Background: an optimization exercise with open tools, aiming at small area and a short achievable clock period. Do not read the settings as production practice.
In this exercise RTL edits were held to simulation tests only and were not proved equivalent to the original.
Some runs may be left out. An edit can pass the tests and still lose a function that they never use.

==> design.v <==
`timescale 1ns/1ps
module rw_field #(
  parameter TP        = 1              ,  
  parameter DWIDTH    = 32             ,  
  parameter RST_VALUE = {DWIDTH{1'd0}}    
)(
  input                   clk   ,  
  input                   rst_n ,  
  input                   en    ,  
  input      [DWIDTH-1:0] d     ,  
  output reg [DWIDTH-1:0] q        
);
always_ff @(posedge clk or negedge rst_n)
if (~rst_n) q <= RST_VALUE; else  
if (en)     q <= d        ;       
endmodule
`timescale 1ns/1ps
module rwa_field #(
  parameter TP        = 1              ,  
  parameter DWIDTH    = 32             ,  
  parameter RST_VALUE = {DWIDTH{1'd0}}    
)(
  input                   clk   ,  
  input                   rst_n ,  
  input                   en    ,  
  input      [DWIDTH-1:0] d     ,  
  output reg [DWIDTH-1:0] q        
);
always_ff @(posedge clk or negedge rst_n)
if (~rst_n)         q <= RST_VALUE; else  
if (en)             q <= d        ; else  
if (q != RST_VALUE) q <= RST_VALUE;       
endmodule
`timescale 1ns/1ps
module rws_field #(
  parameter TP        = 1              ,  
  parameter DWIDTH    = 32             ,  
  parameter RST_VALUE = {DWIDTH{1'd0}}    
)(
  input                   clk   ,  
  input                   rst_n ,  
  input                   a_en  ,  
  input                   b_en  ,  
  input      [DWIDTH-1:0] a_d   ,  
  input      [DWIDTH-1:0] b_d   ,  
  output reg [DWIDTH-1:0]   q      
);
always_ff @(posedge clk or negedge rst_n)
if (~rst_n) q <= RST_VALUE; else  
if (a_en)   q <= a_d      ; else  
if (b_en)   q <= b_d      ;       
endmodule
`timescale 1ns/1ps
module afvip_rsel (
  input  [4:0]  idx   ,
  input         fill  ,
  input  [31:0] f_hot ,
  input  [31:0] vld   ,
  output [31:0] hot
);
assign hot = fill ? f_hot : (vld & (32'd1 << idx));
endmodule
`timescale 1ns/1ps
module afvip_rmux (
  input      [1023:0] d   ,
  input      [31:0]   sel ,
  output reg [31:0]   q
);
integer i;
always @* begin
  q = 32'd0;
  for (i = 0; i < 32; i = i + 1)
    q = q | (d[i*32 +: 32] & {32{sel[i]}});
end
endmodule
module afvip_au (
  input  [31:0] a,
  input  [31:0] y,
  input  [7:0]  c,
  output [127:0] r
);
  wire [32:0] yx = {y, 1'b0};
  wire [15:0] one, two, neg;
  genvar g;
  for (g = 0; g < 16; g = g + 1) begin : g_booth
    assign one[g] = yx[2*g+1] ^ yx[2*g];
    assign two[g] = (yx[2*g+2] & ~yx[2*g+1] & ~yx[2*g]) | (~yx[2*g+2] & yx[2*g+1] & yx[2*g]);
    assign neg[g] = yx[2*g+2];
  end
  wire t0 = ((one[0] & a[0]) ^ neg[0]);
  wire t1 = (((one[0] & a[1]) | (two[0] & a[0])) ^ neg[0]);
  wire t2 = (((one[0] & a[2]) | (two[0] & a[1])) ^ neg[0]);
  wire t3 = (((one[0] & a[3]) | (two[0] & a[2])) ^ neg[0]);
  wire t4 = (((one[0] & a[4]) | (two[0] & a[3])) ^ neg[0]);
  wire t5 = (((one[0] & a[5]) | (two[0] & a[4])) ^ neg[0]);
  wire t6 = (((one[0] & a[6]) | (two[0] & a[5])) ^ neg[0]);
  wire t7 = (((one[0] & a[7]) | (two[0] & a[6])) ^ neg[0]);
  wire t8 = (((one[0] & a[8]) | (two[0] & a[7])) ^ neg[0]);
  wire t9 = (((one[0] & a[9]) | (two[0] & a[8])) ^ neg[0]);
  wire t10 = (((one[0] & a[10]) | (two[0] & a[9])) ^ neg[0]);
  wire t11 = (((one[0] & a[11]) | (two[0] & a[10])) ^ neg[0]);
  wire t12 = (((one[0] & a[12]) | (two[0] & a[11])) ^ neg[0]);
  wire t13 = (((one[0] & a[13]) | (two[0] & a[12])) ^ neg[0]);
  wire t14 = (((one[0] & a[14]) | (two[0] & a[13])) ^ neg[0]);
  wire t15 = (((one[0] & a[15]) | (two[0] & a[14])) ^ neg[0]);
  wire t16 = (((one[0] & a[16]) | (two[0] & a[15])) ^ neg[0]);
  wire t17 = (((one[0] & a[17]) | (two[0] & a[16])) ^ neg[0]);
  wire t18 = (((one[0] & a[18]) | (two[0] & a[17])) ^ neg[0]);
  wire t19 = (((one[0] & a[19]) | (two[0] & a[18])) ^ neg[0]);
  wire t20 = (((one[0] & a[20]) | (two[0] & a[19])) ^ neg[0]);
  wire t21 = (((one[0] & a[21]) | (two[0] & a[20])) ^ neg[0]);
  wire t22 = (((one[0] & a[22]) | (two[0] & a[21])) ^ neg[0]);
  wire t23 = (((one[0] & a[23]) | (two[0] & a[22])) ^ neg[0]);
  wire t24 = (((one[0] & a[24]) | (two[0] & a[23])) ^ neg[0]);
  wire t25 = (((one[0] & a[25]) | (two[0] & a[24])) ^ neg[0]);
  wire t26 = (((one[0] & a[26]) | (two[0] & a[25])) ^ neg[0]);
  wire t27 = (((one[0] & a[27]) | (two[0] & a[26])) ^ neg[0]);
  wire t28 = (((one[0] & a[28]) | (two[0] & a[27])) ^ neg[0]);
  wire t29 = (((one[0] & a[29]) | (two[0] & a[28])) ^ neg[0]);
  wire t30 = (((one[0] & a[30]) | (two[0] & a[29])) ^ neg[0]);
  wire t31 = (((one[0] & a[31]) | (two[0] & a[30])) ^ neg[0]);
  wire t32 = ((one[1] & a[0]) ^ neg[1]);
  wire t33 = (((one[1] & a[1]) | (two[1] & a[0])) ^ neg[1]);
  wire t34 = (((one[1] & a[2]) | (two[1] & a[1])) ^ neg[1]);
  wire t35 = (((one[1] & a[3]) | (two[1] & a[2])) ^ neg[1]);
  wire t36 = (((one[1] & a[4]) | (two[1] & a[3])) ^ neg[1]);
  wire t37 = (((one[1] & a[5]) | (two[1] & a[4])) ^ neg[1]);
  wire t38 = (((one[1] & a[6]) | (two[1] & a[5])) ^ neg[1]);
  wire t39 = (((one[1] & a[7]) | (two[1] & a[6])) ^ neg[1]);
  wire t40 = (((one[1] & a[8]) | (two[1] & a[7])) ^ neg[1]);
  wire t41 = (((one[1] & a[9]) | (two[1] & a[8])) ^ neg[1]);
  wire t42 = (((one[1] & a[10]) | (two[1] & a[9])) ^ neg[1]);
  wire t43 = (((one[1] & a[11]) | (two[1] & a[10])) ^ neg[1]);
  wire t44 = (((one[1] & a[12]) | (two[1] & a[11])) ^ neg[1]);
  wire t45 = (((one[1] & a[13]) | (two[1] & a[12])) ^ neg[1]);
  wire t46 = (((one[1] & a[14]) | (two[1] & a[13])) ^ neg[1]);
  wire t47 = (((one[1] & a[15]) | (two[1] & a[14])) ^ neg[1]);
  wire t48 = (((one[1] & a[16]) | (two[1] & a[15])) ^ neg[1]);
  wire t49 = (((one[1] & a[17]) | (two[1] & a[16])) ^ neg[1]);
  wire t50 = (((one[1] & a[18]) | (two[1] & a[17])) ^ neg[1]);
  wire t51 = (((one[1] & a[19]) | (two[1] & a[18])) ^ neg[1]);
  wire t52 = (((one[1] & a[20]) | (two[1] & a[19])) ^ neg[1]);
  wire t53 = (((one[1] & a[21]) | (two[1] & a[20])) ^ neg[1]);
  wire t54 = (((one[1] & a[22]) | (two[1] & a[21])) ^ neg[1]);
  wire t55 = (((one[1] & a[23]) | (two[1] & a[22])) ^ neg[1]);
  wire t56 = (((one[1] & a[24]) | (two[1] & a[23])) ^ neg[1]);
  wire t57 = (((one[1] & a[25]) | (two[1] & a[24])) ^ neg[1]);
  wire t58 = (((one[1] & a[26]) | (two[1] & a[25])) ^ neg[1]);
  wire t59 = (((one[1] & a[27]) | (two[1] & a[26])) ^ neg[1]);
  wire t60 = (((one[1] & a[28]) | (two[1] & a[27])) ^ neg[1]);
  wire t61 = (((one[1] & a[29]) | (two[1] & a[28])) ^ neg[1]);
  wire t62 = ((one[2] & a[0]) ^ neg[2]);
  wire t63 = (((one[2] & a[1]) | (two[2] & a[0])) ^ neg[2]);
  wire t64 = (((one[2] & a[2]) | (two[2] & a[1])) ^ neg[2]);
  wire t65 = (((one[2] & a[3]) | (two[2] & a[2])) ^ neg[2]);
  wire t66 = (((one[2] & a[4]) | (two[2] & a[3])) ^ neg[2]);
  wire t67 = (((one[2] & a[5]) | (two[2] & a[4])) ^ neg[2]);
  wire t68 = (((one[2] & a[6]) | (two[2] & a[5])) ^ neg[2]);
  wire t69 = (((one[2] & a[7]) | (two[2] & a[6])) ^ neg[2]);
  wire t70 = (((one[2] & a[8]) | (two[2] & a[7])) ^ neg[2]);
  wire t71 = (((one[2] & a[9]) | (two[2] & a[8])) ^ neg[2]);
  wire t72 = (((one[2] & a[10]) | (two[2] & a[9])) ^ neg[2]);
  wire t73 = (((one[2] & a[11]) | (two[2] & a[10])) ^ neg[2]);
  wire t74 = (((one[2] & a[12]) | (two[2] & a[11])) ^ neg[2]);
  wire t75 = (((one[2] & a[13]) | (two[2] & a[12])) ^ neg[2]);
  wire t76 = (((one[2] & a[14]) | (two[2] & a[13])) ^ neg[2]);
  wire t77 = (((one[2] & a[15]) | (two[2] & a[14])) ^ neg[2]);
  wire t78 = (((one[2] & a[16]) | (two[2] & a[15])) ^ neg[2]);
  wire t79 = (((one[2] & a[17]) | (two[2] & a[16])) ^ neg[2]);
  wire t80 = (((one[2] & a[18]) | (two[2] & a[17])) ^ neg[2]);
  wire t81 = (((one[2] & a[19]) | (two[2] & a[18])) ^ neg[2]);
  wire t82 = (((one[2] & a[20]) | (two[2] & a[19])) ^ neg[2]);
  wire t83 = (((one[2] & a[21]) | (two[2] & a[20])) ^ neg[2]);
  wire t84 = (((one[2] & a[22]) | (two[2] & a[21])) ^ neg[2]);
  wire t85 = (((one[2] & a[23]) | (two[2] & a[22])) ^ neg[2]);
  wire t86 = (((one[2] & a[24]) | (two[2] & a[23])) ^ neg[2]);
  wire t87 = (((one[2] & a[25]) | (two[2] & a[24])) ^ neg[2]);
  wire t88 = (((one[2] & a[26]) | (two[2] & a[25])) ^ neg[2]);
  wire t89 = (((one[2] & a[27]) | (two[2] & a[26])) ^ neg[2]);
  wire t90 = ((one[3] & a[0]) ^ neg[3]);
  wire t91 = (((one[3] & a[1]) | (two[3] & a[0])) ^ neg[3]);
  wire t92 = (((one[3] & a[2]) | (two[3] & a[1])) ^ neg[3]);
  wire t93 = (((one[3] & a[3]) | (two[3] & a[2])) ^ neg[3]);
  wire t94 = (((one[3] & a[4]) | (two[3] & a[3])) ^ neg[3]);
  wire t95 = (((one[3] & a[5]) | (two[3] & a[4])) ^ neg[3]);
  wire t96 = (((one[3] & a[6]) | (two[3] & a[5])) ^ neg[3]);
  wire t97 = (((one[3] & a[7]) | (two[3] & a[6])) ^ neg[3]);
  wire t98 = (((one[3] & a[8]) | (two[3] & a[7])) ^ neg[3]);
  wire t99 = (((one[3] & a[9]) | (two[3] & a[8])) ^ neg[3]);
  wire t100 = (((one[3] & a[10]) | (two[3] & a[9])) ^ neg[3]);
  wire t101 = (((one[3] & a[11]) | (two[3] & a[10])) ^ neg[3]);
  wire t102 = (((one[3] & a[12]) | (two[3] & a[11])) ^ neg[3]);
  wire t103 = (((one[3] & a[13]) | (two[3] & a[12])) ^ neg[3]);
  wire t104 = (((one[3] & a[14]) | (two[3] & a[13])) ^ neg[3]);
  wire t105 = (((one[3] & a[15]) | (two[3] & a[14])) ^ neg[3]);
  wire t106 = (((one[3] & a[16]) | (two[3] & a[15])) ^ neg[3]);
  wire t107 = (((one[3] & a[17]) | (two[3] & a[16])) ^ neg[3]);
  wire t108 = (((one[3] & a[18]) | (two[3] & a[17])) ^ neg[3]);
  wire t109 = (((one[3] & a[19]) | (two[3] & a[18])) ^ neg[3]);
  wire t110 = (((one[3] & a[20]) | (two[3] & a[19])) ^ neg[3]);
  wire t111 = (((one[3] & a[21]) | (two[3] & a[20])) ^ neg[3]);
  wire t112 = (((one[3] & a[22]) | (two[3] & a[21])) ^ neg[3]);
  wire t113 = (((one[3] & a[23]) | (two[3] & a[22])) ^ neg[3]);
  wire t114 = (((one[3] & a[24]) | (two[3] & a[23])) ^ neg[3]);
  wire t115 = (((one[3] & a[25]) | (two[3] & a[24])) ^ neg[3]);
  wire t116 = ((one[4] & a[0]) ^ neg[4]);
  wire t117 = (((one[4] & a[1]) | (two[4] & a[0])) ^ neg[4]);
  wire t118 = (((one[4] & a[2]) | (two[4] & a[1])) ^ neg[4]);
  wire t119 = (((one[4] & a[3]) | (two[4] & a[2])) ^ neg[4]);
  wire t120 = (((one[4] & a[4]) | (two[4] & a[3])) ^ neg[4]);
  wire t121 = (((one[4] & a[5]) | (two[4] & a[4])) ^ neg[4]);
  wire t122 = (((one[4] & a[6]) | (two[4] & a[5])) ^ neg[4]);
  wire t123 = (((one[4] & a[7]) | (two[4] & a[6])) ^ neg[4]);
  wire t124 = (((one[4] & a[8]) | (two[4] & a[7])) ^ neg[4]);
  wire t125 = (((one[4] & a[9]) | (two[4] & a[8])) ^ neg[4]);
  wire t126 = (((one[4] & a[10]) | (two[4] & a[9])) ^ neg[4]);
  wire t127 = (((one[4] & a[11]) | (two[4] & a[10])) ^ neg[4]);
  wire t128 = (((one[4] & a[12]) | (two[4] & a[11])) ^ neg[4]);
  wire t129 = (((one[4] & a[13]) | (two[4] & a[12])) ^ neg[4]);
  wire t130 = (((one[4] & a[14]) | (two[4] & a[13])) ^ neg[4]);
  wire t131 = (((one[4] & a[15]) | (two[4] & a[14])) ^ neg[4]);
  wire t132 = (((one[4] & a[16]) | (two[4] & a[15])) ^ neg[4]);
  wire t133 = (((one[4] & a[17]) | (two[4] & a[16])) ^ neg[4]);
  wire t134 = (((one[4] & a[18]) | (two[4] & a[17])) ^ neg[4]);
  wire t135 = (((one[4] & a[19]) | (two[4] & a[18])) ^ neg[4]);
  wire t136 = (((one[4] & a[20]) | (two[4] & a[19])) ^ neg[4]);
  wire t137 = (((one[4] & a[21]) | (two[4] & a[20])) ^ neg[4]);
  wire t138 = (((one[4] & a[22]) | (two[4] & a[21])) ^ neg[4]);
  wire t139 = (((one[4] & a[23]) | (two[4] & a[22])) ^ neg[4]);
  wire t140 = ((one[5] & a[0]) ^ neg[5]);
  wire t141 = (((one[5] & a[1]) | (two[5] & a[0])) ^ neg[5]);
  wire t142 = (((one[5] & a[2]) | (two[5] & a[1])) ^ neg[5]);
  wire t143 = (((one[5] & a[3]) | (two[5] & a[2])) ^ neg[5]);
  wire t144 = (((one[5] & a[4]) | (two[5] & a[3])) ^ neg[5]);
  wire t145 = (((one[5] & a[5]) | (two[5] & a[4])) ^ neg[5]);
  wire t146 = (((one[5] & a[6]) | (two[5] & a[5])) ^ neg[5]);
  wire t147 = (((one[5] & a[7]) | (two[5] & a[6])) ^ neg[5]);
  wire t148 = (((one[5] & a[8]) | (two[5] & a[7])) ^ neg[5]);
  wire t149 = (((one[5] & a[9]) | (two[5] & a[8])) ^ neg[5]);
  wire t150 = (((one[5] & a[10]) | (two[5] & a[9])) ^ neg[5]);
  wire t151 = (((one[5] & a[11]) | (two[5] & a[10])) ^ neg[5]);
  wire t152 = (((one[5] & a[12]) | (two[5] & a[11])) ^ neg[5]);
  wire t153 = (((one[5] & a[13]) | (two[5] & a[12])) ^ neg[5]);
  wire t154 = (((one[5] & a[14]) | (two[5] & a[13])) ^ neg[5]);
  wire t155 = (((one[5] & a[15]) | (two[5] & a[14])) ^ neg[5]);
  wire t156 = (((one[5] & a[16]) | (two[5] & a[15])) ^ neg[5]);
  wire t157 = (((one[5] & a[17]) | (two[5] & a[16])) ^ neg[5]);
  wire t158 = (((one[5] & a[18]) | (two[5] & a[17])) ^ neg[5]);
  wire t159 = (((one[5] & a[19]) | (two[5] & a[18])) ^ neg[5]);
  wire t160 = (((one[5] & a[20]) | (two[5] & a[19])) ^ neg[5]);
  wire t161 = (((one[5] & a[21]) | (two[5] & a[20])) ^ neg[5]);
  wire t162 = ((one[6] & a[0]) ^ neg[6]);
  wire t163 = (((one[6] & a[1]) | (two[6] & a[0])) ^ neg[6]);
  wire t164 = (((one[6] & a[2]) | (two[6] & a[1])) ^ neg[6]);
  wire t165 = (((one[6] & a[3]) | (two[6] & a[2])) ^ neg[6]);
  wire t166 = (((one[6] & a[4]) | (two[6] & a[3])) ^ neg[6]);
  wire t167 = (((one[6] & a[5]) | (two[6] & a[4])) ^ neg[6]);
  wire t168 = (((one[6] & a[6]) | (two[6] & a[5])) ^ neg[6]);
  wire t169 = (((one[6] & a[7]) | (two[6] & a[6])) ^ neg[6]);
  wire t170 = (((one[6] & a[8]) | (two[6] & a[7])) ^ neg[6]);
  wire t171 = (((one[6] & a[9]) | (two[6] & a[8])) ^ neg[6]);
  wire t172 = (((one[6] & a[10]) | (two[6] & a[9])) ^ neg[6]);
  wire t173 = (((one[6] & a[11]) | (two[6] & a[10])) ^ neg[6]);
  wire t174 = (((one[6] & a[12]) | (two[6] & a[11])) ^ neg[6]);
  wire t175 = (((one[6] & a[13]) | (two[6] & a[12])) ^ neg[6]);
  wire t176 = (((one[6] & a[14]) | (two[6] & a[13])) ^ neg[6]);
  wire t177 = (((one[6] & a[15]) | (two[6] & a[14])) ^ neg[6]);
  wire t178 = (((one[6] & a[16]) | (two[6] & a[15])) ^ neg[6]);
  wire t179 = (((one[6] & a[17]) | (two[6] & a[16])) ^ neg[6]);
  wire t180 = (((one[6] & a[18]) | (two[6] & a[17])) ^ neg[6]);
  wire t181 = (((one[6] & a[19]) | (two[6] & a[18])) ^ neg[6]);
  wire t182 = ((one[7] & a[0]) ^ neg[7]);
  wire t183 = (((one[7] & a[1]) | (two[7] & a[0])) ^ neg[7]);
  wire t184 = (((one[7] & a[2]) | (two[7] & a[1])) ^ neg[7]);
  wire t185 = (((one[7] & a[3]) | (two[7] & a[2])) ^ neg[7]);
  wire t186 = (((one[7] & a[4]) | (two[7] & a[3])) ^ neg[7]);
  wire t187 = (((one[7] & a[5]) | (two[7] & a[4])) ^ neg[7]);
  wire t188 = (((one[7] & a[6]) | (two[7] & a[5])) ^ neg[7]);
  wire t189 = (((one[7] & a[7]) | (two[7] & a[6])) ^ neg[7]);
  wire t190 = (((one[7] & a[8]) | (two[7] & a[7])) ^ neg[7]);
  wire t191 = (((one[7] & a[9]) | (two[7] & a[8])) ^ neg[7]);
  wire t192 = (((one[7] & a[10]) | (two[7] & a[9])) ^ neg[7]);
  wire t193 = (((one[7] & a[11]) | (two[7] & a[10])) ^ neg[7]);
  wire t194 = (((one[7] & a[12]) | (two[7] & a[11])) ^ neg[7]);
  wire t195 = (((one[7] & a[13]) | (two[7] & a[12])) ^ neg[7]);
  wire t196 = (((one[7] & a[14]) | (two[7] & a[13])) ^ neg[7]);
  wire t197 = (((one[7] & a[15]) | (two[7] & a[14])) ^ neg[7]);
  wire t198 = (((one[7] & a[16]) | (two[7] & a[15])) ^ neg[7]);
  wire t199 = (((one[7] & a[17]) | (two[7] & a[16])) ^ neg[7]);
  wire t200 = ((one[8] & a[0]) ^ neg[8]);
  wire t201 = (((one[8] & a[1]) | (two[8] & a[0])) ^ neg[8]);
  wire t202 = (((one[8] & a[2]) | (two[8] & a[1])) ^ neg[8]);
  wire t203 = (((one[8] & a[3]) | (two[8] & a[2])) ^ neg[8]);
  wire t204 = (((one[8] & a[4]) | (two[8] & a[3])) ^ neg[8]);
  wire t205 = (((one[8] & a[5]) | (two[8] & a[4])) ^ neg[8]);
  wire t206 = (((one[8] & a[6]) | (two[8] & a[5])) ^ neg[8]);
  wire t207 = (((one[8] & a[7]) | (two[8] & a[6])) ^ neg[8]);
  wire t208 = (((one[8] & a[8]) | (two[8] & a[7])) ^ neg[8]);
  wire t209 = (((one[8] & a[9]) | (two[8] & a[8])) ^ neg[8]);
  wire t210 = (((one[8] & a[10]) | (two[8] & a[9])) ^ neg[8]);
  wire t211 = (((one[8] & a[11]) | (two[8] & a[10])) ^ neg[8]);
  wire t212 = (((one[8] & a[12]) | (two[8] & a[11])) ^ neg[8]);
  wire t213 = (((one[8] & a[13]) | (two[8] & a[12])) ^ neg[8]);
  wire t214 = (((one[8] & a[14]) | (two[8] & a[13])) ^ neg[8]);
  wire t215 = (((one[8] & a[15]) | (two[8] & a[14])) ^ neg[8]);
  wire t216 = ((one[9] & a[0]) ^ neg[9]);
  wire t217 = (((one[9] & a[1]) | (two[9] & a[0])) ^ neg[9]);
  wire t218 = (((one[9] & a[2]) | (two[9] & a[1])) ^ neg[9]);
  wire t219 = (((one[9] & a[3]) | (two[9] & a[2])) ^ neg[9]);
  wire t220 = (((one[9] & a[4]) | (two[9] & a[3])) ^ neg[9]);
  wire t221 = (((one[9] & a[5]) | (two[9] & a[4])) ^ neg[9]);
  wire t222 = (((one[9] & a[6]) | (two[9] & a[5])) ^ neg[9]);
  wire t223 = (((one[9] & a[7]) | (two[9] & a[6])) ^ neg[9]);
  wire t224 = (((one[9] & a[8]) | (two[9] & a[7])) ^ neg[9]);
  wire t225 = (((one[9] & a[9]) | (two[9] & a[8])) ^ neg[9]);
  wire t226 = (((one[9] & a[10]) | (two[9] & a[9])) ^ neg[9]);
  wire t227 = (((one[9] & a[11]) | (two[9] & a[10])) ^ neg[9]);
  wire t228 = (((one[9] & a[12]) | (two[9] & a[11])) ^ neg[9]);
  wire t229 = (((one[9] & a[13]) | (two[9] & a[12])) ^ neg[9]);
  wire t230 = ((one[10] & a[0]) ^ neg[10]);
  wire t231 = (((one[10] & a[1]) | (two[10] & a[0])) ^ neg[10]);
  wire t232 = (((one[10] & a[2]) | (two[10] & a[1])) ^ neg[10]);
  wire t233 = (((one[10] & a[3]) | (two[10] & a[2])) ^ neg[10]);
  wire t234 = (((one[10] & a[4]) | (two[10] & a[3])) ^ neg[10]);
  wire t235 = (((one[10] & a[5]) | (two[10] & a[4])) ^ neg[10]);
  wire t236 = (((one[10] & a[6]) | (two[10] & a[5])) ^ neg[10]);
  wire t237 = (((one[10] & a[7]) | (two[10] & a[6])) ^ neg[10]);
  wire t238 = (((one[10] & a[8]) | (two[10] & a[7])) ^ neg[10]);
  wire t239 = (((one[10] & a[9]) | (two[10] & a[8])) ^ neg[10]);
  wire t240 = (((one[10] & a[10]) | (two[10] & a[9])) ^ neg[10]);
  wire t241 = (((one[10] & a[11]) | (two[10] & a[10])) ^ neg[10]);
  wire t242 = ((one[11] & a[0]) ^ neg[11]);
  wire t243 = (((one[11] & a[1]) | (two[11] & a[0])) ^ neg[11]);
  wire t244 = (((one[11] & a[2]) | (two[11] & a[1])) ^ neg[11]);
  wire t245 = (((one[11] & a[3]) | (two[11] & a[2])) ^ neg[11]);
  wire t246 = (((one[11] & a[4]) | (two[11] & a[3])) ^ neg[11]);
  wire t247 = (((one[11] & a[5]) | (two[11] & a[4])) ^ neg[11]);
  wire t248 = (((one[11] & a[6]) | (two[11] & a[5])) ^ neg[11]);
  wire t249 = (((one[11] & a[7]) | (two[11] & a[6])) ^ neg[11]);
  wire t250 = (((one[11] & a[8]) | (two[11] & a[7])) ^ neg[11]);
  wire t251 = (((one[11] & a[9]) | (two[11] & a[8])) ^ neg[11]);
  wire t252 = ((one[12] & a[0]) ^ neg[12]);
  wire t253 = (((one[12] & a[1]) | (two[12] & a[0])) ^ neg[12]);
  wire t254 = (((one[12] & a[2]) | (two[12] & a[1])) ^ neg[12]);
  wire t255 = (((one[12] & a[3]) | (two[12] & a[2])) ^ neg[12]);
  wire t256 = (((one[12] & a[4]) | (two[12] & a[3])) ^ neg[12]);
  wire t257 = (((one[12] & a[5]) | (two[12] & a[4])) ^ neg[12]);
  wire t258 = (((one[12] & a[6]) | (two[12] & a[5])) ^ neg[12]);
  wire t259 = (((one[12] & a[7]) | (two[12] & a[6])) ^ neg[12]);
  wire t260 = ((one[13] & a[0]) ^ neg[13]);
  wire t261 = (((one[13] & a[1]) | (two[13] & a[0])) ^ neg[13]);
  wire t262 = (((one[13] & a[2]) | (two[13] & a[1])) ^ neg[13]);
  wire t263 = (((one[13] & a[3]) | (two[13] & a[2])) ^ neg[13]);
  wire t264 = (((one[13] & a[4]) | (two[13] & a[3])) ^ neg[13]);
  wire t265 = (((one[13] & a[5]) | (two[13] & a[4])) ^ neg[13]);
  wire t266 = ((one[14] & a[0]) ^ neg[14]);
  wire t267 = (((one[14] & a[1]) | (two[14] & a[0])) ^ neg[14]);
  wire t268 = (((one[14] & a[2]) | (two[14] & a[1])) ^ neg[14]);
  wire t269 = (((one[14] & a[3]) | (two[14] & a[2])) ^ neg[14]);
  wire t270 = ((one[15] & a[0]) ^ neg[15]);
  wire t271 = (((one[15] & a[1]) | (two[15] & a[0])) ^ neg[15]);
  wire t272, t273; assign {t273, t272} = t0 + neg[0] + c[0];
  wire t274, t275; assign {t275, t274} = t2 + t32 + neg[1];
  wire t276, t277; assign {t277, t276} = t3 + t33 + c[3];
  wire t278, t279; assign {t279, t278} = t4 + t34 + t62;
  wire t280, t281; assign {t281, t280} = t5 + t35 + t63;
  wire t282, t283; assign {t283, t282} = t6 + t36 + t64;
  wire t284, t285; assign {t285, t284} = t90 + neg[3] + c[6];
  wire t286, t287; assign {t287, t286} = t7 + t37 + t65;
  wire t288, t289; assign {t289, t288} = t8 + t38 + t66;
  wire t290, t291; assign {t291, t290} = t92 + t116 + neg[4];
  wire t292, t293; assign {t293, t292} = t9 + t39 + t67;
  wire t294, t295; assign {t295, t294} = t10 + t40 + t68;
  wire t296, t297; assign {t297, t296} = t94 + t118 + t140;
  wire t298, t299; assign {t299, t298} = t11 + t41 + t69;
  wire t300, t301; assign {t301, t300} = t95 + t119 + t141;
  wire t302, t303; assign {t303, t302} = t12 + t42 + t70;
  wire t304, t305; assign {t305, t304} = t96 + t120 + t142;
  wire t306, t307; assign {t307, t306} = t13 + t43 + t71;
  wire t308, t309; assign {t309, t308} = t97 + t121 + t143;
  wire t310, t311; assign {t311, t310} = t14 + t44 + t72;
  wire t312, t313; assign {t313, t312} = t98 + t122 + t144;
  wire t314, t315; assign {t315, t314} = t164 + t182 + neg[7];
  wire t316, t317; assign {t317, t316} = t15 + t45 + t73;
  wire t318, t319; assign {t319, t318} = t99 + t123 + t145;
  wire t320, t321; assign {t321, t320} = t16 + t46 + t74;
  wire t322, t323; assign {t323, t322} = t100 + t124 + t146;
  wire t324, t325; assign {t325, t324} = t166 + t184 + t200;
  wire t326, t327; assign {t327, t326} = t17 + t47 + t75;
  wire t328, t329; assign {t329, t328} = t101 + t125 + t147;
  wire t330, t331; assign {t331, t330} = t167 + t185 + t201;
  wire t332, t333; assign {t333, t332} = t18 + t48 + t76;
  wire t334, t335; assign {t335, t334} = t102 + t126 + t148;
  wire t336, t337; assign {t337, t336} = t168 + t186 + t202;
  wire t338, t339; assign {t339, t338} = t19 + t49 + t77;
  wire t340, t341; assign {t341, t340} = t103 + t127 + t149;
  wire t342, t343; assign {t343, t342} = t169 + t187 + t203;
  wire t344, t345; assign {t345, t344} = t20 + t50 + t78;
  wire t346, t347; assign {t347, t346} = t104 + t128 + t150;
  wire t348, t349; assign {t349, t348} = t170 + t188 + t204;
  wire t350, t351; assign {t351, t350} = t218 + t230 + neg[10];
  wire t352, t353; assign {t353, t352} = t21 + t51 + t79;
  wire t354, t355; assign {t355, t354} = t105 + t129 + t151;
  wire t356, t357; assign {t357, t356} = t171 + t189 + t205;
  wire t358, t359; assign {t359, t358} = t22 + t52 + t80;
  wire t360, t361; assign {t361, t360} = t106 + t130 + t152;
  wire t362, t363; assign {t363, t362} = t172 + t190 + t206;
  wire t364, t365; assign {t365, t364} = t220 + t232 + t242;
  wire t366, t367; assign {t367, t366} = t23 + t53 + t81;
  wire t368, t369; assign {t369, t368} = t107 + t131 + t153;
  wire t370, t371; assign {t371, t370} = t173 + t191 + t207;
  wire t372, t373; assign {t373, t372} = t221 + t233 + t243;
  wire t374, t375; assign {t375, t374} = t24 + t54 + t82;
  wire t376, t377; assign {t377, t376} = t108 + t132 + t154;
  wire t378, t379; assign {t379, t378} = t174 + t192 + t208;
  wire t380, t381; assign {t381, t380} = t222 + t234 + t244;
  wire t382, t383; assign {t383, t382} = t25 + t55 + t83;
  wire t384, t385; assign {t385, t384} = t109 + t133 + t155;
  wire t386, t387; assign {t387, t386} = t175 + t193 + t209;
  wire t388, t389; assign {t389, t388} = t223 + t235 + t245;
  wire t390, t391; assign {t391, t390} = t26 + t56 + t84;
  wire t392, t393; assign {t393, t392} = t110 + t134 + t156;
  wire t394, t395; assign {t395, t394} = t176 + t194 + t210;
  wire t396, t397; assign {t397, t396} = t224 + t236 + t246;
  wire t398, t399; assign {t399, t398} = t254 + t260 + neg[13];
  wire t400, t401; assign {t401, t400} = t27 + t57 + t85;
  wire t402, t403; assign {t403, t402} = t111 + t135 + t157;
  wire t404, t405; assign {t405, t404} = t177 + t195 + t211;
  wire t406, t407; assign {t407, t406} = t225 + t237 + t247;
  wire t408, t409; assign {t409, t408} = t28 + t58 + t86;
  wire t410, t411; assign {t411, t410} = t112 + t136 + t158;
  wire t412, t413; assign {t413, t412} = t178 + t196 + t212;
  wire t414, t415; assign {t415, t414} = t226 + t238 + t248;
  wire t416, t417; assign {t417, t416} = t256 + t262 + t266;
  wire t418, t419; assign {t419, t418} = t29 + t59 + t87;
  wire t420, t421; assign {t421, t420} = t113 + t137 + t159;
  wire t422, t423; assign {t423, t422} = t179 + t197 + t213;
  wire t424, t425; assign {t425, t424} = t227 + t239 + t249;
  wire t426, t427; assign {t427, t426} = t257 + t263 + t267;
  wire t428, t429; assign {t429, t428} = t30 + t60 + t88;
  wire t430, t431; assign {t431, t430} = t114 + t138 + t160;
  wire t432, t433; assign {t433, t432} = t180 + t198 + t214;
  wire t434, t435; assign {t435, t434} = t228 + t240 + t250;
  wire t436, t437; assign {t437, t436} = t258 + t264 + t268;
  wire t438, t439; assign {t439, t438} = t31 + t61 + t89;
  wire t440, t441; assign {t441, t440} = t115 + t139 + t161;
  wire t442, t443; assign {t443, t442} = t181 + t199 + t215;
  wire t444, t445; assign {t445, t444} = t229 + t241 + t251;
  wire t446, t447; assign {t447, t446} = t259 + t265 + t269;
  wire t448, t449; assign {t449, t448} = t273 + t1 + c[1];
  wire t450, t451; assign {t451, t450} = t277 + t278 + neg[2];
  wire t452, t453; assign {t453, t452} = t279 + t280 + c[5];
  wire t454, t455; assign {t455, t454} = t281 + t282 + t284;
  wire t456, t457; assign {t457, t456} = t283 + t285 + t286;
  wire t458, t459; assign {t459, t458} = t287 + t288 + t290;
  wire t460, t461; assign {t461, t460} = t289 + t291 + t292;
  wire t462, t463; assign {t463, t462} = t293 + t294 + t296;
  wire t464, t465; assign {t465, t464} = t295 + t297 + t298;
  wire t466, t467; assign {t467, t466} = t299 + t301 + t302;
  wire t468, t469; assign {t469, t468} = t304 + t162 + neg[6];
  wire t470, t471; assign {t471, t470} = t303 + t305 + t306;
  wire t472, t473; assign {t473, t472} = t307 + t309 + t310;
  wire t474, t475; assign {t475, t474} = t311 + t313 + t315;
  wire t476, t477; assign {t477, t476} = t316 + t318 + t165;
  wire t478, t479; assign {t479, t478} = t317 + t319 + t320;
  wire t480, t481; assign {t481, t480} = t322 + t324 + neg[8];
  wire t482, t483; assign {t483, t482} = t321 + t323 + t325;
  wire t484, t485; assign {t485, t484} = t326 + t328 + t330;
  wire t486, t487; assign {t487, t486} = t327 + t329 + t331;
  wire t488, t489; assign {t489, t488} = t332 + t334 + t336;
  wire t490, t491; assign {t491, t490} = t333 + t335 + t337;
  wire t492, t493; assign {t493, t492} = t338 + t340 + t342;
  wire t494, t495; assign {t495, t494} = t339 + t341 + t343;
  wire t496, t497; assign {t497, t496} = t344 + t346 + t348;
  wire t498, t499; assign {t499, t498} = t345 + t347 + t349;
  wire t500, t501; assign {t501, t500} = t351 + t352 + t354;
  wire t502, t503; assign {t503, t502} = t356 + t219 + t231;
  wire t504, t505; assign {t505, t504} = t353 + t355 + t357;
  wire t506, t507; assign {t507, t506} = t358 + t360 + t362;
  wire t508, t509; assign {t509, t508} = t359 + t361 + t363;
  wire t510, t511; assign {t511, t510} = t365 + t366 + t368;
  wire t512, t513; assign {t513, t512} = t367 + t369 + t371;
  wire t514, t515; assign {t515, t514} = t373 + t374 + t376;
  wire t516, t517; assign {t517, t516} = t378 + t380 + t252;
  wire t518, t519; assign {t519, t518} = t375 + t377 + t379;
  wire t520, t521; assign {t521, t520} = t381 + t382 + t384;
  wire t522, t523; assign {t523, t522} = t386 + t388 + t253;
  wire t524, t525; assign {t525, t524} = t383 + t385 + t387;
  wire t526, t527; assign {t527, t526} = t389 + t390 + t392;
  wire t528, t529; assign {t529, t528} = t394 + t396 + t398;
  wire t530, t531; assign {t531, t530} = t391 + t393 + t395;
  wire t532, t533; assign {t533, t532} = t397 + t399 + t400;
  wire t534, t535; assign {t535, t534} = t402 + t404 + t406;
  wire t536, t537; assign {t537, t536} = t401 + t403 + t405;
  wire t538, t539; assign {t539, t538} = t407 + t408 + t410;
  wire t540, t541; assign {t541, t540} = t412 + t414 + t416;
  wire t542, t543; assign {t543, t542} = t409 + t411 + t413;
  wire t544, t545; assign {t545, t544} = t415 + t417 + t418;
  wire t546, t547; assign {t547, t546} = t420 + t422 + t424;
  wire t548, t549; assign {t549, t548} = t419 + t421 + t423;
  wire t550, t551; assign {t551, t550} = t425 + t427 + t428;
  wire t552, t553; assign {t553, t552} = t430 + t432 + t434;
  wire t554, t555; assign {t555, t554} = t436 + t270 + neg[15];
  wire t556, t557; assign {t557, t556} = t429 + t431 + t433;
  wire t558, t559; assign {t559, t558} = t435 + t437 + t438;
  wire t560, t561; assign {t561, t560} = t440 + t442 + t444;
  wire t562, t563; assign {t563, t562} = t449 + t274 + c[2];
  wire t564, t565; assign {t565, t564} = t455 + t456 + t91;
  wire t566, t567; assign {t567, t566} = t459 + t460 + t93;
  wire t568, t569; assign {t569, t568} = t461 + t462 + neg[5];
  wire t570, t571; assign {t571, t570} = t463 + t464 + t300;
  wire t572, t573; assign {t573, t572} = t465 + t466 + t468;
  wire t574, t575; assign {t575, t574} = t467 + t469 + t470;
  wire t576, t577; assign {t577, t576} = t471 + t472 + t312;
  wire t578, t579; assign {t579, t578} = t473 + t474 + t476;
  wire t580, t581; assign {t581, t580} = t475 + t477 + t478;
  wire t582, t583; assign {t583, t582} = t479 + t481 + t482;
  wire t584, t585; assign {t585, t584} = t483 + t485 + t486;
  wire t586, t587; assign {t587, t586} = t488 + t216 + neg[9];
  wire t588, t589; assign {t589, t588} = t487 + t489 + t490;
  wire t590, t591; assign {t591, t590} = t491 + t493 + t494;
  wire t592, t593; assign {t593, t592} = t495 + t497 + t498;
  wire t594, t595; assign {t595, t594} = t499 + t501 + t503;
  wire t596, t597; assign {t597, t596} = t504 + t506 + t364;
  wire t598, t599; assign {t599, t598} = t505 + t507 + t508;
  wire t600, t601; assign {t601, t600} = t510 + t370 + t372;
  wire t602, t603; assign {t603, t602} = t509 + t511 + t512;
  wire t604, t605; assign {t605, t604} = t514 + t516 + neg[12];
  wire t606, t607; assign {t607, t606} = t513 + t515 + t517;
  wire t608, t609; assign {t609, t608} = t518 + t520 + t522;
  wire t610, t611; assign {t611, t610} = t519 + t521 + t523;
  wire t612, t613; assign {t613, t612} = t524 + t526 + t528;
  wire t614, t615; assign {t615, t614} = t525 + t527 + t529;
  wire t616, t617; assign {t617, t616} = t530 + t532 + t534;
  wire t618, t619; assign {t619, t618} = t531 + t533 + t535;
  wire t620, t621; assign {t621, t620} = t536 + t538 + t540;
  wire t622, t623; assign {t623, t622} = t537 + t539 + t541;
  wire t624, t625; assign {t625, t624} = t542 + t544 + t546;
  wire t626, t627; assign {t627, t626} = t543 + t545 + t547;
  wire t628, t629; assign {t629, t628} = t548 + t550 + t552;
  wire t630, t631; assign {t631, t630} = t549 + t551 + t553;
  wire t632, t633; assign {t633, t632} = t555 + t556 + t558;
  wire t634, t635; assign {t635, t634} = t560 + t446 + t271;
  wire t636, t637; assign {t637, t636} = t563 + t275 + t276;
  wire t638, t639; assign {t639, t638} = t450 + c[4];
  wire t640, t641; assign {t641, t640} = t451 + t452;
  wire t642, t643; assign {t643, t642} = t453 + t454;
  wire t644, t645; assign {t645, t644} = t564 + c[7];
  wire t646, t647; assign {t647, t646} = t565 + t457 + t458;
  wire t648, t649; assign {t649, t648} = t566 + t117;
  wire t650, t651; assign {t651, t650} = t567 + t568;
  wire t652, t653; assign {t653, t652} = t569 + t570;
  wire t654, t655; assign {t655, t654} = t571 + t572;
  wire t656, t657; assign {t657, t656} = t573 + t574 + t308;
  wire t658, t659; assign {t659, t658} = t575 + t576 + t314;
  wire t660, t661; assign {t661, t660} = t577 + t578 + t183;
  wire t662, t663; assign {t663, t662} = t579 + t580 + t480;
  wire t664, t665; assign {t665, t664} = t581 + t582 + t484;
  wire t666, t667; assign {t667, t666} = t583 + t584 + t586;
  wire t668, t669; assign {t669, t668} = t585 + t587 + t588;
  wire t670, t671; assign {t671, t670} = t492 + t217;
  wire t672, t673; assign {t673, t672} = t589 + t590 + t496;
  wire t674, t675; assign {t675, t674} = t591 + t592 + t500;
  wire t676, t677; assign {t677, t676} = t593 + t594 + t596;
  wire t678, t679; assign {t679, t678} = t595 + t597 + t598;
  wire t680, t681; assign {t681, t680} = t599 + t601 + t602;
  wire t682, t683; assign {t683, t682} = t603 + t605 + t606;
  wire t684, t685; assign {t685, t684} = t607 + t609 + t610;
  wire t686, t687; assign {t687, t686} = t611 + t613 + t614;
  wire t688, t689; assign {t689, t688} = t616 + t255 + t261;
  wire t690, t691; assign {t691, t690} = t615 + t617 + t618;
  wire t692, t693; assign {t693, t692} = t620 + neg[14];
  wire t694, t695; assign {t695, t694} = t619 + t621 + t622;
  wire t696, t697; assign {t697, t696} = t624 + t426;
  wire t698, t699; assign {t699, t698} = t623 + t625 + t626;
  wire t700, t701; assign {t701, t700} = t628 + t554;
  wire t702, t703; assign {t703, t702} = t627 + t629 + t630;
  wire t704, t705; assign {t705, t704} = t632 + t634;
  assign r[0] = t272;
  assign r[32] = 1'b0;
  assign r[64] = 1'b0;
  assign r[96] = 1'b0;
  assign r[1] = t448;
  assign r[33] = 1'b0;
  assign r[65] = 1'b0;
  assign r[97] = 1'b0;
  assign r[2] = t562;
  assign r[34] = 1'b0;
  assign r[66] = 1'b0;
  assign r[98] = 1'b0;
  assign r[3] = t636;
  assign r[35] = 1'b0;
  assign r[67] = 1'b0;
  assign r[99] = 1'b0;
  assign r[4] = t637;
  assign r[36] = t638;
  assign r[68] = 1'b0;
  assign r[100] = 1'b0;
  assign r[5] = t639;
  assign r[37] = t640;
  assign r[69] = 1'b0;
  assign r[101] = 1'b0;
  assign r[6] = t641;
  assign r[38] = t642;
  assign r[70] = 1'b0;
  assign r[102] = 1'b0;
  assign r[7] = t643;
  assign r[39] = t644;
  assign r[71] = 1'b0;
  assign r[103] = 1'b0;
  assign r[8] = t645;
  assign r[40] = t646;
  assign r[72] = 1'b0;
  assign r[104] = 1'b0;
  assign r[9] = t647;
  assign r[41] = t648;
  assign r[73] = 1'b0;
  assign r[105] = 1'b0;
  assign r[10] = t649;
  assign r[42] = t650;
  assign r[74] = 1'b0;
  assign r[106] = 1'b0;
  assign r[11] = t651;
  assign r[43] = t652;
  assign r[75] = 1'b0;
  assign r[107] = 1'b0;
  assign r[12] = t653;
  assign r[44] = t654;
  assign r[76] = 1'b0;
  assign r[108] = 1'b0;
  assign r[13] = t655;
  assign r[45] = t656;
  assign r[77] = t163;
  assign r[109] = 1'b0;
  assign r[14] = t657;
  assign r[46] = t658;
  assign r[78] = 1'b0;
  assign r[110] = 1'b0;
  assign r[15] = t659;
  assign r[47] = t660;
  assign r[79] = 1'b0;
  assign r[111] = 1'b0;
  assign r[16] = t661;
  assign r[48] = t662;
  assign r[80] = 1'b0;
  assign r[112] = 1'b0;
  assign r[17] = t663;
  assign r[49] = t664;
  assign r[81] = 1'b0;
  assign r[113] = 1'b0;
  assign r[18] = t665;
  assign r[50] = t666;
  assign r[82] = 1'b0;
  assign r[114] = 1'b0;
  assign r[19] = t667;
  assign r[51] = t668;
  assign r[83] = t670;
  assign r[115] = 1'b0;
  assign r[20] = t669;
  assign r[52] = t671;
  assign r[84] = t672;
  assign r[116] = t350;
  assign r[21] = t673;
  assign r[53] = t674;
  assign r[85] = t502;
  assign r[117] = 1'b0;
  assign r[22] = t675;
  assign r[54] = t676;
  assign r[86] = neg[11];
  assign r[118] = 1'b0;
  assign r[23] = t677;
  assign r[55] = t678;
  assign r[87] = t600;
  assign r[119] = 1'b0;
  assign r[24] = t679;
  assign r[56] = t680;
  assign r[88] = t604;
  assign r[120] = 1'b0;
  assign r[25] = t681;
  assign r[57] = t682;
  assign r[89] = t608;
  assign r[121] = 1'b0;
  assign r[26] = t683;
  assign r[58] = t684;
  assign r[90] = t612;
  assign r[122] = 1'b0;
  assign r[27] = t685;
  assign r[59] = t686;
  assign r[91] = t688;
  assign r[123] = 1'b0;
  assign r[28] = t687;
  assign r[60] = t689;
  assign r[92] = t690;
  assign r[124] = t692;
  assign r[29] = t691;
  assign r[61] = t693;
  assign r[93] = t694;
  assign r[125] = t696;
  assign r[30] = t695;
  assign r[62] = t697;
  assign r[94] = t698;
  assign r[126] = t700;
  assign r[31] = t699;
  assign r[63] = t701;
  assign r[95] = t702;
  assign r[127] = t704;
endmodule
`timescale 1ns/1ps
module afvip #(
    parameter TP = 0
)(
    input            clk        ,
    input            rst_n      ,
    output           afvip_intr ,
    input            psel       ,
    input            penable    ,
    input     [15:0] paddr      ,
    input            pwrite     ,
    input     [31:0] pwdata     ,
    output           pready     ,
    output    [31:0] prdata     ,
    output           pslverr
);
integer i;
wire        a_low    = ~|paddr[15:8];
wire        a_work   = a_low & ~paddr[7] & ~|paddr[1:0];
wire        a_cfg    = a_low & (paddr[7:0] == 8'h80);
wire        a_sts    = a_low & (paddr[7:0] == 8'h84);
wire        a_clr    = a_low & (paddr[7:0] == 8'h88);
wire        a_ctl    = a_low & (paddr[7:0] == 8'h8C);
wire [4:0]  a_idx    = paddr[6:2];
wire        wr_acc   = psel & penable & pwrite;
wire        we_work  = wr_acc & a_work;
wire        we_cfg   = wr_acc & a_cfg;
wire        we_clr   = wr_acc & a_clr;
wire        we_ctl   = wr_acc & a_ctl;
reg  [2:0]  op;
reg  [4:0]  rs0, rs1, dst;
reg  [7:0]  imm;
reg         mul, y_imm, c_b, c_imm, op_ok;
wire [2:0]  wop = pwdata[2:0];
always @(posedge clk or negedge rst_n)
if (~rst_n) begin
  op <= 3'd0; rs0 <= 5'd0; rs1 <= 5'd0; dst <= 5'd0; imm <= 8'd0;
  mul <= 1'b0; y_imm <= 1'b0; c_b <= 1'b0; c_imm <= 1'b0; op_ok <= 1'b1;
end else if (we_cfg) begin
  op <= wop; rs0 <= pwdata[7:3]; rs1 <= pwdata[12:8]; dst <= pwdata[20:16]; imm <= pwdata[31:24];
  mul   <= (wop == 3'd1) | (wop == 3'd3) | (wop == 3'd4);
  y_imm <= (wop == 3'd1);
  c_b   <= (wop == 3'd2);
  c_imm <= (wop == 3'd4);
  op_ok <= (wop < 3'd5);
end
reg         clr_err, clr_fin, start;
always @(posedge clk or negedge rst_n)
if (~rst_n) begin
  clr_err <= 1'b0; clr_fin <= 1'b0; start <= 1'b0;
end else begin
  clr_err <= we_clr & pwdata[0];
  clr_fin <= we_clr & pwdata[1];
  start   <= we_ctl & pwdata[0];
end
reg         err, fin;
always @(posedge clk or negedge rst_n)
if (~rst_n)                err <= 1'b0; else
if (start & ~op_ok)        err <= 1'b1; else
if (clr_err)               err <= 1'b0;
always @(posedge clk or negedge rst_n)
if (~rst_n)                fin <= 1'b0; else
if (start &  op_ok)        fin <= 1'b1; else
if (clr_fin)               fin <= 1'b0;
assign afvip_intr = err | fin;
reg         pend;     
wire [31:0] res;
reg         wb_v;
reg  [4:0]  wb_idx;
reg  [31:0] wb_dat;
always @(posedge clk or negedge rst_n)
if (~rst_n) begin
  pend <= 1'b0; wb_v <= 1'b0;
end else begin
  pend <= start & op_ok;
  wb_v <= we_work;
end
always @(posedge clk) begin
  wb_idx <= a_idx;
  wb_dat <= pwdata;
end
wire [31:0] wbus  = wb_v ? wb_dat : res;
wire [31:0] d_hot = 32'd1 << dst;
wire [31:0] w_hot = 32'd1 << wb_idx;
reg  [1023:0] wreg;
reg  [31:0]   vld;
wire [31:0]   wsel = ({32{wb_v}} & w_hot) | ({32{pend}} & d_hot);
always @(posedge clk)
  for (i = 0; i < 32; i = i + 1)
    if (wsel[i]) wreg[i*32 +: 32] <= wbus;
always @(posedge clk or negedge rst_n)
if (~rst_n) vld <= 32'd0;
else        vld <= vld | wsel;
reg         a_ok, b_ok;
wire [4:0]  f_idx = a_ok ? rs1 : rs0;
wire [31:0] r_vld = vld & ~({32{wb_v}} & w_hot);           
wire [31:0] f_hot = r_vld & (32'd1 << f_idx);
wire [31:0] rhot;
afvip_rsel afvip_rsel_i (.idx(a_idx), .fill(pwrite), .f_hot(f_hot), .vld(r_vld), .hot(rhot));
wire        r_fwd = wb_v & (pwrite ? (f_idx == wb_idx) : (a_idx == wb_idx));
wire [31:0] rmux;
afvip_rmux afvip_rmux_i (.d(wreg), .sel(rhot), .q(rmux));
wire [31:0] rval  = rmux | ({32{r_fwd}} & wb_dat);
reg  [31:0] opa, opb;
wire        fill    = pwrite;
wire        au_a    = pend & (dst == rs0);
wire        au_b    = pend & (dst == rs1);
wire        fill_a  = fill & ~a_ok;
wire        fill_b  = fill & a_ok & ~b_ok;
always @(posedge clk) begin
  if (au_a)                 opa <= res; else
  if (fill_a)               opa <= rval;
  if (au_b & ~y_imm)        opb <= res; else
  if (fill_b)               opb <= y_imm ? {24'd0, imm} : rval;
end
always @(posedge clk or negedge rst_n)
if (~rst_n) begin
  a_ok <= 1'b0; b_ok <= 1'b0;
end else if (we_cfg) begin
  a_ok <= 1'b0; b_ok <= 1'b0;
end else begin
  a_ok <= (a_ok | fill | au_a) & ~(we_work & (a_idx == rs0));
  b_ok <= (b_ok | (fill & a_ok) | au_b) & ~(we_work & (a_idx == rs1) & ~y_imm);
end
wire [127:0] cs;
reg  [127:0] st;
afvip_au afvip_au_i (.a(opa), .y(opb), .c(imm & {8{c_imm}}), .r(cs));
always @(posedge clk)
  st <= mul ? cs : {64'd0, (c_b ? opb : {24'd0, imm}), opa};
wire [31:0] r0 = st[31:0], r1 = st[63:32], r2 = st[95:64], r3 = st[127:96];
wire [31:0] s1 = r0 ^ r1 ^ r2;
wire [31:0] c1 = {(r0[30:0] & r1[30:0]) | (r0[30:0] & r2[30:0]) | (r1[30:0] & r2[30:0]), 1'b0};
wire [31:0] s2 = s1 ^ c1 ^ r3;
wire [31:0] c2 = {(s1[30:0] & c1[30:0]) | (s1[30:0] & r3[30:0]) | (c1[30:0] & r3[30:0]), 1'b0};
assign res = s2 + c2;
wire [31:0] rdata    = ({32{a_work}} & rval)
                     | ({32{a_cfg }} & {imm, 3'd0, dst, 3'd0, rs1, rs0, op})
                     | ({32{a_sts }} & {30'd0, fin, err})
                     | ({32{a_clr }} & {30'd0, clr_fin, clr_err})
                     | ({32{a_ctl }} & {31'd0, start});
wire        dec_ok   = a_work | a_cfg | a_clr | a_ctl | (a_sts & ~pwrite);
reg  [31:0] prdata_r;
reg         pslverr_r;
always @(posedge clk) begin
  prdata_r  <= rdata;
  pslverr_r <= ~dec_ok;
end
assign prdata  = prdata_r;
assign pslverr = pslverr_r;
assign pready  = 1'b1;
endmodule
==> flow/run.sh <==
#!/bin/bash
# Layout flow: the standard layout (standard.sh) with these changes:
#  - synthesis uses flow/synth.tcl: the standard synthesis script, except that the work register read
#    mux and its select lines (modules afvip_rmux and afvip_rsel, which hold no registers) are mapped
#    on their own (see flow/synth.tcl); registers, their names and cells are those of the standard
#    synthesis;
#  - repair_timing aims for a setup slack margin of SETUP_SLACK_MARGIN ns against the design's clock;
#  - clock tree sink clusters of up to 25 flip-flops and no dummy loads;
#  - ports are buffered with buf_4 cells.
# Each tool's output goes to a log here (synth.log, standard.log) and to ORFS's logs under orfs/logs.
set -euo pipefail
export SETUP_SLACK_MARGIN=8.7
export CTS_ARGS="-sink_clustering_enable -repair_clock_nets -dont_use_dummy_load -sink_clustering_size 25 -sink_clustering_max_diameter 80"
export BUFFER_PORTS_ARGS="-buffer_cell sky130_fd_sc_hd__buf_4"
make_line=$(grep '^make ' standard.sh)
synth_line=$(printf '%s\n' "$make_line" | sed -e "s|SYNTH_SCRIPT=[^ ]*|SYNTH_SCRIPT=$PWD/flow/synth.tcl|" -e 's|"${@:-finish}"|synth|')
bash -c "$synth_line" > synth.log 2>&1
bash standard.sh finish > standard.log 2>&1
==> flow/synth.tcl <==
# Synthesis for flow/run.sh: the standard synthesis (synth_recipe.tcl, ORFS synth.tcl), except
# that the work register read mux (module afvip_rmux) and its select lines (module afvip_rsel) are
# kept as modules of their own until the end: ABC maps afvip_rsel as it maps the top module, and
# afvip_rmux with an area-only mapping onto a few AND-OR cells. Neither module holds registers.
# The design is flattened and renamed as synth_recipe.tcl does.
proc synth {args} { yosys synth -nofsm -noshare {*}$args }
set ::env(SYNTH_KEEP_MODULES) {afvip_rmux afvip_rsel}
proc abc {args} {
  yosys abc {*}$args afvip
  yosys abc {*}$args afvip_rsel
  set lib [lindex $args [expr {[lsearch -exact $args -liberty] + 1}]]
  set fh [open $lib r]; set text [read $fh]; close $fh
  set keep {sky130_fd_sc_hd__a22oi_1 sky130_fd_sc_hd__nand4_1 sky130_fd_sc_hd__nand2_1
            sky130_fd_sc_hd__nor2_1 sky130_fd_sc_hd__inv_1}
  set rargs {}
  set skip 0
  foreach a $args {
    if {$skip} { set skip 0; continue }
    if {$a eq "-script" || $a eq "-constr"} { set skip 1; continue }
    lappend rargs $a
  }
  foreach {- c} [regexp -all -inline {cell\s*\(\s*"?([A-Za-z0-9_]+)"?\s*\)} $text] {
    if {[lsearch -exact $keep $c] < 0} { lappend rargs -dont_use $c }
  }
  set scr $::env(OBJECTS_DIR)/abc_rmux.script
  set fh [open $scr w]; puts $fh "strash\ndch\nmap -a"; close $fh
  yosys abc -script $scr {*}$rargs afvip_rmux
}
source $::env(SCRIPTS_DIR)/synth.tcl
# left out here: clear keep_hierarchy, flatten, clean up, hide names made inside functions, write 1_2_yosys.v
==> standard.sh <==
#!/bin/bash
# synth_recipe.tcl (not shown) runs the flow's synth.tcl, then flattens the netlist and writes it again
# the make line also repeats each setting of config.mk as NAME=value (left out here)
make -C /OpenROAD-flow-scripts/flow DESIGN_CONFIG=/design/flow/config.mk WORK_HOME=/design/flow/orfs CLKGATE_MAP_FILE= SYNTH_SCRIPT=/design/flow/synth_recipe.tcl "${@:-finish}"
==> config.mk <==
export PLATFORM = sky130hd
export DESIGN_NAME = afvip
export DESIGN_NICKNAME = afvip
export VERILOG_FILES = /design/flow/design.v
export SDC_FILE = /design/flow/constraint.sdc
export NUM_CORES = 8
export LEC_CHECK = 0
export ABC_AREA = 1
export CAP_MARGIN = 20
export CORE_MARGIN = 2
export CORE_UTILIZATION = 66
export PLACE_DENSITY = 0.76
export SLEW_MARGIN = 20
==> constraint.sdc <==
create_clock -name core_clock -period 13.0 [get_ports {clk}]
set_input_delay 2.6000 -clock core_clock [delete_from_list [all_inputs] [get_ports {clk}]]
set_output_delay 2.6000 -clock core_clock [all_outputs]
set_load 0.01 [all_outputs]
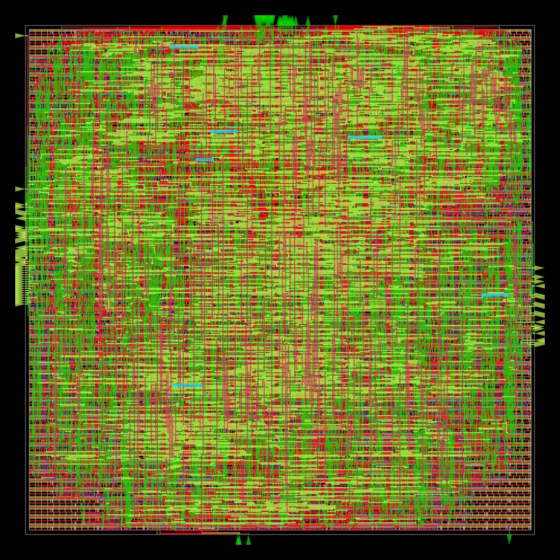
*Signal routing as the flow saved it, run 1*
gr usage total: 45.0%
WL met1: 74,100 um
routed vias: 45,813
met2 wire length: 91,400 um

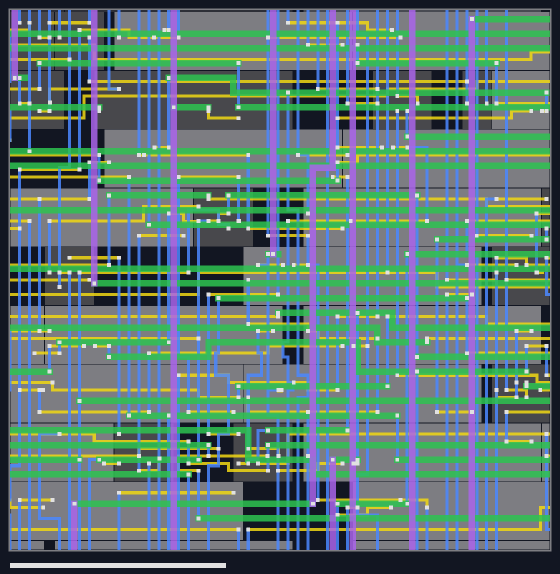
*A small window of the routed layout, run 1*
The bar under the picture is 10 um long. Window x 141 to 166, y 141 to 166 um. Cells in grey, sequential cells in the stronger grey; small squares are vias.
[met3] green
[met1] yellow
[met2] blue
[met4] purple
cells with their middle in the window: 26
sequential cells in the window: 14
most frequent: edfxtp_1 (14), a22oi_1 (7), nand4_1 (2)
netlist names of flops here include: wreg (14)

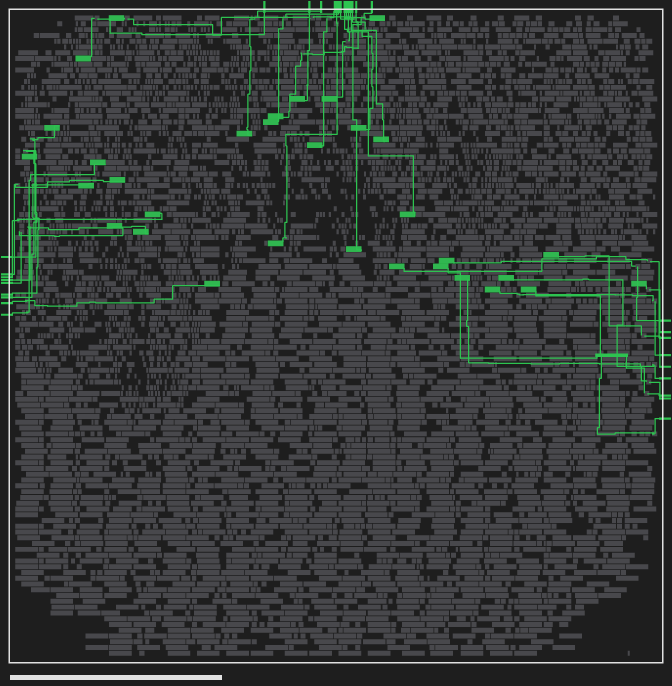
*I/O nets highlighted, run 1*
The bar under the picture is 100 um long.
[prdata] green | bits: 32 | direction: output | end cells: 32 | wire: 3,230 um

==> metrics.yaml, run 1 <==
max_slew_margin_pct: 19.3
synth_most_common_cell: "edfxtp_1"
cts_setup_buffers: 26
synth-xor-area-share_pct: 4.20
nNonClkBuffers: 281
netlist_area_sq_mm: 0.0606
stdcell_count: 6270
hold_violations: 0
synth-simple-area-share_pct: 9.12
die_width_um: 307
cts_tree: "done"
crit_required_ns: 13.37
synth_commonest_cells: "edfxtp_1, nand2_1, a22oi_1, inv_1, o22ai_1"
critPathTopFamily: "simple AND/OR/NAND/NOR gates"
start_util_pct: 66.3
place.gp.congestion: 1.04
clk_pin_slew_worst_paths_ns: 0.10
final_cell_mix: "edfxtp_1, nand2_1, a22oi_1"
area_dominant_class: "flip-flops and latches"
utilization_pct: 74.2
cpMaxStageDelayCell: "nand2_4"
synth_fp_nets: 5228
multi_input_gates: 3025
clkLatencyLatePin_ns: 0.68
wl_um: 219000
seq_share_pct: 55.4
end_kind: "flip-flop"
syn_avg_cell_area_sq_um: 12.4
route.detailed.drc: 0
numSequentialCells: 1313
async_flop_share_pct: 5.48
fin_tns_setup_ns: 0
taps: 1186
rsz0062_at_grt: "yes"
synthAdderAreaFrac_pct: 8.36
ys_seq_area_share_pct: 61.9
drive_gt1_share_pct: 13.8
bufAreaShareNonClock_pct: 3.96
viasPerCell: 7.31
synth_ff_type: "edfxtp_1"
drtAntennaViolNets: 0
muxShareOfSynthArea_pct: 0.165
ys_ff_latch: 1313
crit_arrival_ns: 4.75
hold_start: "clr_fin"
worst_slack_ns: 8.62
synth_top_area_cell: "edfxtp_1"
timing.critical_path.buf_inv: 4
ctsResizeCount: 192
grt_overflow: 0
hold_depth: 1
tightest_slew_ns: 1.21
drtIter0Drc: 8811
holdCritPathClass: "reg2reg"
dieArea_sq_mm: 0.0943
finalNetCount: 5415
clockBufferDepth: 3
multi_input_comb_area_sq_mm: 0.0228
syn_inst: 4890
yosys_warnings: 2
die_h_um: 307
area_delta_synth_final_pct: 11.8
timing.rr.start: "wb_v"
crit_chain: "buf_8, clkinvlp_4, buf_4, nor2_2, nand2_4, nand2_8, buf_4, a22oi_1, nand4_1, nor2_2, nand2_2, a21oi_2, o21ai_0"
maxSlewViolCount: 0
synth_compound_area_share_pct: 12.5
dpl-instance-area_sq_mm: 0.0635
clock_sink_count: 1313
synthTopCellsByArea: "edfxtp_1, fa_1, a22oi_1, dfxtp_1, nand2_1"
crit_type: "in2reg"
synth_top_family_by_area: "compound AO/OA/AOI/OAI gates"
rrSetupSlack_ns: 8.73
status: "timing/DRC/antenna clean"
r2r_end: "opa[24]"
cts_buffers: 67
cp_num_cells: 13
clock_tree_area_fraction_pct: 2.47
synth_top_area_share_pct: 53.9
grt_pass1_vias: 42794
final_common_cell: "edfxtp_1"
n_antenna_cell: 9
regArea_sq_mm: 0.0375
nClkBuffers: 67
ctsHoldBuffers: 0
inv_count: 389
multi_input_area_share_pct: 33.6
fp.coreArea_sq_mm: 0.0914
min_period_ns: 4.38
slowest_delay_ns: 0.23
numPortBuffers: 86
fin_crit_sh_pct: 33.7
antenna_found_initial: 16
dp_cells: 6081
synth-edff-count: 1088
cp-startpoint: "paddr[5]"
rows: 111
cap_violations: 0
grt_pass1_wl_um: 299000
cp-endpoint: "opa[24]"
hpwl_um: 127000
path_max_fanout: 18
wl_per_cell_um: 34.9
-- run 1: state kept, by name (all words and copies together) (netlist names), 3 cells and up --
register and flops:
rs0 5, wreg 1024, vld 32, dst 5
op 3, imm 8, st 83, opb 32
opa 32, prdata_r 32, rs1 5, wb_dat 32
wb_idx 5
-- run 1: per-module statistics from Yosys, one instance, submodules excluded --
module | cells inside | cell area [sq um] | flip-flops and latches | times used
afvip | 3990 | 54900 | 1313 | 1
afvip_rsel | 164 | 696 | 0 | 1
afvip_rmux | 736 | 5000 | 0 | 1
-- run 1: per-layer routing --
| metal | global-route usage, % | part of all wire [%] | vias to the layer above |
|---|---|---|---|
| met1 | 62.0 | 34 | 22072 |
| met3 | 17.3 | 18 | 846 |
| met5 | 0 | 0.039 | - |
| li1 | - | - | 18342 |
| met4 | 20.3 | 6.0 | 12 |
| met2 | 63.9 | 42 | 4541 |
### The metal 2 layer, run 1

Cells faint in the background.
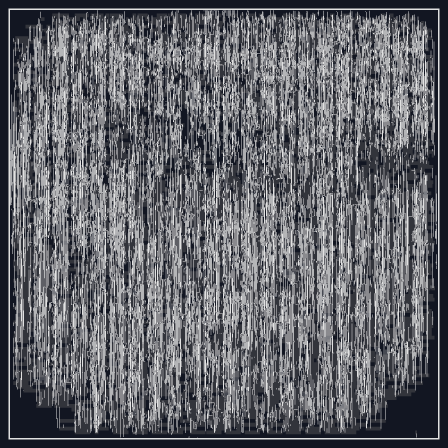

## Run 2: what changed since run 1
--- a/config.mk
+++ b/config.mk
@@ -10,4 +10,4 @@
 export CORE_MARGIN = 2
-export CORE_UTILIZATION = 66
-export PLACE_DENSITY = 0.76
+export CORE_UTILIZATION = 58
+export PLACE_DENSITY = 0.68
 export SLEW_MARGIN = 20
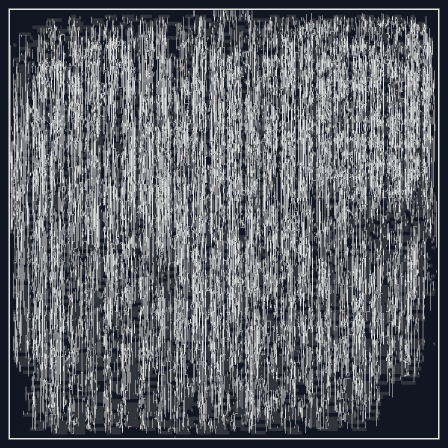
*The metal 2 layer, run 2*
Cells faint in the background.
nets with wire on the layer: 4,545
longest straight run: 131 um
main direction: vertical
share of all routed wire: 45%

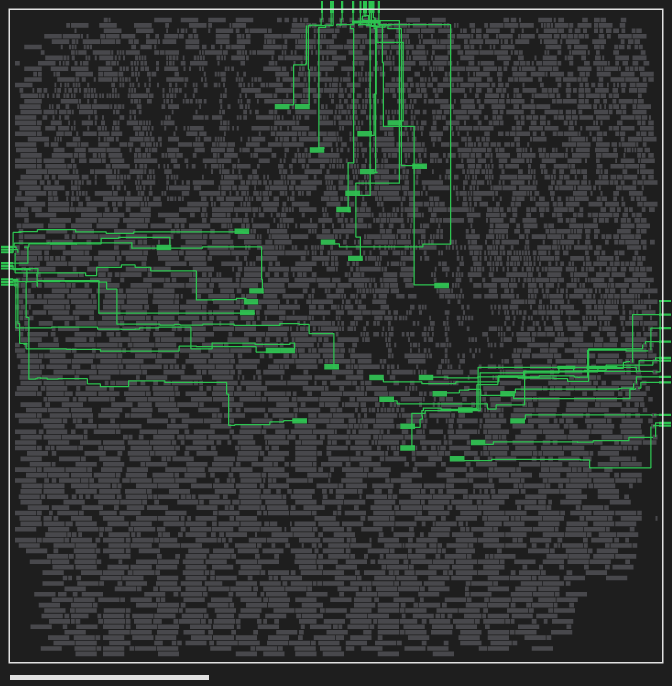
*I/O nets highlighted, run 2*
The bar under the picture is 100 um long.
[prdata] green | bits: 32 | direction: output | end cells: 32 | wire: 4,350 um
Port Buf Inserts: 86
I/O Pins: 88

==> run 2 against run 1 <==
Net effect: critical path depth up 1; largest cell class unchanged; highest routed layer unchanged; critical endpoint is now opa[22]; die area grew 14%; register-to-register slack worse by 0.02 ns; sequential share of layout area is 0.13 points lower; global-route usage down 5.8 points; final area increased by 0.23%; worst setup slack gained 0.057 ns; area after synthesis unchanged; critical path type unchanged; synthesized cell count unchanged.
==> metrics.yaml, run 2 <==
async_flop_share_pct: 5.48  # unchanged
grt_util_met3_pct: 8.69  # -8.6 points
yosys_warnings: 2  # unchanged
status: "timing/DRC/antenna clean"
top_layer_used: "met5"
finalNetCount: 5411  # -0.074%
route.met3.wl_um: 27100  # -32%
viasPerCell: 6.89  # -5.7%
top_register: "wreg"
crit_type: "in2reg"
clk_pin_slew_worst_paths_ns: 0.08  # -0.02 ns
gr-usage-all-layers_pct: 39.2  # -5.8 points
regArea_sq_mm: 0.0375  # unchanged
die_h_um: 327  # +6.6%
synth-xor-area-share_pct: 4.20  # unchanged
grt_pass1_wl_um: 299000  # about the same
synth-simple-area-share_pct: 9.12  # unchanged
slowest_delay_ns: 0.29  # +0.06 ns
tightest_slew_ns: 1.05  # -0.155 ns
fin_crit_sh_pct: 33.3  # -0.44 points
route.detailed.drc: 0  # unchanged
rrSetupSlack_ns: 8.71  # -0.02 ns
synth_commonest_cells: "edfxtp_1, nand2_1, a22oi_1, inv_1, o22ai_1"
synth_top_area_share_pct: 53.9  # unchanged
wl_met1_um: 77800  # +5.0%
drtIter0Drc: 6616  # -25%
rows: 118  # +6.3%
via_count: 44468  # -2.9%
cts_buffers: 68  # +1.5%
timing.critical_path.buf_inv: 5  # +1
fp.coreArea_sq_mm: 0.104  # +13%
die_width_um: 327  # +6.6%
wl_per_cell_um: 33.4  # -4.1%
drive_gt1_share_pct: 13.5  # -0.30 points
synthTopCellsByArea: "edfxtp_1, fa_1, a22oi_1, dfxtp_1, nand2_1"
start_util_pct: 58.5  # -7.8 points
cp_num_cells: 14  # +1
drtAntennaViolNets: 0  # unchanged
crit_required_ns: 13.35  # -0.02 ns
ys_seq_area_share_pct: 61.9  # unchanged
final_common_cell: "edfxtp_1"
synth_compound_area_share_pct: 12.5  # unchanged
maxSlewViolCount: 0  # unchanged
end_kind: "flip-flop"
muxShareOfSynthArea_pct: 0.165  # unchanged
fin_tns_setup_ns: 0  # unchanged
synth_most_common_cell: "edfxtp_1"
cpMaxStageDelayCell: "nor2_4"
start_kind: "primary input"
holdCritPathClass: "reg2reg"
wl_um: 216000  # -1.2%
hold_depth: 1  # unchanged
reg_top3: "wreg (1024), st (83)"
synth_top_area_cell: "edfxtp_1"
synth-edff-count: 1088  # unchanged
cts_root_buf: "clkbuf_16"
syn_avg_cell_area_sq_um: 12.4  # unchanged
ys_ff_latch: 1313  # unchanged
dp_cells: 6288  # +3.4%
clkLatencyLatePin_ns: 0.70  # +0.02 ns
synth_fp_nets: 5228  # unchanged
syn_inst: 4890  # unchanged
use_met2_pct: 60.2  # -3.7 points
stdcell_count: 6456  # +3.0%
final_cell_mix: "edfxtp_1, nand2_1, a22oi_1"
dieArea_sq_mm: 0.107  # +14%
synth_ff_type: "edfxtp_1"
crit_chain: "buf_12, clkinvlp_4, buf_6, nor2_2, nand2_1, nand2_4, buf_12, clkbuf_16, a22oi_1, nand4_1, nor2_4, nand2_1, a21oi_2, o21ai_0"
dr.pass1.iters: 6
largest_reg_flops: 1024  # unchanged
ctsHoldBuffers: 0  # unchanged
netlist_area_sq_mm: 0.0606  # unchanged
cap_violations: 0  # unchanged
area_delta_synth_final_pct: 12.0
synth_top_family_by_area: "compound AO/OA/AOI/OAI gates"
place.gp.congestion: 0.993  # -4.0%
busiest_layer: "met2"
multi_input_comb_area_sq_mm: 0.0225  # -1.0%
grt_overflow: 0  # unchanged
max_slew_margin_pct: 29.7  # +10 points
dpl-instance-area_sq_mm: 0.0638  # +0.55%
synthAdderAreaFrac_pct: 8.36  # unchanged
antenna_found_initial: 13  # -3
run 2: cell counts after synthesis:
Identical to the previous run, type by type.
run 2: repair_timing:
action	in CTS	in global routing
pin swaps	16	59
gates cloned	9	12
resized for setup	155	210
setup buffers	30	43
endpoints found under the setup margin	289	318
run 2: kinds of logic (layout without fill, tap and decap cells):
group,Yosys count,count (layout)
flip-flops,1313,1313
multiplexers,10,10
buffers and inverters,571,742
AND/OR/NAND/NOR,1263,1272
other,1,6
AO/OA/AOI/OAI,1156,1157
XOR/XNOR,291,291
adder cells (fa/ha/maj),285,285
run 2: final cells by class:
cell class	instances	area share [%]
Sequential cell	1313	55.3
Multi-Input combinational cell	3016	33.2
Timing Repair Buffer	285	4.13
Tap cell	1380	2.54
Clock buffer	68	2.51
Inverter	385	2.32
Timing Repair inverter	4	0.0461
Antenna cell	5	0.0184
run 2: final timing paths:
kind / from / to
min in group asynchronous: rst_n / imm[5]
setup reg to reg: st[4] / wreg[979]
hold / removal: vld[7] / vld[7]
max in group asynchronous: rst_n / vld[4]
hold reg to reg: vld[7] / vld[7]
setup / recovery: paddr[5] / opa[22]
### A small window of the routed layout, run 2

The bar under the picture is 10 um long. Window x 151 to 176, y 151 to 176 um. Cells in grey, sequential cells in the stronger grey; small squares are vias.
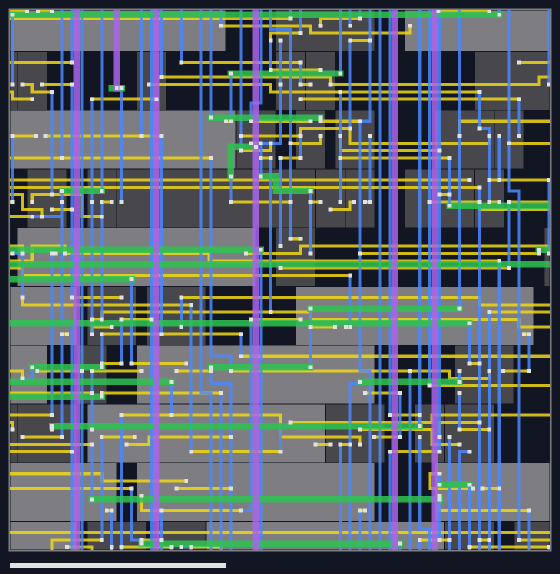

## Run 3: what changed since run 2
--- a/flow/run.sh
+++ b/flow/run.sh
@@ -8,3 +8,3 @@
 #  - clock tree sink clusters of up to 25 flip-flops and no dummy loads;
-#  - ports are buffered with buf_4 cells.
+#  - ports are buffered with buf_2 cells.
 # Each tool's output goes to a log here (synth.log, standard.log) and to ORFS's logs under orfs/logs.
@@ -13,3 +13,3 @@
 export CTS_ARGS="-sink_clustering_enable -repair_clock_nets -dont_use_dummy_load -sink_clustering_size 25 -sink_clustering_max_diameter 80"
-export BUFFER_PORTS_ARGS="-buffer_cell sky130_fd_sc_hd__buf_4"
+export BUFFER_PORTS_ARGS="-buffer_cell sky130_fd_sc_hd__buf_2"
 make_line=$(grep '^make ' standard.sh)
--- a/config.mk
+++ b/config.mk
@@ -10,4 +10,4 @@
 export CORE_MARGIN = 2
-export CORE_UTILIZATION = 58
-export PLACE_DENSITY = 0.68
+export CORE_UTILIZATION = 62
+export PLACE_DENSITY = 0.72
 export SLEW_MARGIN = 20
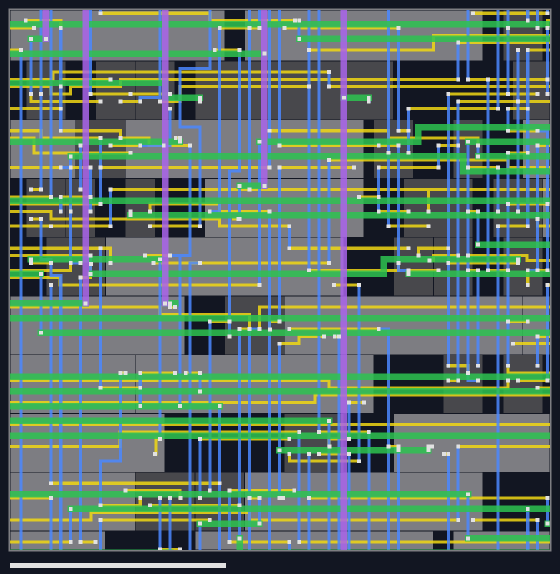
*A small window of the routed layout, run 3*
The bar under the picture is 10 um long. Window x 146 to 171, y 146 to 171 um. Cells in grey, sequential cells in the stronger grey; small squares are vias.
[met4] purple
[met2] blue
[met3] green
[met1] yellow
netlist names of flops here include: wreg (10)
sequential cells in the window: 13
cells with their middle in the window: 37
most frequent: edfxtp_1 (12), nand3_1 (6)

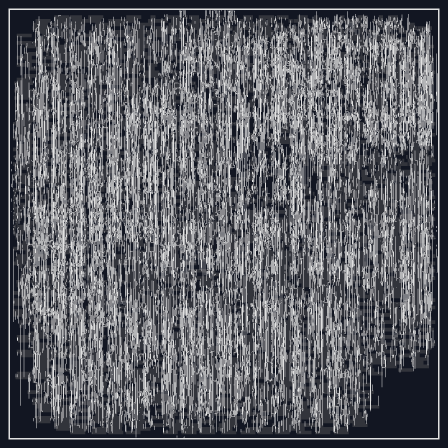
*The metal 2 layer, run 3*
Cells faint in the background.
share of all routed wire: 42%
nets with wire on the layer: 4,507
main direction: vertical
longest straight run: 111 um
wire length on this layer: 89.1 mm

==> run 3 against run 2 <==
Net effect: count of clock-buffer cells in the layout decreased by 1; final area fell by 0.41%; register-to-register slack worse by 0.04 ns; core utilization grew 4.3 points; critical path type unchanged; sequential share of layout area up 0.23 points; final cell count fell by 1.5%; non-clock buffer count shrank 6; global-route usage grew 2.0 points; largest cell class unchanged; highest routed layer unchanged; first-iteration DRC count is 22% higher; critical path depth decreased by 2.
==> metrics.yaml, run 3 <==
status: "timing/DRC/antenna clean"
end_kind: "flip-flop"
utilization_pct: 69.8
numPortBuffers: 86  # unchanged
reg_top3: "wreg (1024), st (83)"
route.detailed.drc: 0  # unchanged
path_max_fanout: 32
fin_tns_setup_ns: 0  # unchanged
cts_buffers: 67  # -1.5%
grt_pass1_wl_um: 293000  # -2.2%
ios: 88  # unchanged
synth_fp_nets: 5228  # unchanged
synth_top_area_cell: "edfxtp_1"
inv_count: 390  # +0.26%
htree_levels: 3
async_flop_share_pct: 5.48  # unchanged
final_cell_mix: "edfxtp_1, nand2_1, a22oi_1"
dr.pass1.iters: 10  # +4
finalNetCount: 5416  # +0.092%
crit_arrival_ns: 4.74
critPathTopFamily: "simple AND/OR/NAND/NOR gates"
cts_tree: "done"
die_width_um: 317  # -3.2%
synth_top_area_share_pct: 53.9  # unchanged
wl_um: 213000  # -1.1%
r2r_end: "st[59]"
regArea_sq_mm: 0.0375  # unchanged
clock_sink_count: 1313
cts_root_buf: "clkbuf_16"
place.gp.congestion: 0.996  # +0.28%
grt_max_degree: 97
clock_tree_area_fraction_pct: 2.48  # -0.027 points
taps: 1276  # -7.5%
syn_inst: 4890  # unchanged
min_period_ns: 4.34
crit_chain: "clkbuf_4, inv_2, nor2_4, nand2_1, o21ai_4, buf_8, a22oi_1, nand4_1, nor2_2, nand2_1, a21oi_1, o21ai_0"
multi_input_area_share_pct: 33.4  # +0.25 points
tightest_slew_ns: 1.15  # +0.0963 ns
nClkBuffers: 67  # -1.5%
synth_compound_area_share_pct: 12.5  # unchanged
hold_depth: 1  # unchanged
netlist_area_sq_mm: 0.0606  # unchanged
antenna_found_initial: 5  # -8
synth-simple-area-share_pct: 9.12  # unchanged
grt_overflow: 0  # unchanged
synth_top_family_by_area: "compound AO/OA/AOI/OAI gates"
fillers: 6782
clkLatencyLatePin_ns: 0.67  # -0.03 ns
cap_violations: 0  # unchanged
rsz0062_at_grt: "yes"
top_register: "wreg"
crit_required_ns: 13.40  # +0.05 ns
setup_viol: 0
timing.rr.start: "opa[11]"
cpMaxStageDelayCell: "a22oi_1"
drtIter0Drc: 8050  # +22%
clk_pin_slew_worst_paths_ns: 0.09  # about the same
multi_input_gates: 3027  # +0.36%
synth-xor-area-share_pct: 4.20  # unchanged
stdcell_count: 6357  # -1.5%
seq_share_pct: 55.5  # +0.23 points
hpwl_um: 125000
dp_cells: 6177  # -1.8%
nNonClkBuffers: 279  # -2.1%
die_h_um: 317  # -3.2%
wl_per_cell_um: 33.6  # +0.45%
viasPerCell: 7.08  # +2.8%
start_util_pct: 62.6  # +4.1 points
dieArea_sq_mm: 0.100  # -6.4%
slowest_delay_ns: 0.26  # -0.03 ns
max_slew_margin_pct: 23.2  # -6.4 points
synth_most_common_cell: "edfxtp_1"
largest_reg_flops: 1024  # unchanged
fin_crit_sh_pct: 33.4  # +0.13 points
numSequentialCells: 1313  # unchanged
synthAdderAreaFrac_pct: 8.36  # unchanged
area_delta_synth_final_pct: 11.6
area_dominant_class: "flip-flops and latches"
synthTopCellsByArea: "edfxtp_1, fa_1, a22oi_1, dfxtp_1, nand2_1"
holdCritPathClass: "reg2reg"
drive_gt1_share_pct: 13.1  # -0.47 points
hold_start: "vld[24]"
n_antenna_cell: 5  # unchanged
ctsHoldBuffers: 0  # unchanged
ys_seq_area_share_pct: 61.9  # unchanged
rows: 114  # -3.4%
grt_pass1_vias: 41946
via_count: 45024  # +1.3%
fp.coreArea_sq_mm: 0.0969  # -6.6%
timing.critical_path.buf_inv: 3  # -2
gr-usage-all-layers_pct: 41.3  # +2.0 points
hold_violations: 0
ys_ff_latch: 1313  # unchanged
synth_cell_types: 52
min_to: "vld[24]"
bufAreaShareNonClock_pct: 3.83  # -0.30 points
cp_num_cells: 12  # -2
fmax_mhz: 230
cp-endpoint: "opb[27]"
synth_commonest_cells: "edfxtp_1, nand2_1, a22oi_1, inv_1, o22ai_1"
crit_type: "in2reg"
synth-edff-count: 1088  # unchanged
synth_ff_type: "edfxtp_1"
cpMostUsedCell: "nand2_1"
r2r_cells: 10
hold_ws_ns: 0.469
yosys_warnings: 2  # unchanged
muxShareOfSynthArea_pct: 0.165  # unchanged
clockBufferDepth: 3
multi_input_comb_area_sq_mm: 0.0226  # +0.33%
final_common_cell: "edfxtp_1"
maxSlewViolCount: 0  # unchanged
syn_avg_cell_area_sq_um: 12.4  # unchanged
cp-startpoint: "paddr[6]"
rrSetupSlack_ns: 8.67  # -0.04 ns
finClkSkew_ns: 0.0430
start_kind: "primary input"
drtAntennaViolNets: 0  # unchanged
## run 3: changes by cell type in the layout (fill, tap and decap cells not counted), moves of 4 or more
cell / change
buf_4: -80
buf_2: +79
a22oi_1: +11
a22oi_2: -11
buf_6: -11
nor2_1: +9
nor2_2: -8
buf_12: +7
nand2_2: -7
nand2_8: +7
nand2_4: +6
a21oi_2: +4
buf_16: -4
buf_8: -4
## run 3: metrics by stage
stage / worst slack (ns) / instance area, sq um
detailed placement: 7.11 / 63400
floorplan: 8.71 / 60900
finish: 8.66 / 67600
CTS: 8.65 / 66300
global placement: 7.14 / 63400
global route: 8.62 / 67600
## run 3: what timing repair did
action	4_1_cts	5_1_grt
resized for setup	199	155
endpoints found under the setup margin	500	394
setup buffers	32	40
cloned	15	20
pin swaps	23	46
## run 3: per-layer routing
layer | global-route usage [%] | wire [um] | vias to the layer above
met4 | 18.9 | 11600 | 8
met2 | 58.2 | 89100 | 3967
met1 | 58.1 | 77200 | 22021
met5 | 0 | 125 | -
li1 | - | - | 18345
met3 | 14.2 | 35400 | 683
### I/O nets highlighted, run 3

The bar under the picture is 100 um long.
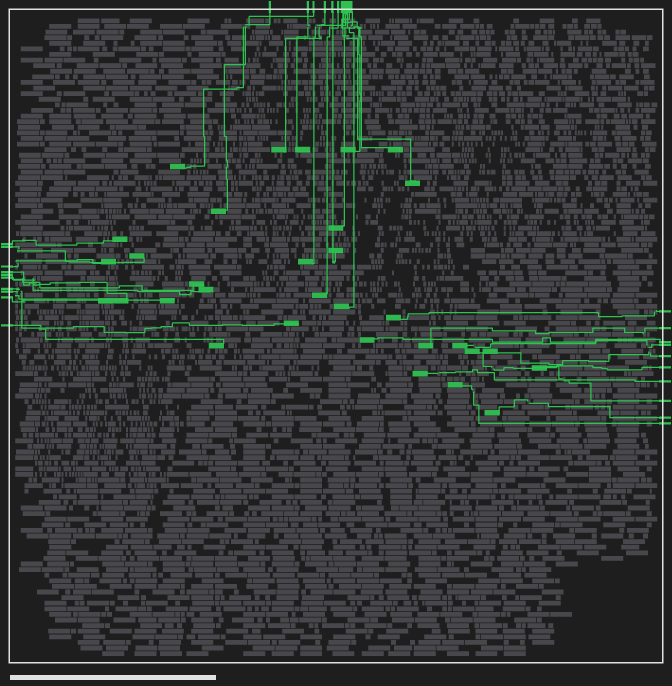

## Run 4: what changed since run 3
--- a/design.v
+++ b/design.v
@@ -816,2 +816,4 @@
 wire        fill_b  = fill & a_ok & ~b_ok;
+wire        b_alt_ld = y_imm ? fill_b : au_b;
+wire [31:0] b_alt    = y_imm ? {24'd0, imm} : res;
 always @(posedge clk) begin
@@ -819,4 +821,3 @@
   if (fill_a)               opa <= rval;
-  if (au_b & ~y_imm)        opb <= res; else
-  if (fill_b)               opb <= y_imm ? {24'd0, imm} : rval;
+  if (b_alt_ld | fill_b)    opb <= b_alt_ld ? b_alt : rval;
 end
--- a/flow/run.sh
+++ b/flow/run.sh
@@ -8,3 +8,3 @@
 #  - clock tree sink clusters of up to 25 flip-flops and no dummy loads;
-#  - ports are buffered with buf_2 cells.
+#  - ports are buffered with buf_4 cells.
 # Each tool's output goes to a log here (synth.log, standard.log) and to ORFS's logs under orfs/logs.
@@ -13,3 +13,3 @@
 export CTS_ARGS="-sink_clustering_enable -repair_clock_nets -dont_use_dummy_load -sink_clustering_size 25 -sink_clustering_max_diameter 80"
-export BUFFER_PORTS_ARGS="-buffer_cell sky130_fd_sc_hd__buf_2"
+export BUFFER_PORTS_ARGS="-buffer_cell sky130_fd_sc_hd__buf_4"
 make_line=$(grep '^make ' standard.sh)
--- a/flow/synth.tcl
+++ b/flow/synth.tcl
@@ -2,3 +2,3 @@
 # that the work register read mux (module afvip_rmux) and its select lines (module afvip_rsel) are
-# kept as modules of their own until the end: ABC maps afvip_rsel as it maps the top module, and
+# kept as modules of their own until the end: ABC maps afvip_rsel with ORFS's speed script, and
 # afvip_rmux with an area-only mapping onto a few AND-OR cells. Neither module holds registers.
@@ -9,3 +9,5 @@
   yosys abc {*}$args afvip
-  yosys abc {*}$args afvip_rsel
+  set sargs $args
+  lset sargs [expr {[lsearch -exact $sargs -script] + 1}] $::env(SCRIPTS_DIR)/abc_speed.script
+  yosys abc {*}$sargs afvip_rsel
   set lib [lindex $args [expr {[lsearch -exact $args -liberty] + 1}]]
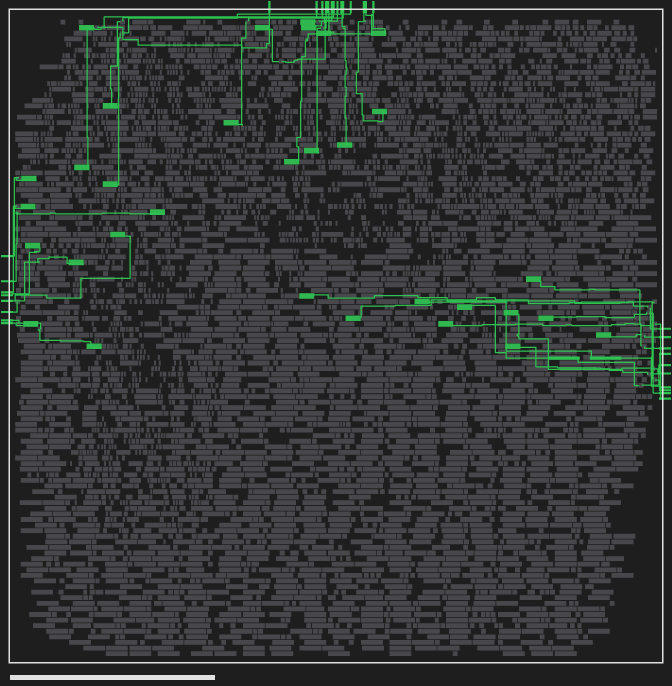
*I/O nets highlighted, run 4*
The bar under the picture is 100 um long.
[prdata] green | bits: 32 | direction: output | end cells: 32 | wire: 2,950 um

==> run 4 against run 3 <==
Net effect: final area about the same; fmax up 0.50%; still clean on timing, DRC and antenna; die area up 0.39%; final cell count down 0.55%; wire length down 3.6%; global-route usage down 0.89 points; first-iteration DRC count up 4.3%; area after synthesis up 0.39%; register-to-register slack better by 0.02 ns; count of clock-buffer cells in the layout unchanged.
==> metrics.yaml, run 4 <==
ys_seq_area_share_pct: 61.7  # -0.24 points
fin_tns_setup_ns: 0  # unchanged
status: "timing/DRC/antenna clean"
multi_input_comb_area_sq_mm: 0.0227  # +0.24%
nClkBuffers: 67  # unchanged
ctsResizeCount: 164  # -18%
route.detailed.drc: 0  # unchanged
area_dominant_class: "flip-flops and latches"
utilization_pct: 69.7  # -0.15 points
grt_pass1_wl_um: 289000  # -1.2%
rsz0062_at_grt: "yes"
top_register: "wreg"
synth_fp_nets: 5221  # -0.13%
dp_cells: 6172  # -0.081%
synth_top_family_by_area: "compound AO/OA/AOI/OAI gates"
hpwl_um: 124000  # -0.65%
crit_type: "in2reg"
numPortBuffers: 86  # unchanged
stdcell_count: 6322  # -0.55%
reg_top3: "wreg (1024), st (83)"
synth-xor-area-share_pct: 4.19  # -0.016 points
ys_ff_latch: 1313  # unchanged
drtIter0Drc: 8395  # +4.3%
viasPerCell: 7.02  # -0.92%
place.gp.congestion: 0.994  # -0.27%
start_util_pct: 62.8  # +0.15 points
synth_commonest_cells: "edfxtp_1, nand2_1, a22oi_1, inv_1, o22ai_1"
multi_input_gates: 2997  # -0.99%
synth-simple-area-share_pct: 9.21  # +0.092 points
cpMaxStageDelayCell: "a32o_2"
largest_reg_flops: 1024  # unchanged
cap_violations: 0  # unchanged
setup_viol: 0  # unchanged
multi_input_area_share_pct: 33.5  # +0.10 points
bufAreaShareNonClock_pct: 3.72  # -0.11 points
fin_crit_sh_pct: 33.2  # -0.16 points
finClkSkew_ns: 0.0917  # +0.0487 ns
n_antenna_cell: 2  # -3
max_slew_margin_pct: 21.7  # -1.6 points
tightest_slew_ns: 1.17  # +0.0235 ns
dr.pass1.iters: 9  # -1
cpMostUsedCell: "nand2_1"
clk_pin_slew_worst_paths_ns: 0.09  # about the same
seq_share_pct: 55.5  # about the same
yosys_warnings: 2  # unchanged
drive_gt1_share_pct: 13.0  # -0.056 points
antenna_found_initial: 13  # +8
die_width_um: 317  # +0.19%
via_count: 44364  # -1.5%
clock_sink_count: 1313  # unchanged
grt_pass1_vias: 41393  # -1.3%
cts_buffers: 67  # unchanged
synth_ff_type: "edfxtp_1"
nNonClkBuffers: 261  # -6.5%
fmax_mhz: 232  # +0.50%
numSequentialCells: 1313  # unchanged
timing.critical_path.buf_inv: 2  # -1
path_max_fanout: 32  # unchanged
rows: 114  # unchanged
dieArea_sq_mm: 0.101  # +0.39%
slowest_delay_ns: 0.30  # +0.04 ns
min_period_ns: 4.32  # -0.0214 ns
clkLatencyLatePin_ns: 0.70  # +0.03 ns
ctsHoldBuffers: 0  # unchanged
start_kind: "primary input"
end_kind: "flip-flop"
cts_root_buf: "clkbuf_16"
regArea_sq_mm: 0.0375  # unchanged
muxShareOfSynthArea_pct: 0  # -0.17 points
cts_tree: "done"
synth-edff-count: 1088  # unchanged
final_cell_mix: "edfxtp_1, nand2_1, a22oi_1"
stdcell_area_sq_mm: 0.0676  # about the same
finalNetCount: 5384  # -0.59%
hold_ws_ns: 0.470  # +0.00115 ns
ios: 88  # unchanged
die_h_um: 317  # +0.19%
wl_um: 206000  # -3.6%
hold_violations: 0  # unchanged
synth_top_area_cell: "edfxtp_1"
drtAntennaViolNets: 0  # unchanged
synth_most_common_cell: "edfxtp_1"
crit_arrival_ns: 4.73  # about the same
worst_slack_ns: 8.68  # +0.0214 ns
syn_avg_cell_area_sq_um: 12.5  # +0.54%
area_delta_synth_final_pct: 11.1
synthTopCellsByArea: "edfxtp_1, fa_1, a22oi_1, dfxtp_1, xor2_1"
fillers: 6824  # +0.62%
clockBufferDepth: 3  # unchanged
final_common_cell: "edfxtp_1"
clock_tree_area_fraction_pct: 2.48  # about the same
crit_chain: "buf_12, nor3b_2, a32o_2, buf_12, a22oi_1, nand4_1, nor2_2, nand2_1, o21bai_4, nand2_1, nand2_1"
inv_count: 406  # +4.1%
dp_slack_ns: 7.33  # +0.220 ns
synthAdderAreaFrac_pct: 8.33  # -0.033 points
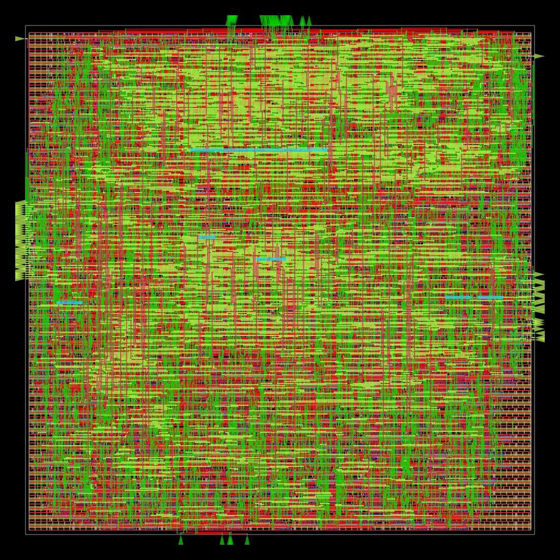
*Signal routing as the flow saved it, run 4*
metal3 WL: 34,500 um
max layer used: met5
met2 wire length: 85,800 um
gr usage total: 40.4%

-- run 4: cell count changes after synthesis, sizes merged, moves of 6 or more --
cell / before / now
inv: 368 / 387
a22o: 0 / 9
o22ai: 292 / 275
nor2b: 0 / 9
nand2: 627 / 599
o21bai: 6 / 15
nor2: 247 / 218
or2: 36 / 42
mux2i: 10 / 0
a21oi: 79 / 68
a32o: 0 / 23
o31ai: 0 / 6
-- run 4: routing by layer --
metal  routed length (um)  GRT usage, %  vias to the layer above
met5                  149         0.284                        -
met2                85800          56.0                     3772
li1                     -             -                    18322
met3                34500          13.6                      556
met4                 7810          13.3                       12
met1                77500          60.1                    21702
-- run 4: final timing paths --
check,to,from,cells past startpoint,slack (ns)
max,opa[5],paddr[6],11,8.68
min,err,clr_err,1,0.47
max reg2reg,st[54],opb[5],14,8.69
min reg2reg,err,clr_err,1,0.47
max in group asynchronous,mul,rst_n,2,10.00
min in group asynchronous,vld[1],rst_n,1,1.78
-- run 4: per-module statistics from Yosys (local to each module, per instance) --
module / cell area [sq um] / flip-flops and latches
afvip: 55200 / 1313
afvip_rmux: 5000 / 0
afvip_rsel: 638 / 0
### M4 wires, run 4

The bar under the picture is 100 um long. Cells faint in the background.
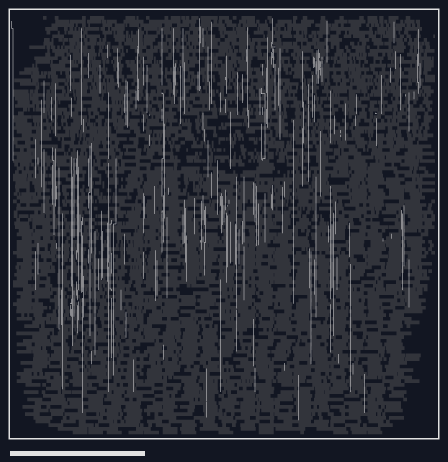

## Run 5: what changed since run 4
--- a/design.v
+++ b/design.v
@@ -739,4 +739,2 @@
 reg  [7:0]  imm;
-reg         mul, y_imm, c_b, c_imm, op_ok;
-wire [2:0]  wop = pwdata[2:0];
 always @(posedge clk or negedge rst_n)
@@ -744,11 +742,10 @@
   op <= 3'd0; rs0 <= 5'd0; rs1 <= 5'd0; dst <= 5'd0; imm <= 8'd0;
-  mul <= 1'b0; y_imm <= 1'b0; c_b <= 1'b0; c_imm <= 1'b0; op_ok <= 1'b1;
 end else if (we_cfg) begin
-  op <= wop; rs0 <= pwdata[7:3]; rs1 <= pwdata[12:8]; dst <= pwdata[20:16]; imm <= pwdata[31:24];
-  mul   <= (wop == 3'd1) | (wop == 3'd3) | (wop == 3'd4);
-  y_imm <= (wop == 3'd1);
-  c_b   <= (wop == 3'd2);
-  c_imm <= (wop == 3'd4);
-  op_ok <= (wop < 3'd5);
+  op <= pwdata[2:0]; rs0 <= pwdata[7:3]; rs1 <= pwdata[12:8]; dst <= pwdata[20:16]; imm <= pwdata[31:24];
 end
+wire        mul   = (op == 3'd1) | (op == 3'd3) | (op == 3'd4);
+wire        y_imm = (op == 3'd1);
+wire        c_b   = (op == 3'd2);
+wire        c_imm = (op == 3'd4);
+wire        op_ok = (op < 3'd5);
 reg         clr_err, clr_fin, start;
@@ -816,4 +813,2 @@
 wire        fill_b  = fill & a_ok & ~b_ok;
-wire        b_alt_ld = y_imm ? fill_b : au_b;
-wire [31:0] b_alt    = y_imm ? {24'd0, imm} : res;
 always @(posedge clk) begin
@@ -821,3 +816,4 @@
   if (fill_a)               opa <= rval;
-  if (b_alt_ld | fill_b)    opb <= b_alt_ld ? b_alt : rval;
+  if (au_b & ~y_imm)        opb <= res; else
+  if (fill_b)               opb <= y_imm ? {24'd0, imm} : rval;
 end
--- a/flow/synth.tcl
+++ b/flow/synth.tcl
@@ -2,3 +2,3 @@
 # that the work register read mux (module afvip_rmux) and its select lines (module afvip_rsel) are
-# kept as modules of their own until the end: ABC maps afvip_rsel with ORFS's speed script, and
+# kept as modules of their own until the end: ABC maps afvip_rsel as it maps the top module, and
 # afvip_rmux with an area-only mapping onto a few AND-OR cells. Neither module holds registers.
@@ -9,5 +9,3 @@
   yosys abc {*}$args afvip
-  set sargs $args
-  lset sargs [expr {[lsearch -exact $sargs -script] + 1}] $::env(SCRIPTS_DIR)/abc_speed.script
-  yosys abc {*}$sargs afvip_rsel
+  yosys abc {*}$args afvip_rsel
   set lib [lindex $args [expr {[lsearch -exact $args -liberty] + 1}]]
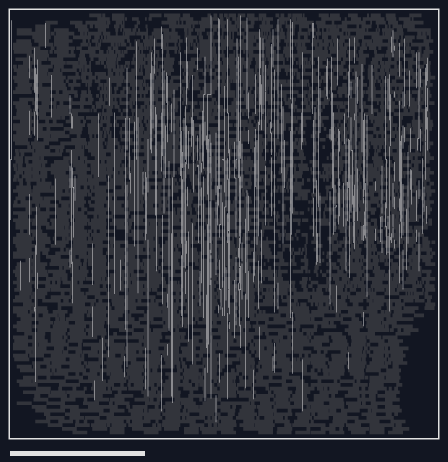
*M4 wires, run 5*
The bar under the picture is 100 um long. Cells faint in the background.
nets with wire on the layer: 235
main direction: vertical
routed vias: 44,541
Routed WL: 208,000 um

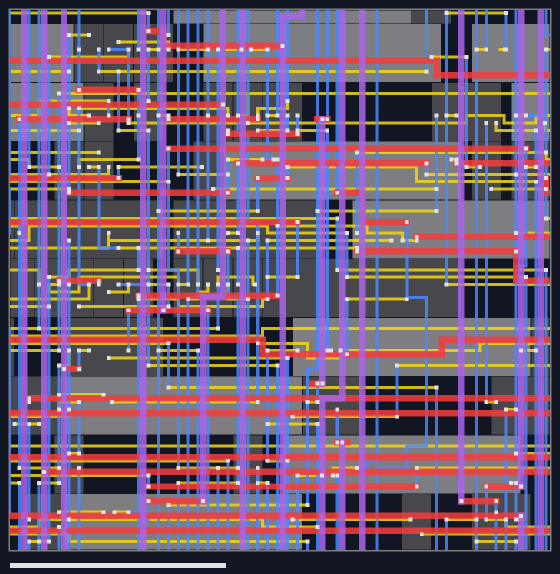
*A small window of the routed layout, run 5*
The bar under the picture is 10 um long. Window x 147 to 172, y 147 to 172 um. Cells in grey, sequential cells in the stronger grey; small squares are vias.
[met1] yellow
[met4] purple
[met3] red
[met2] blue
sequential cells in the window: 7
netlist names of flops here include: opa (4), opb (2)
cells with their middle in the window: 40
most frequent: nand2_1 (17), edfxtp_1 (7), inv_1 (3)

==> run 5 against run 4 <==
Net effect: final cell count rose by 2.5%; count of clock-buffer cells in the layout did not move; hold slack got worse by 0.0065 ns; synthesized cell count rose by 2.1%; global-route usage rose by 0.13 points; worst setup slack got worse by 0.086 ns; critical path type unchanged; clock skew rose by 0.0064 ns; die area rose by 0.52%; flip-flop and latch count fell by 5; largest cell class unchanged; critical endpoint is now opb[29].
==> metrics.yaml, run 5 <==
status: "timing/DRC/antenna clean"
synthAdderAreaFrac_pct: 8.28  # -0.044 points
fp.coreArea_sq_mm: 0.0981
dpl-instance-area_sq_mm: 0.0644
route.detailed.drc: 0  # unchanged
netlist_area_sq_mm: 0.0612
fmax_mhz: 227  # -2.0%
use_met2_pct: 61.7  # +5.7 points
cts_root_buf: "clkbuf_16"
muxShareOfSynthArea_pct: 0.0368  # +0.037 points
syn_inst: 4986
clock_sink_count: 1308  # -0.38%
end_kind: "flip-flop"
timing.rr.start: "opb[13]"
synth-xor-area-share_pct: 4.22  # +0.035 points
finalNetCount: 5530  # +2.7%
drtAntennaViolNets: 0  # unchanged
dp_cells: 6288  # +1.9%
die_width_um: 318  # +0.26%
wl_met1_um: 72000  # -7.2%
hpwl_um: 126000  # +1.5%
synthTopCellsByArea: "edfxtp_1, fa_1, a22oi_1, dfxtp_1, nand2_1"
async_flop_share_pct: 5.12
start_util_pct: 62.4  # -0.40 points
path_max_fanout: 7  # -78%
seq_share_pct: 54.5  # -1.0 points
largest_reg_flops: 1024  # unchanged
setup_viol: 0  # unchanged
min_to: "vld[6]"
synth_ff_type: "edfxtp_1"
gr-usage-all-layers_pct: 40.5  # +0.13 points
wl_met2_um: 93700  # +9.3%
nNonClkBuffers: 296  # +13%
numSequentialCells: 1308  # -0.38%
min_period_ns: 4.41  # +0.0863 ns
fin_tns_setup_ns: 0  # unchanged
hold_violations: 0  # unchanged
grt_overflow: 0
synth-simple-area-share_pct: 9.75  # +0.54 points
grt_pass1_vias: 42865  # +3.6%
reg_top3: "wreg (1024), st (83)"
dieArea_sq_mm: 0.101  # +0.52%
cap_violations: 0  # unchanged
area_delta_synth_final_pct: 12.1
fin_crit_sh_pct: 33.9  # +0.66 points
stdcell_area_sq_mm: 0.0686  # +1.5%
synth_top_family_by_area: "compound AO/OA/AOI/OAI gates"
ctsHoldBuffers: 0  # unchanged
drive_gt1_share_pct: 14.3  # +1.3 points
clockBufferDepth: 3  # unchanged
top_register: "wreg"
antenna_found_initial: 4  # -9
crit_type: "in2reg"
r2r_end: "st[91]"
multi_input_gates: 3094  # +3.2%
final_cell_mix: "edfxtp_1, nand2_1, a22oi_1"
multi_input_comb_area_sq_mm: 0.0234  # +3.3%
area_dominant_class: "flip-flops and latches"
max_slew_margin_pct: 22.4  # +0.79 points
maxSlewViolCount: 0
synth_cell_types: 47
holdCritPathClass: "reg2reg"
dr.pass1.iters: 14  # +5
taps: 1287
clock_tree_area_fraction_pct: 2.44  # -0.037 points
nClkBuffers: 67  # unchanged
die_h_um: 318  # +0.26%
grt_pass1_wl_um: 295000  # +2.0%
viasPerCell: 6.87  # -2.0%
htree_levels: 3
ys_ff_latch: 1308  # -0.38%
synth_fp_nets: 5324  # +2.0%
synth-edff-count: 1088  # unchanged
utilization_pct: 69.9  # +0.23 points
worst_slack_ns: 8.59  # -0.0863 ns
hold_start: "vld[6]"
cts_tree: "done"
syn_avg_cell_area_sq_um: 12.3  # -1.5%
final_common_cell: "edfxtp_1"
synth_commonest_cells: "edfxtp_1, nand2_1, a22oi_1, inv_1, xor2_1"
rsz0062_at_grt: "yes"
hold_depth: 1  # unchanged
cp-endpoint: "opb[29]"
tightest_slew_ns: 1.16  # -0.0134 ns
top_layer_used: "met4"
bufAreaShareNonClock_pct: 4.05  # +0.34 points
synth_compound_area_share_pct: 12.7
place.gp.congestion: 1.01  # +1.9%
rows: 115  # +0.88%
grt.met1_usage_pct: 51.8  # -8.3 points
grt_util_met3_pct: 12.1  # -1.5 points
clkLatencyLatePin_ns: 0.70  # about the same
multi_input_area_share_pct: 34.1  # +0.58 points
clk_pin_slew_worst_paths_ns: 0.08  # about the same
r2r_cells: 11  # -3
regArea_sq_mm: 0.0374  # -0.34%
stdcell_count: 6479  # +2.5%
ios: 88  # unchanged
busiest_layer: "met2"
grt_max_degree: 91
synth_most_common_cell: "edfxtp_1"
dp_slack_ns: 7.11  # -0.219 ns
numPortBuffers: 86  # unchanged
crit_required_ns: 13.38
hold_ws_ns: 0.464  # -0.00654 ns
start_kind: "primary input"
ys_seq_area_share_pct: 61.1  # -0.53 points
route.met3.wl_um: 28200  # -18%
inv_count: 425  # +4.7%
cp-startpoint: "paddr[5]"
finClkSkew_ns: 0.0981  # +0.00640 ns
wl_per_cell_um: 32.2
n_antenna_cell: 2  # unchanged
synth_top_area_share_pct: 53.4
drtIter0Drc: 6811  # -19%
crit_arrival_ns: 4.79  # +0.06 ns
fillers: 6770  # -0.79%
rrSetupSlack_ns: 8.80  # +0.11 ns
yosys_warnings: 2  # unchanged
synth_top_area_cell: "edfxtp_1"
cts_buffers: 67  # unchanged
## run 5: cell count changes after synthesis, moves of 10 or more
cell / before / now
o21bai_4: 0 / 30
o21ai_0: 181 / 201
inv_1: 375 / 394
nand2_1: 596 / 706
buf_2: 24 / 36
nor2_1: 215 / 259
xor2_1: 265 / 277
a21oi_1: 68 / 52
a32o_1: 23 / 0
o21bai_1: 15 / 5
## run 5: what timing repair did
item                                   in CTS  in global routing
resized for setup                         171                145
setup buffers                              42                 51
setup endpoints to repair                 221                167
endpoints found under the hold margin       0                  0
pin swaps                                  30                 44
gates cloned                               16                 11
## run 5: critical path: stages
cell and delay (ns):
buf_16 0.10, clkinvlp_4 0.12, buf_6 0.14, nand3_4 0.10, o21ai_4 0.06, buf_12 0.15
buf_12 0.16, a22oi_2 0.17, nand4_1 0.37, nor2_2 0.30, nand2_1 0.10, o21bai_4 0.19
nand2_1 0.11, o21ai_2 0.07
### Signal routing as the flow saved it, run 5

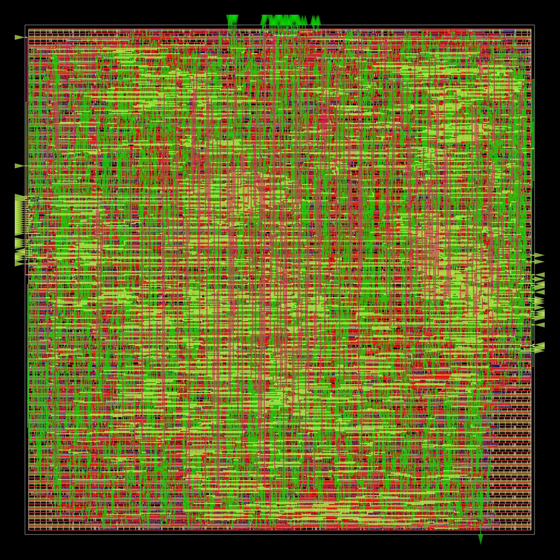

## Run 6: what changed since run 5
--- a/design.v
+++ b/design.v
@@ -773,3 +773,3 @@
 reg  [4:0]  wb_idx;
-reg  [31:0] wb_dat;
+reg  [31:0] xd;       
 always @(posedge clk or negedge rst_n)
@@ -781,7 +781,5 @@
 end
-always @(posedge clk) begin
+always @(posedge clk)
   wb_idx <= a_idx;
-  wb_dat <= pwdata;
-end
-wire [31:0] wbus  = wb_v ? wb_dat : res;
+wire [31:0] wbus  = wb_v ? xd : res;
 wire [31:0] d_hot = 32'd1 << dst;
@@ -806,3 +804,3 @@
 afvip_rmux afvip_rmux_i (.d(wreg), .sel(rhot), .q(rmux));
-wire [31:0] rval  = rmux | ({32{r_fwd}} & wb_dat);
+wire [31:0] rval  = rmux | ({32{r_fwd}} & xd);
 reg  [31:0] opa, opb;
@@ -839,15 +837,16 @@
 assign res = s2 + c2;
-wire [31:0] rdata    = ({32{a_work}} & rval)
-                     | ({32{a_cfg }} & {imm, 3'd0, dst, 3'd0, rs1, rs0, op})
-                     | ({32{a_sts }} & {30'd0, fin, err})
-                     | ({32{a_clr }} & {30'd0, clr_fin, clr_err})
-                     | ({32{a_ctl }} & {31'd0, start});
+wire        rd       = ~pwrite;
+wire [31:0] xd_d     = ({32{rd & a_work}} & rval)
+                     | ({32{rd & a_cfg }} & {imm, 3'd0, dst, 3'd0, rs1, rs0, op})
+                     | ({32{rd & a_sts }} & {30'd0, fin, err})
+                     | ({32{rd & a_clr }} & {30'd0, clr_fin, clr_err})
+                     | ({32{rd & a_ctl }} & {31'd0, start})
+                     | ({32{pwrite    }} & pwdata);
 wire        dec_ok   = a_work | a_cfg | a_clr | a_ctl | (a_sts & ~pwrite);
-reg  [31:0] prdata_r;
 reg         pslverr_r;
 always @(posedge clk) begin
-  prdata_r  <= rdata;
+  xd        <= xd_d;
   pslverr_r <= ~dec_ok;
 end
-assign prdata  = prdata_r;
+assign prdata  = xd;
 assign pslverr = pslverr_r;
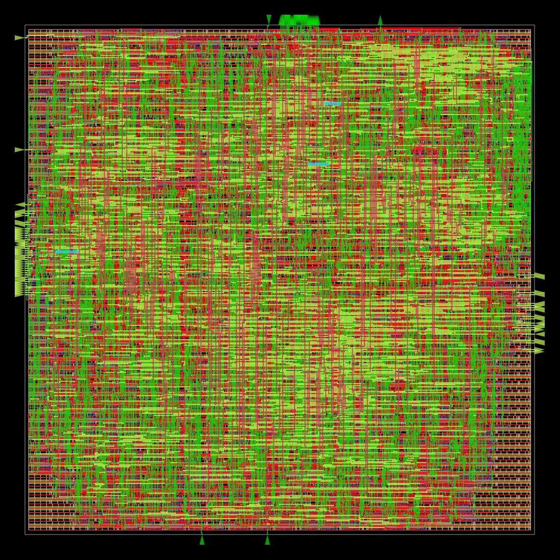
*Signal routing as the flow saved it, run 6*
Routed WL: 211,000 um
metal3 WL: 32,500 um

==> run 6 against run 5 <==
Net effect: synthesized cell count fell by 1.3%; non-clock buffer count fell by 12; fmax fell by 3.4%; final cell count fell by 1.2%; largest cell class unchanged; core utilization rose by 0.14 points; still clean on timing, DRC and antenna; via count rose by 0.95%; flip-flop and latch count fell by 32; worst setup slack got worse by 0.16 ns.
==> metrics.yaml, run 6 <==
status: "timing/DRC/antenna clean"
dpl-instance-area_sq_mm: 0.0634  # -1.4%
crit_chain: "buf_8, inv_2, nand3_1, nor2_1, nand2_4, nand2_8, a22oi_1, nand4_1, nor2_4, nand2_1, o21bai_4, nand2_1, nand2_1"
synth_commonest_cells: "edfxtp_1, nand2_1, a22oi_1, inv_1"
synth_cell_types: 53  # +13%
hpwl_um: 125000  # -0.66%
stdcell_count: 6400  # -1.2%
wl_per_cell_um: 33.0  # +2.7%
synth_fp_nets: 5259  # -1.2%
netlist_area_sq_mm: 0.0602  # -1.6%
cpMaxStageDelayCell: "a22oi_1"
rsz0062_at_grt: "yes"
dr.pass1.iters: 9  # -5
dp_slack_ns: 6.83  # -0.284 ns
final_common_cell: "edfxtp_1"
maxSlewViolCount: 0  # unchanged
cp_num_cells: 13  # -1
area_delta_synth_final_pct: 12.2  # about the same
syn_avg_cell_area_sq_um: 12.2  # -0.30%
start_util_pct: 62.4  # +0.090 points
synth_most_common_cell: "edfxtp_1"
dp_cells: 6221  # -1.1%
fmax_mhz: 219  # -3.4%
route.detailed.drc: 0  # unchanged
utilization_pct: 70.1  # +0.14 points
place.gp.congestion: 1.00  # -1.2%
path_max_fanout: 16  # +9
finalNetCount: 5456  # -1.3%
regArea_sq_mm: 0.0368  # -1.7%
reg_top3: "wreg (1024), st (83)"
critPathTopFamily: "simple AND/OR/NAND/NOR gates"
cpMostUsedCell: "nand2_1"
start_kind: "primary input"
setup_viol: 0  # unchanged
yosys_warnings: 2  # unchanged
ys_ff_latch: 1276  # -2.4%
drtIter0Drc: 8367  # +23%
tightest_slew_ns: 1.16  # +0.00606 ns
synth_ff_type: "edfxtp_1"
syn_inst: 4921  # -1.3%
grt_max_degree: 68  # -25%
cts_setup_buffers: 43  # +2.4%
synth_top_area_cell: "edfxtp_1"
synthTopCellsByArea: "edfxtp_1, fa_1, a22oi_1, nand2_1, dfxtp_1"
gr-usage-all-layers_pct: 41.1  # +0.59 points
fin_tns_setup_ns: 0  # unchanged
largest_reg_flops: 1024  # unchanged
r2r_cells: 9  # -2
htree_levels: 2  # -1
final_cell_mix: "edfxtp_1, nand2_1, a22oi_1"
die_width_um: 316  # -0.79%
crit_required_ns: 13.41  # +0.03 ns
drive_gt1_share_pct: 14.5  # +0.17 points
clockBufferDepth: 3  # unchanged
clk_pin_slew_worst_paths_ns: 0.08  # about the same
stdcell_area_sq_mm: 0.0676  # -1.5%
ctsResizeCount: 193  # +13%
holdCritPathClass: "reg2reg"
crit_type: "in2reg"
synth-edff-count: 1088  # unchanged
numPortBuffers: 86  # unchanged
ios: 88  # unchanged
cap_violations: 0  # unchanged
finClkSkew_ns: 0.0983  # +0.000231 ns
grt_pass1_vias: 41884  # -2.3%
clock_sink_count: 1276  # -2.4%
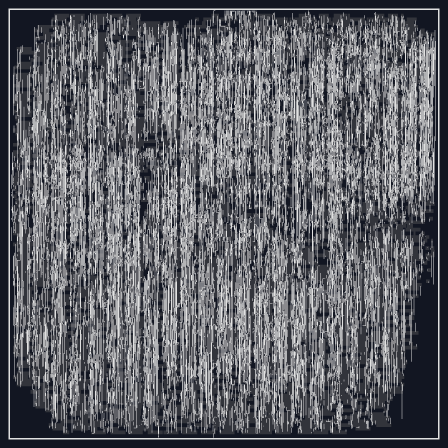
*The metal 2 layer, run 6*
Cells faint in the background.
longest straight run: 108 um
wire length on this layer: 90.0 mm
main direction: vertical
nets with wire on the layer: 4,500
share of all routed wire: 43%
routed vias: 44,962
M2 GR Usage: 59.7%

==> run 6: kinds of logic (layout without fill, tap and decap cells) <==
logic type	Yosys count	after routing	share of synthesized area [%]
simple gates	1313	1334	9.56
flops	1276	1276	61.1
compound gates	1149	1149	12.7
buf+inv	597	771	3.88
xor+xnor	298	298	4.33
fa+ha+maj	285	285	8.42
mux	2	2	0.0333
other cells	1	9	0.00623
==> run 6: metal layers <==
metal	GRT usage, %	routed length, um
met2	59.7	90000
met1	57.7	75900
met3	10.9	32500
met4	20.8	13100
met5	0	31
==> run 6: worst paths after layout <==
path / startpoint / end / slack (ns)
max: paddr[2] / opb[31] / 8.44
min: vld[18] / vld[18] / 0.47
max reg2reg: opa[12] / st[48] / 8.72
min reg2reg: vld[18] / vld[18] / 0.47
max in group asynchronous: rst_n / wb_v / 10.19
min in group asynchronous: rst_n / vld[7] / 2.07
==> run 6: cell type report <==
cell class              count  area share (%)
clock buffers              61            2.26
diodes                      8          0.0296
repair inverters            6          0.0685
inverters                 420            2.56
repair buffers            284            3.78
multi-input cells        3069            34.5
well taps                1276            2.36
flip-flops and latches   1276            54.4
### A small window of the routed layout, run 6

The bar under the picture is 10 um long. Window x 145 to 170, y 145 to 170 um. Cells in grey, sequential cells in the stronger grey; small squares are vias.
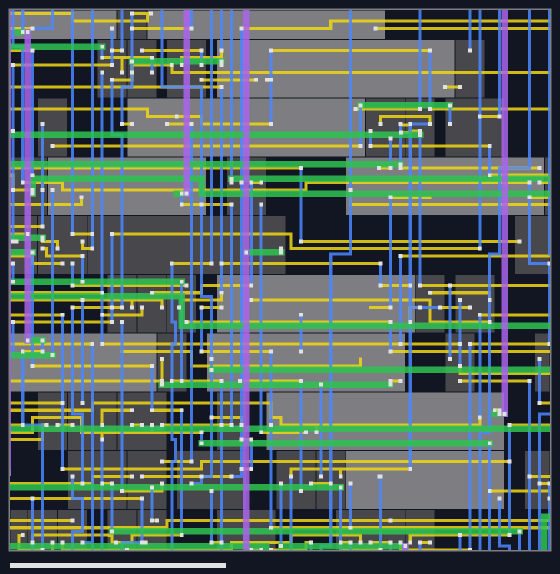

## Run 7: what changed since run 6
--- a/config.mk
+++ b/config.mk
@@ -10,4 +10,4 @@
 export CORE_MARGIN = 2
-export CORE_UTILIZATION = 62
-export PLACE_DENSITY = 0.72
+export CORE_UTILIZATION = 58
+export PLACE_DENSITY = 0.68
 export SLEW_MARGIN = 20
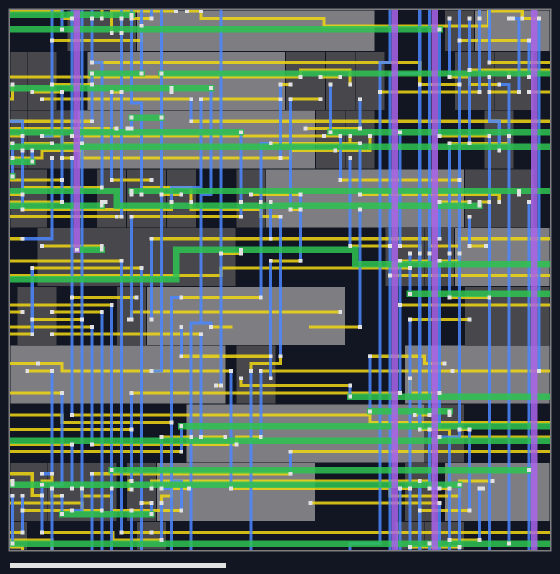
*A small window of the routed layout, run 7*
The bar under the picture is 10 um long. Window x 151 to 176, y 151 to 176 um. Cells in grey, sequential cells in the stronger grey; small squares are vias.
[met4] purple
[met1] yellow
[met2] blue
[met3] green
sequential cells in the window: 10
netlist names of flops here include: opb (3), opa (2), rs1 (2)
cells with their middle in the window: 40
most frequent: nand2_1 (8), o21ai_0 (7), edfxtp_1 (5)

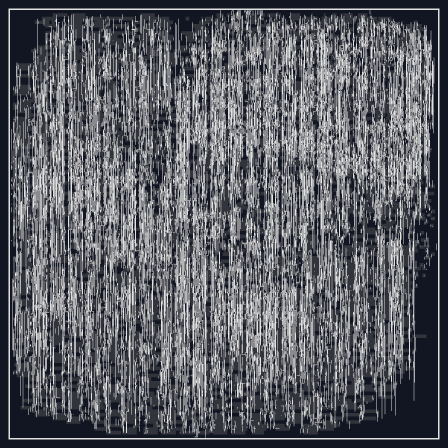
*The metal 2 layer, run 7*
Cells faint in the background.
main direction: vertical
wire length on this layer: 90.2 mm
Routed WL: 210,000 um
M2 GR Usage: 55.9%

==> run 7 against run 6 <==
Net effect: still clean; first-iteration DRC count down 13%; critical endpoint is now opb[29]; clock skew is essentially flat; non-clock buffer count is 18 lower; final cell count grew 1.2%; area after synthesis did not move; critical path type unchanged; wire length shrank 0.68%.
==> metrics.yaml, run 7 <==
inv_count: 422  # -0.94%
dp_slack_ns: 6.87  # +0.0453 ns
numSequentialCells: 1276  # unchanged
synthAdderAreaFrac_pct: 8.42  # unchanged
fin_tns_setup_ns: 0  # unchanged
synth_top_family_by_area: "compound AO/OA/AOI/OAI gates"
synth-simple-area-share_pct: 9.56  # unchanged
wl_per_cell_um: 32.4  # -1.9%
synth-xor-area-share_pct: 4.33  # unchanged
syn_inst: 4921  # unchanged
min_to: "vld[21]"
cts_setup_buffers: 29  # -33%
cpMaxStageDelayCell: "nand2_1"
nNonClkBuffers: 266  # -6.3%
clockBufferDepth: 3  # unchanged
crit_type: "in2reg"
netlist_area_sq_mm: 0.0602  # unchanged
cpMostUsedCell: "nand2_1"
status: "timing/DRC/antenna clean"
synth_compound_area_share_pct: 12.7  # unchanged
synth_ff_type: "edfxtp_1"
numPortBuffers: 86  # unchanged
start_util_pct: 58.3  # -4.1 points
die_width_um: 326  # +3.3%
via_count: 44477  # -1.1%
wl_met2_um: 90200  # +0.19%
holdCritPathClass: "reg2reg"
dr.pass1.iters: 7  # -2
path_max_fanout: 29  # +13
drtIter0Drc: 7291  # -13%
finalNetCount: 5437  # -0.35%
r2r_cells: 15  # +6
htree_levels: 3  # +1
reg_top3: "wreg (1024), st (83)"
start_kind: "primary input"
grt_util_met3_pct: 10.9  # -0.034 points
hold_start: "vld[21]"
cap_violations: 0  # unchanged
grt.met1_usage_pct: 54.8  # -2.9 points
clock_tree_area_fraction_pct: 2.48  # +0.22 points
hpwl_um: 125000  # -0.65%
area_delta_synth_final_pct: 12.2  # about the same
synth-edff-count: 1088  # unchanged
ctsResizeCount: 168  # -13%
taps: 1380  # +8.2%
area_dominant_class: "flip-flops and latches"
critPathTopFamily: "simple AND/OR/NAND/NOR gates"
gr-usage-all-layers_pct: 38.7  # -2.4 points
grt_pass1_vias: 42206  # +0.77%
regArea_sq_mm: 0.0368  # unchanged
cts_tree: "done"
route.detailed.drc: 0  # unchanged
fmax_mhz: 229  # +4.6%
final_cell_mix: "edfxtp_1, nand2_1, a22oi_1"
stdcell_area_sq_mm: 0.0676  # about the same
r2r_end: "st[54]"
route.met3.wl_um: 31000  # -4.6%
n_antenna_cell: 2  # -6
synth_most_common_cell: "edfxtp_1"
clock_sink_count: 1276  # unchanged
seq_share_pct: 54.4  # about the same
muxShareOfSynthArea_pct: 0.0333  # unchanged
dpl-instance-area_sq_mm: 0.0636  # +0.23%
yosys_warnings: 2  # unchanged
top_layer_used: "met5"
multi_input_area_share_pct: 34.4  # -0.081 points
ios: 88  # unchanged
syn_avg_cell_area_sq_um: 12.2  # unchanged
maxSlewViolCount: 0  # unchanged
largest_reg_flops: 1024  # unchanged
crit_required_ns: 13.33  # -0.08 ns
rsz0062_at_grt: "yes"
tightest_slew_ns: 1.17  # +0.00935 ns
ys_ff_latch: 1276  # unchanged
grt_max_degree: 68  # unchanged
synth_commonest_cells: "edfxtp_1, nand2_1, a22oi_1, inv_1"
timing.rr.start: "opb[3]"
multi_input_gates: 3066  # -0.098%
clk_pin_slew_worst_paths_ns: 0.08  # about the same
rrSetupSlack_ns: 8.69  # -0.03 ns
==> run 7: modules after synthesis, one instance, submodules excluded <==
module	flops+latches	cells	cell area, sq um	times used
afvip_rmux	0	736	5000	1
afvip	1276	4021	54500	1
afvip_rsel	0	164	696	1
==> run 7: how the worst max path moves through the flow <==
stage	start	to	slack (ns)	cells past startpoint
3_5_place_dp	pwrite	opb[21]	6.87	12
6_report	pwrite	opb[29]	8.64	9
5_1_grt	opb[3]	st[45]	8.62	15
3_3_place_gp	pwrite	opb[21]	6.92	12
4_1_cts	paddr[3]	opb[3]	8.66	14
2_1_floorplan	paddr[3]	opb[9]	8.69	11
==> run 7: per-stage QoR <==
step                cells  utilization [%]  hold slack [ns]
floorplan            4921                -            0.425
global placement     6325             61.6            0.448
detailed placement   6326             61.6            0.452
CTS                  6435             64.3            0.471
global route         6477             65.5            0.481
finish               6479             65.5            0.472

==> re-timing with driven ports <==
No port has a modelled driver above. Below, the same layouts with a new extraction and two added sets of constraints. Step 1 (the two cells are an assumption about what drives the block):
set clk [get_ports {clk}]
set_driving_cell -lib_cell sky130_fd_sc_hd__clkbuf_16 $clk
set_driving_cell -lib_cell sky130_fd_sc_hd__buf_2 [delete_from_list [all_inputs] $clk]
Step 2 adds t to the input delays and takes it off the output delays; t is the mean of the earliest and latest rising clock arrival at the registers after step 1. Input paths then give back, and output paths get back, about the clock's delay inside the block. a / b / c = ideal ports / drivers / drivers and shift; a / b = the first two.
run | shift t [ns] | setup slack, ns | worst register clock-pin slew, ns
run 1 | 0.721 | 8.619 / 8.545 / 7.824 | 0.11 / 0.11
run 2 | 0.730 | 8.677 / 8.544 / 7.814 | 0.10 / 0.10
run 3 | 0.726 | 8.659 / 8.538 / 7.812 | 0.10 / 0.10
run 4 | 0.727 | 8.680 / 8.542 / 7.815 | 0.10 / 0.10
run 5 | 0.732 | 8.594 / 8.537 / 7.805 | 0.10 / 0.10
run 6 | 0.750 | 8.437 / 8.460 / 7.710 | 0.11 / 0.11
run 7 | 0.705 | 8.639 / 8.554 / 7.850 | 0.11 / 0.11
After both steps setup and hold are still met in every run listed. The setup slack of run 4, which loses most, moves by -0.138 ns with the drivers and by -0.865 ns with both steps.
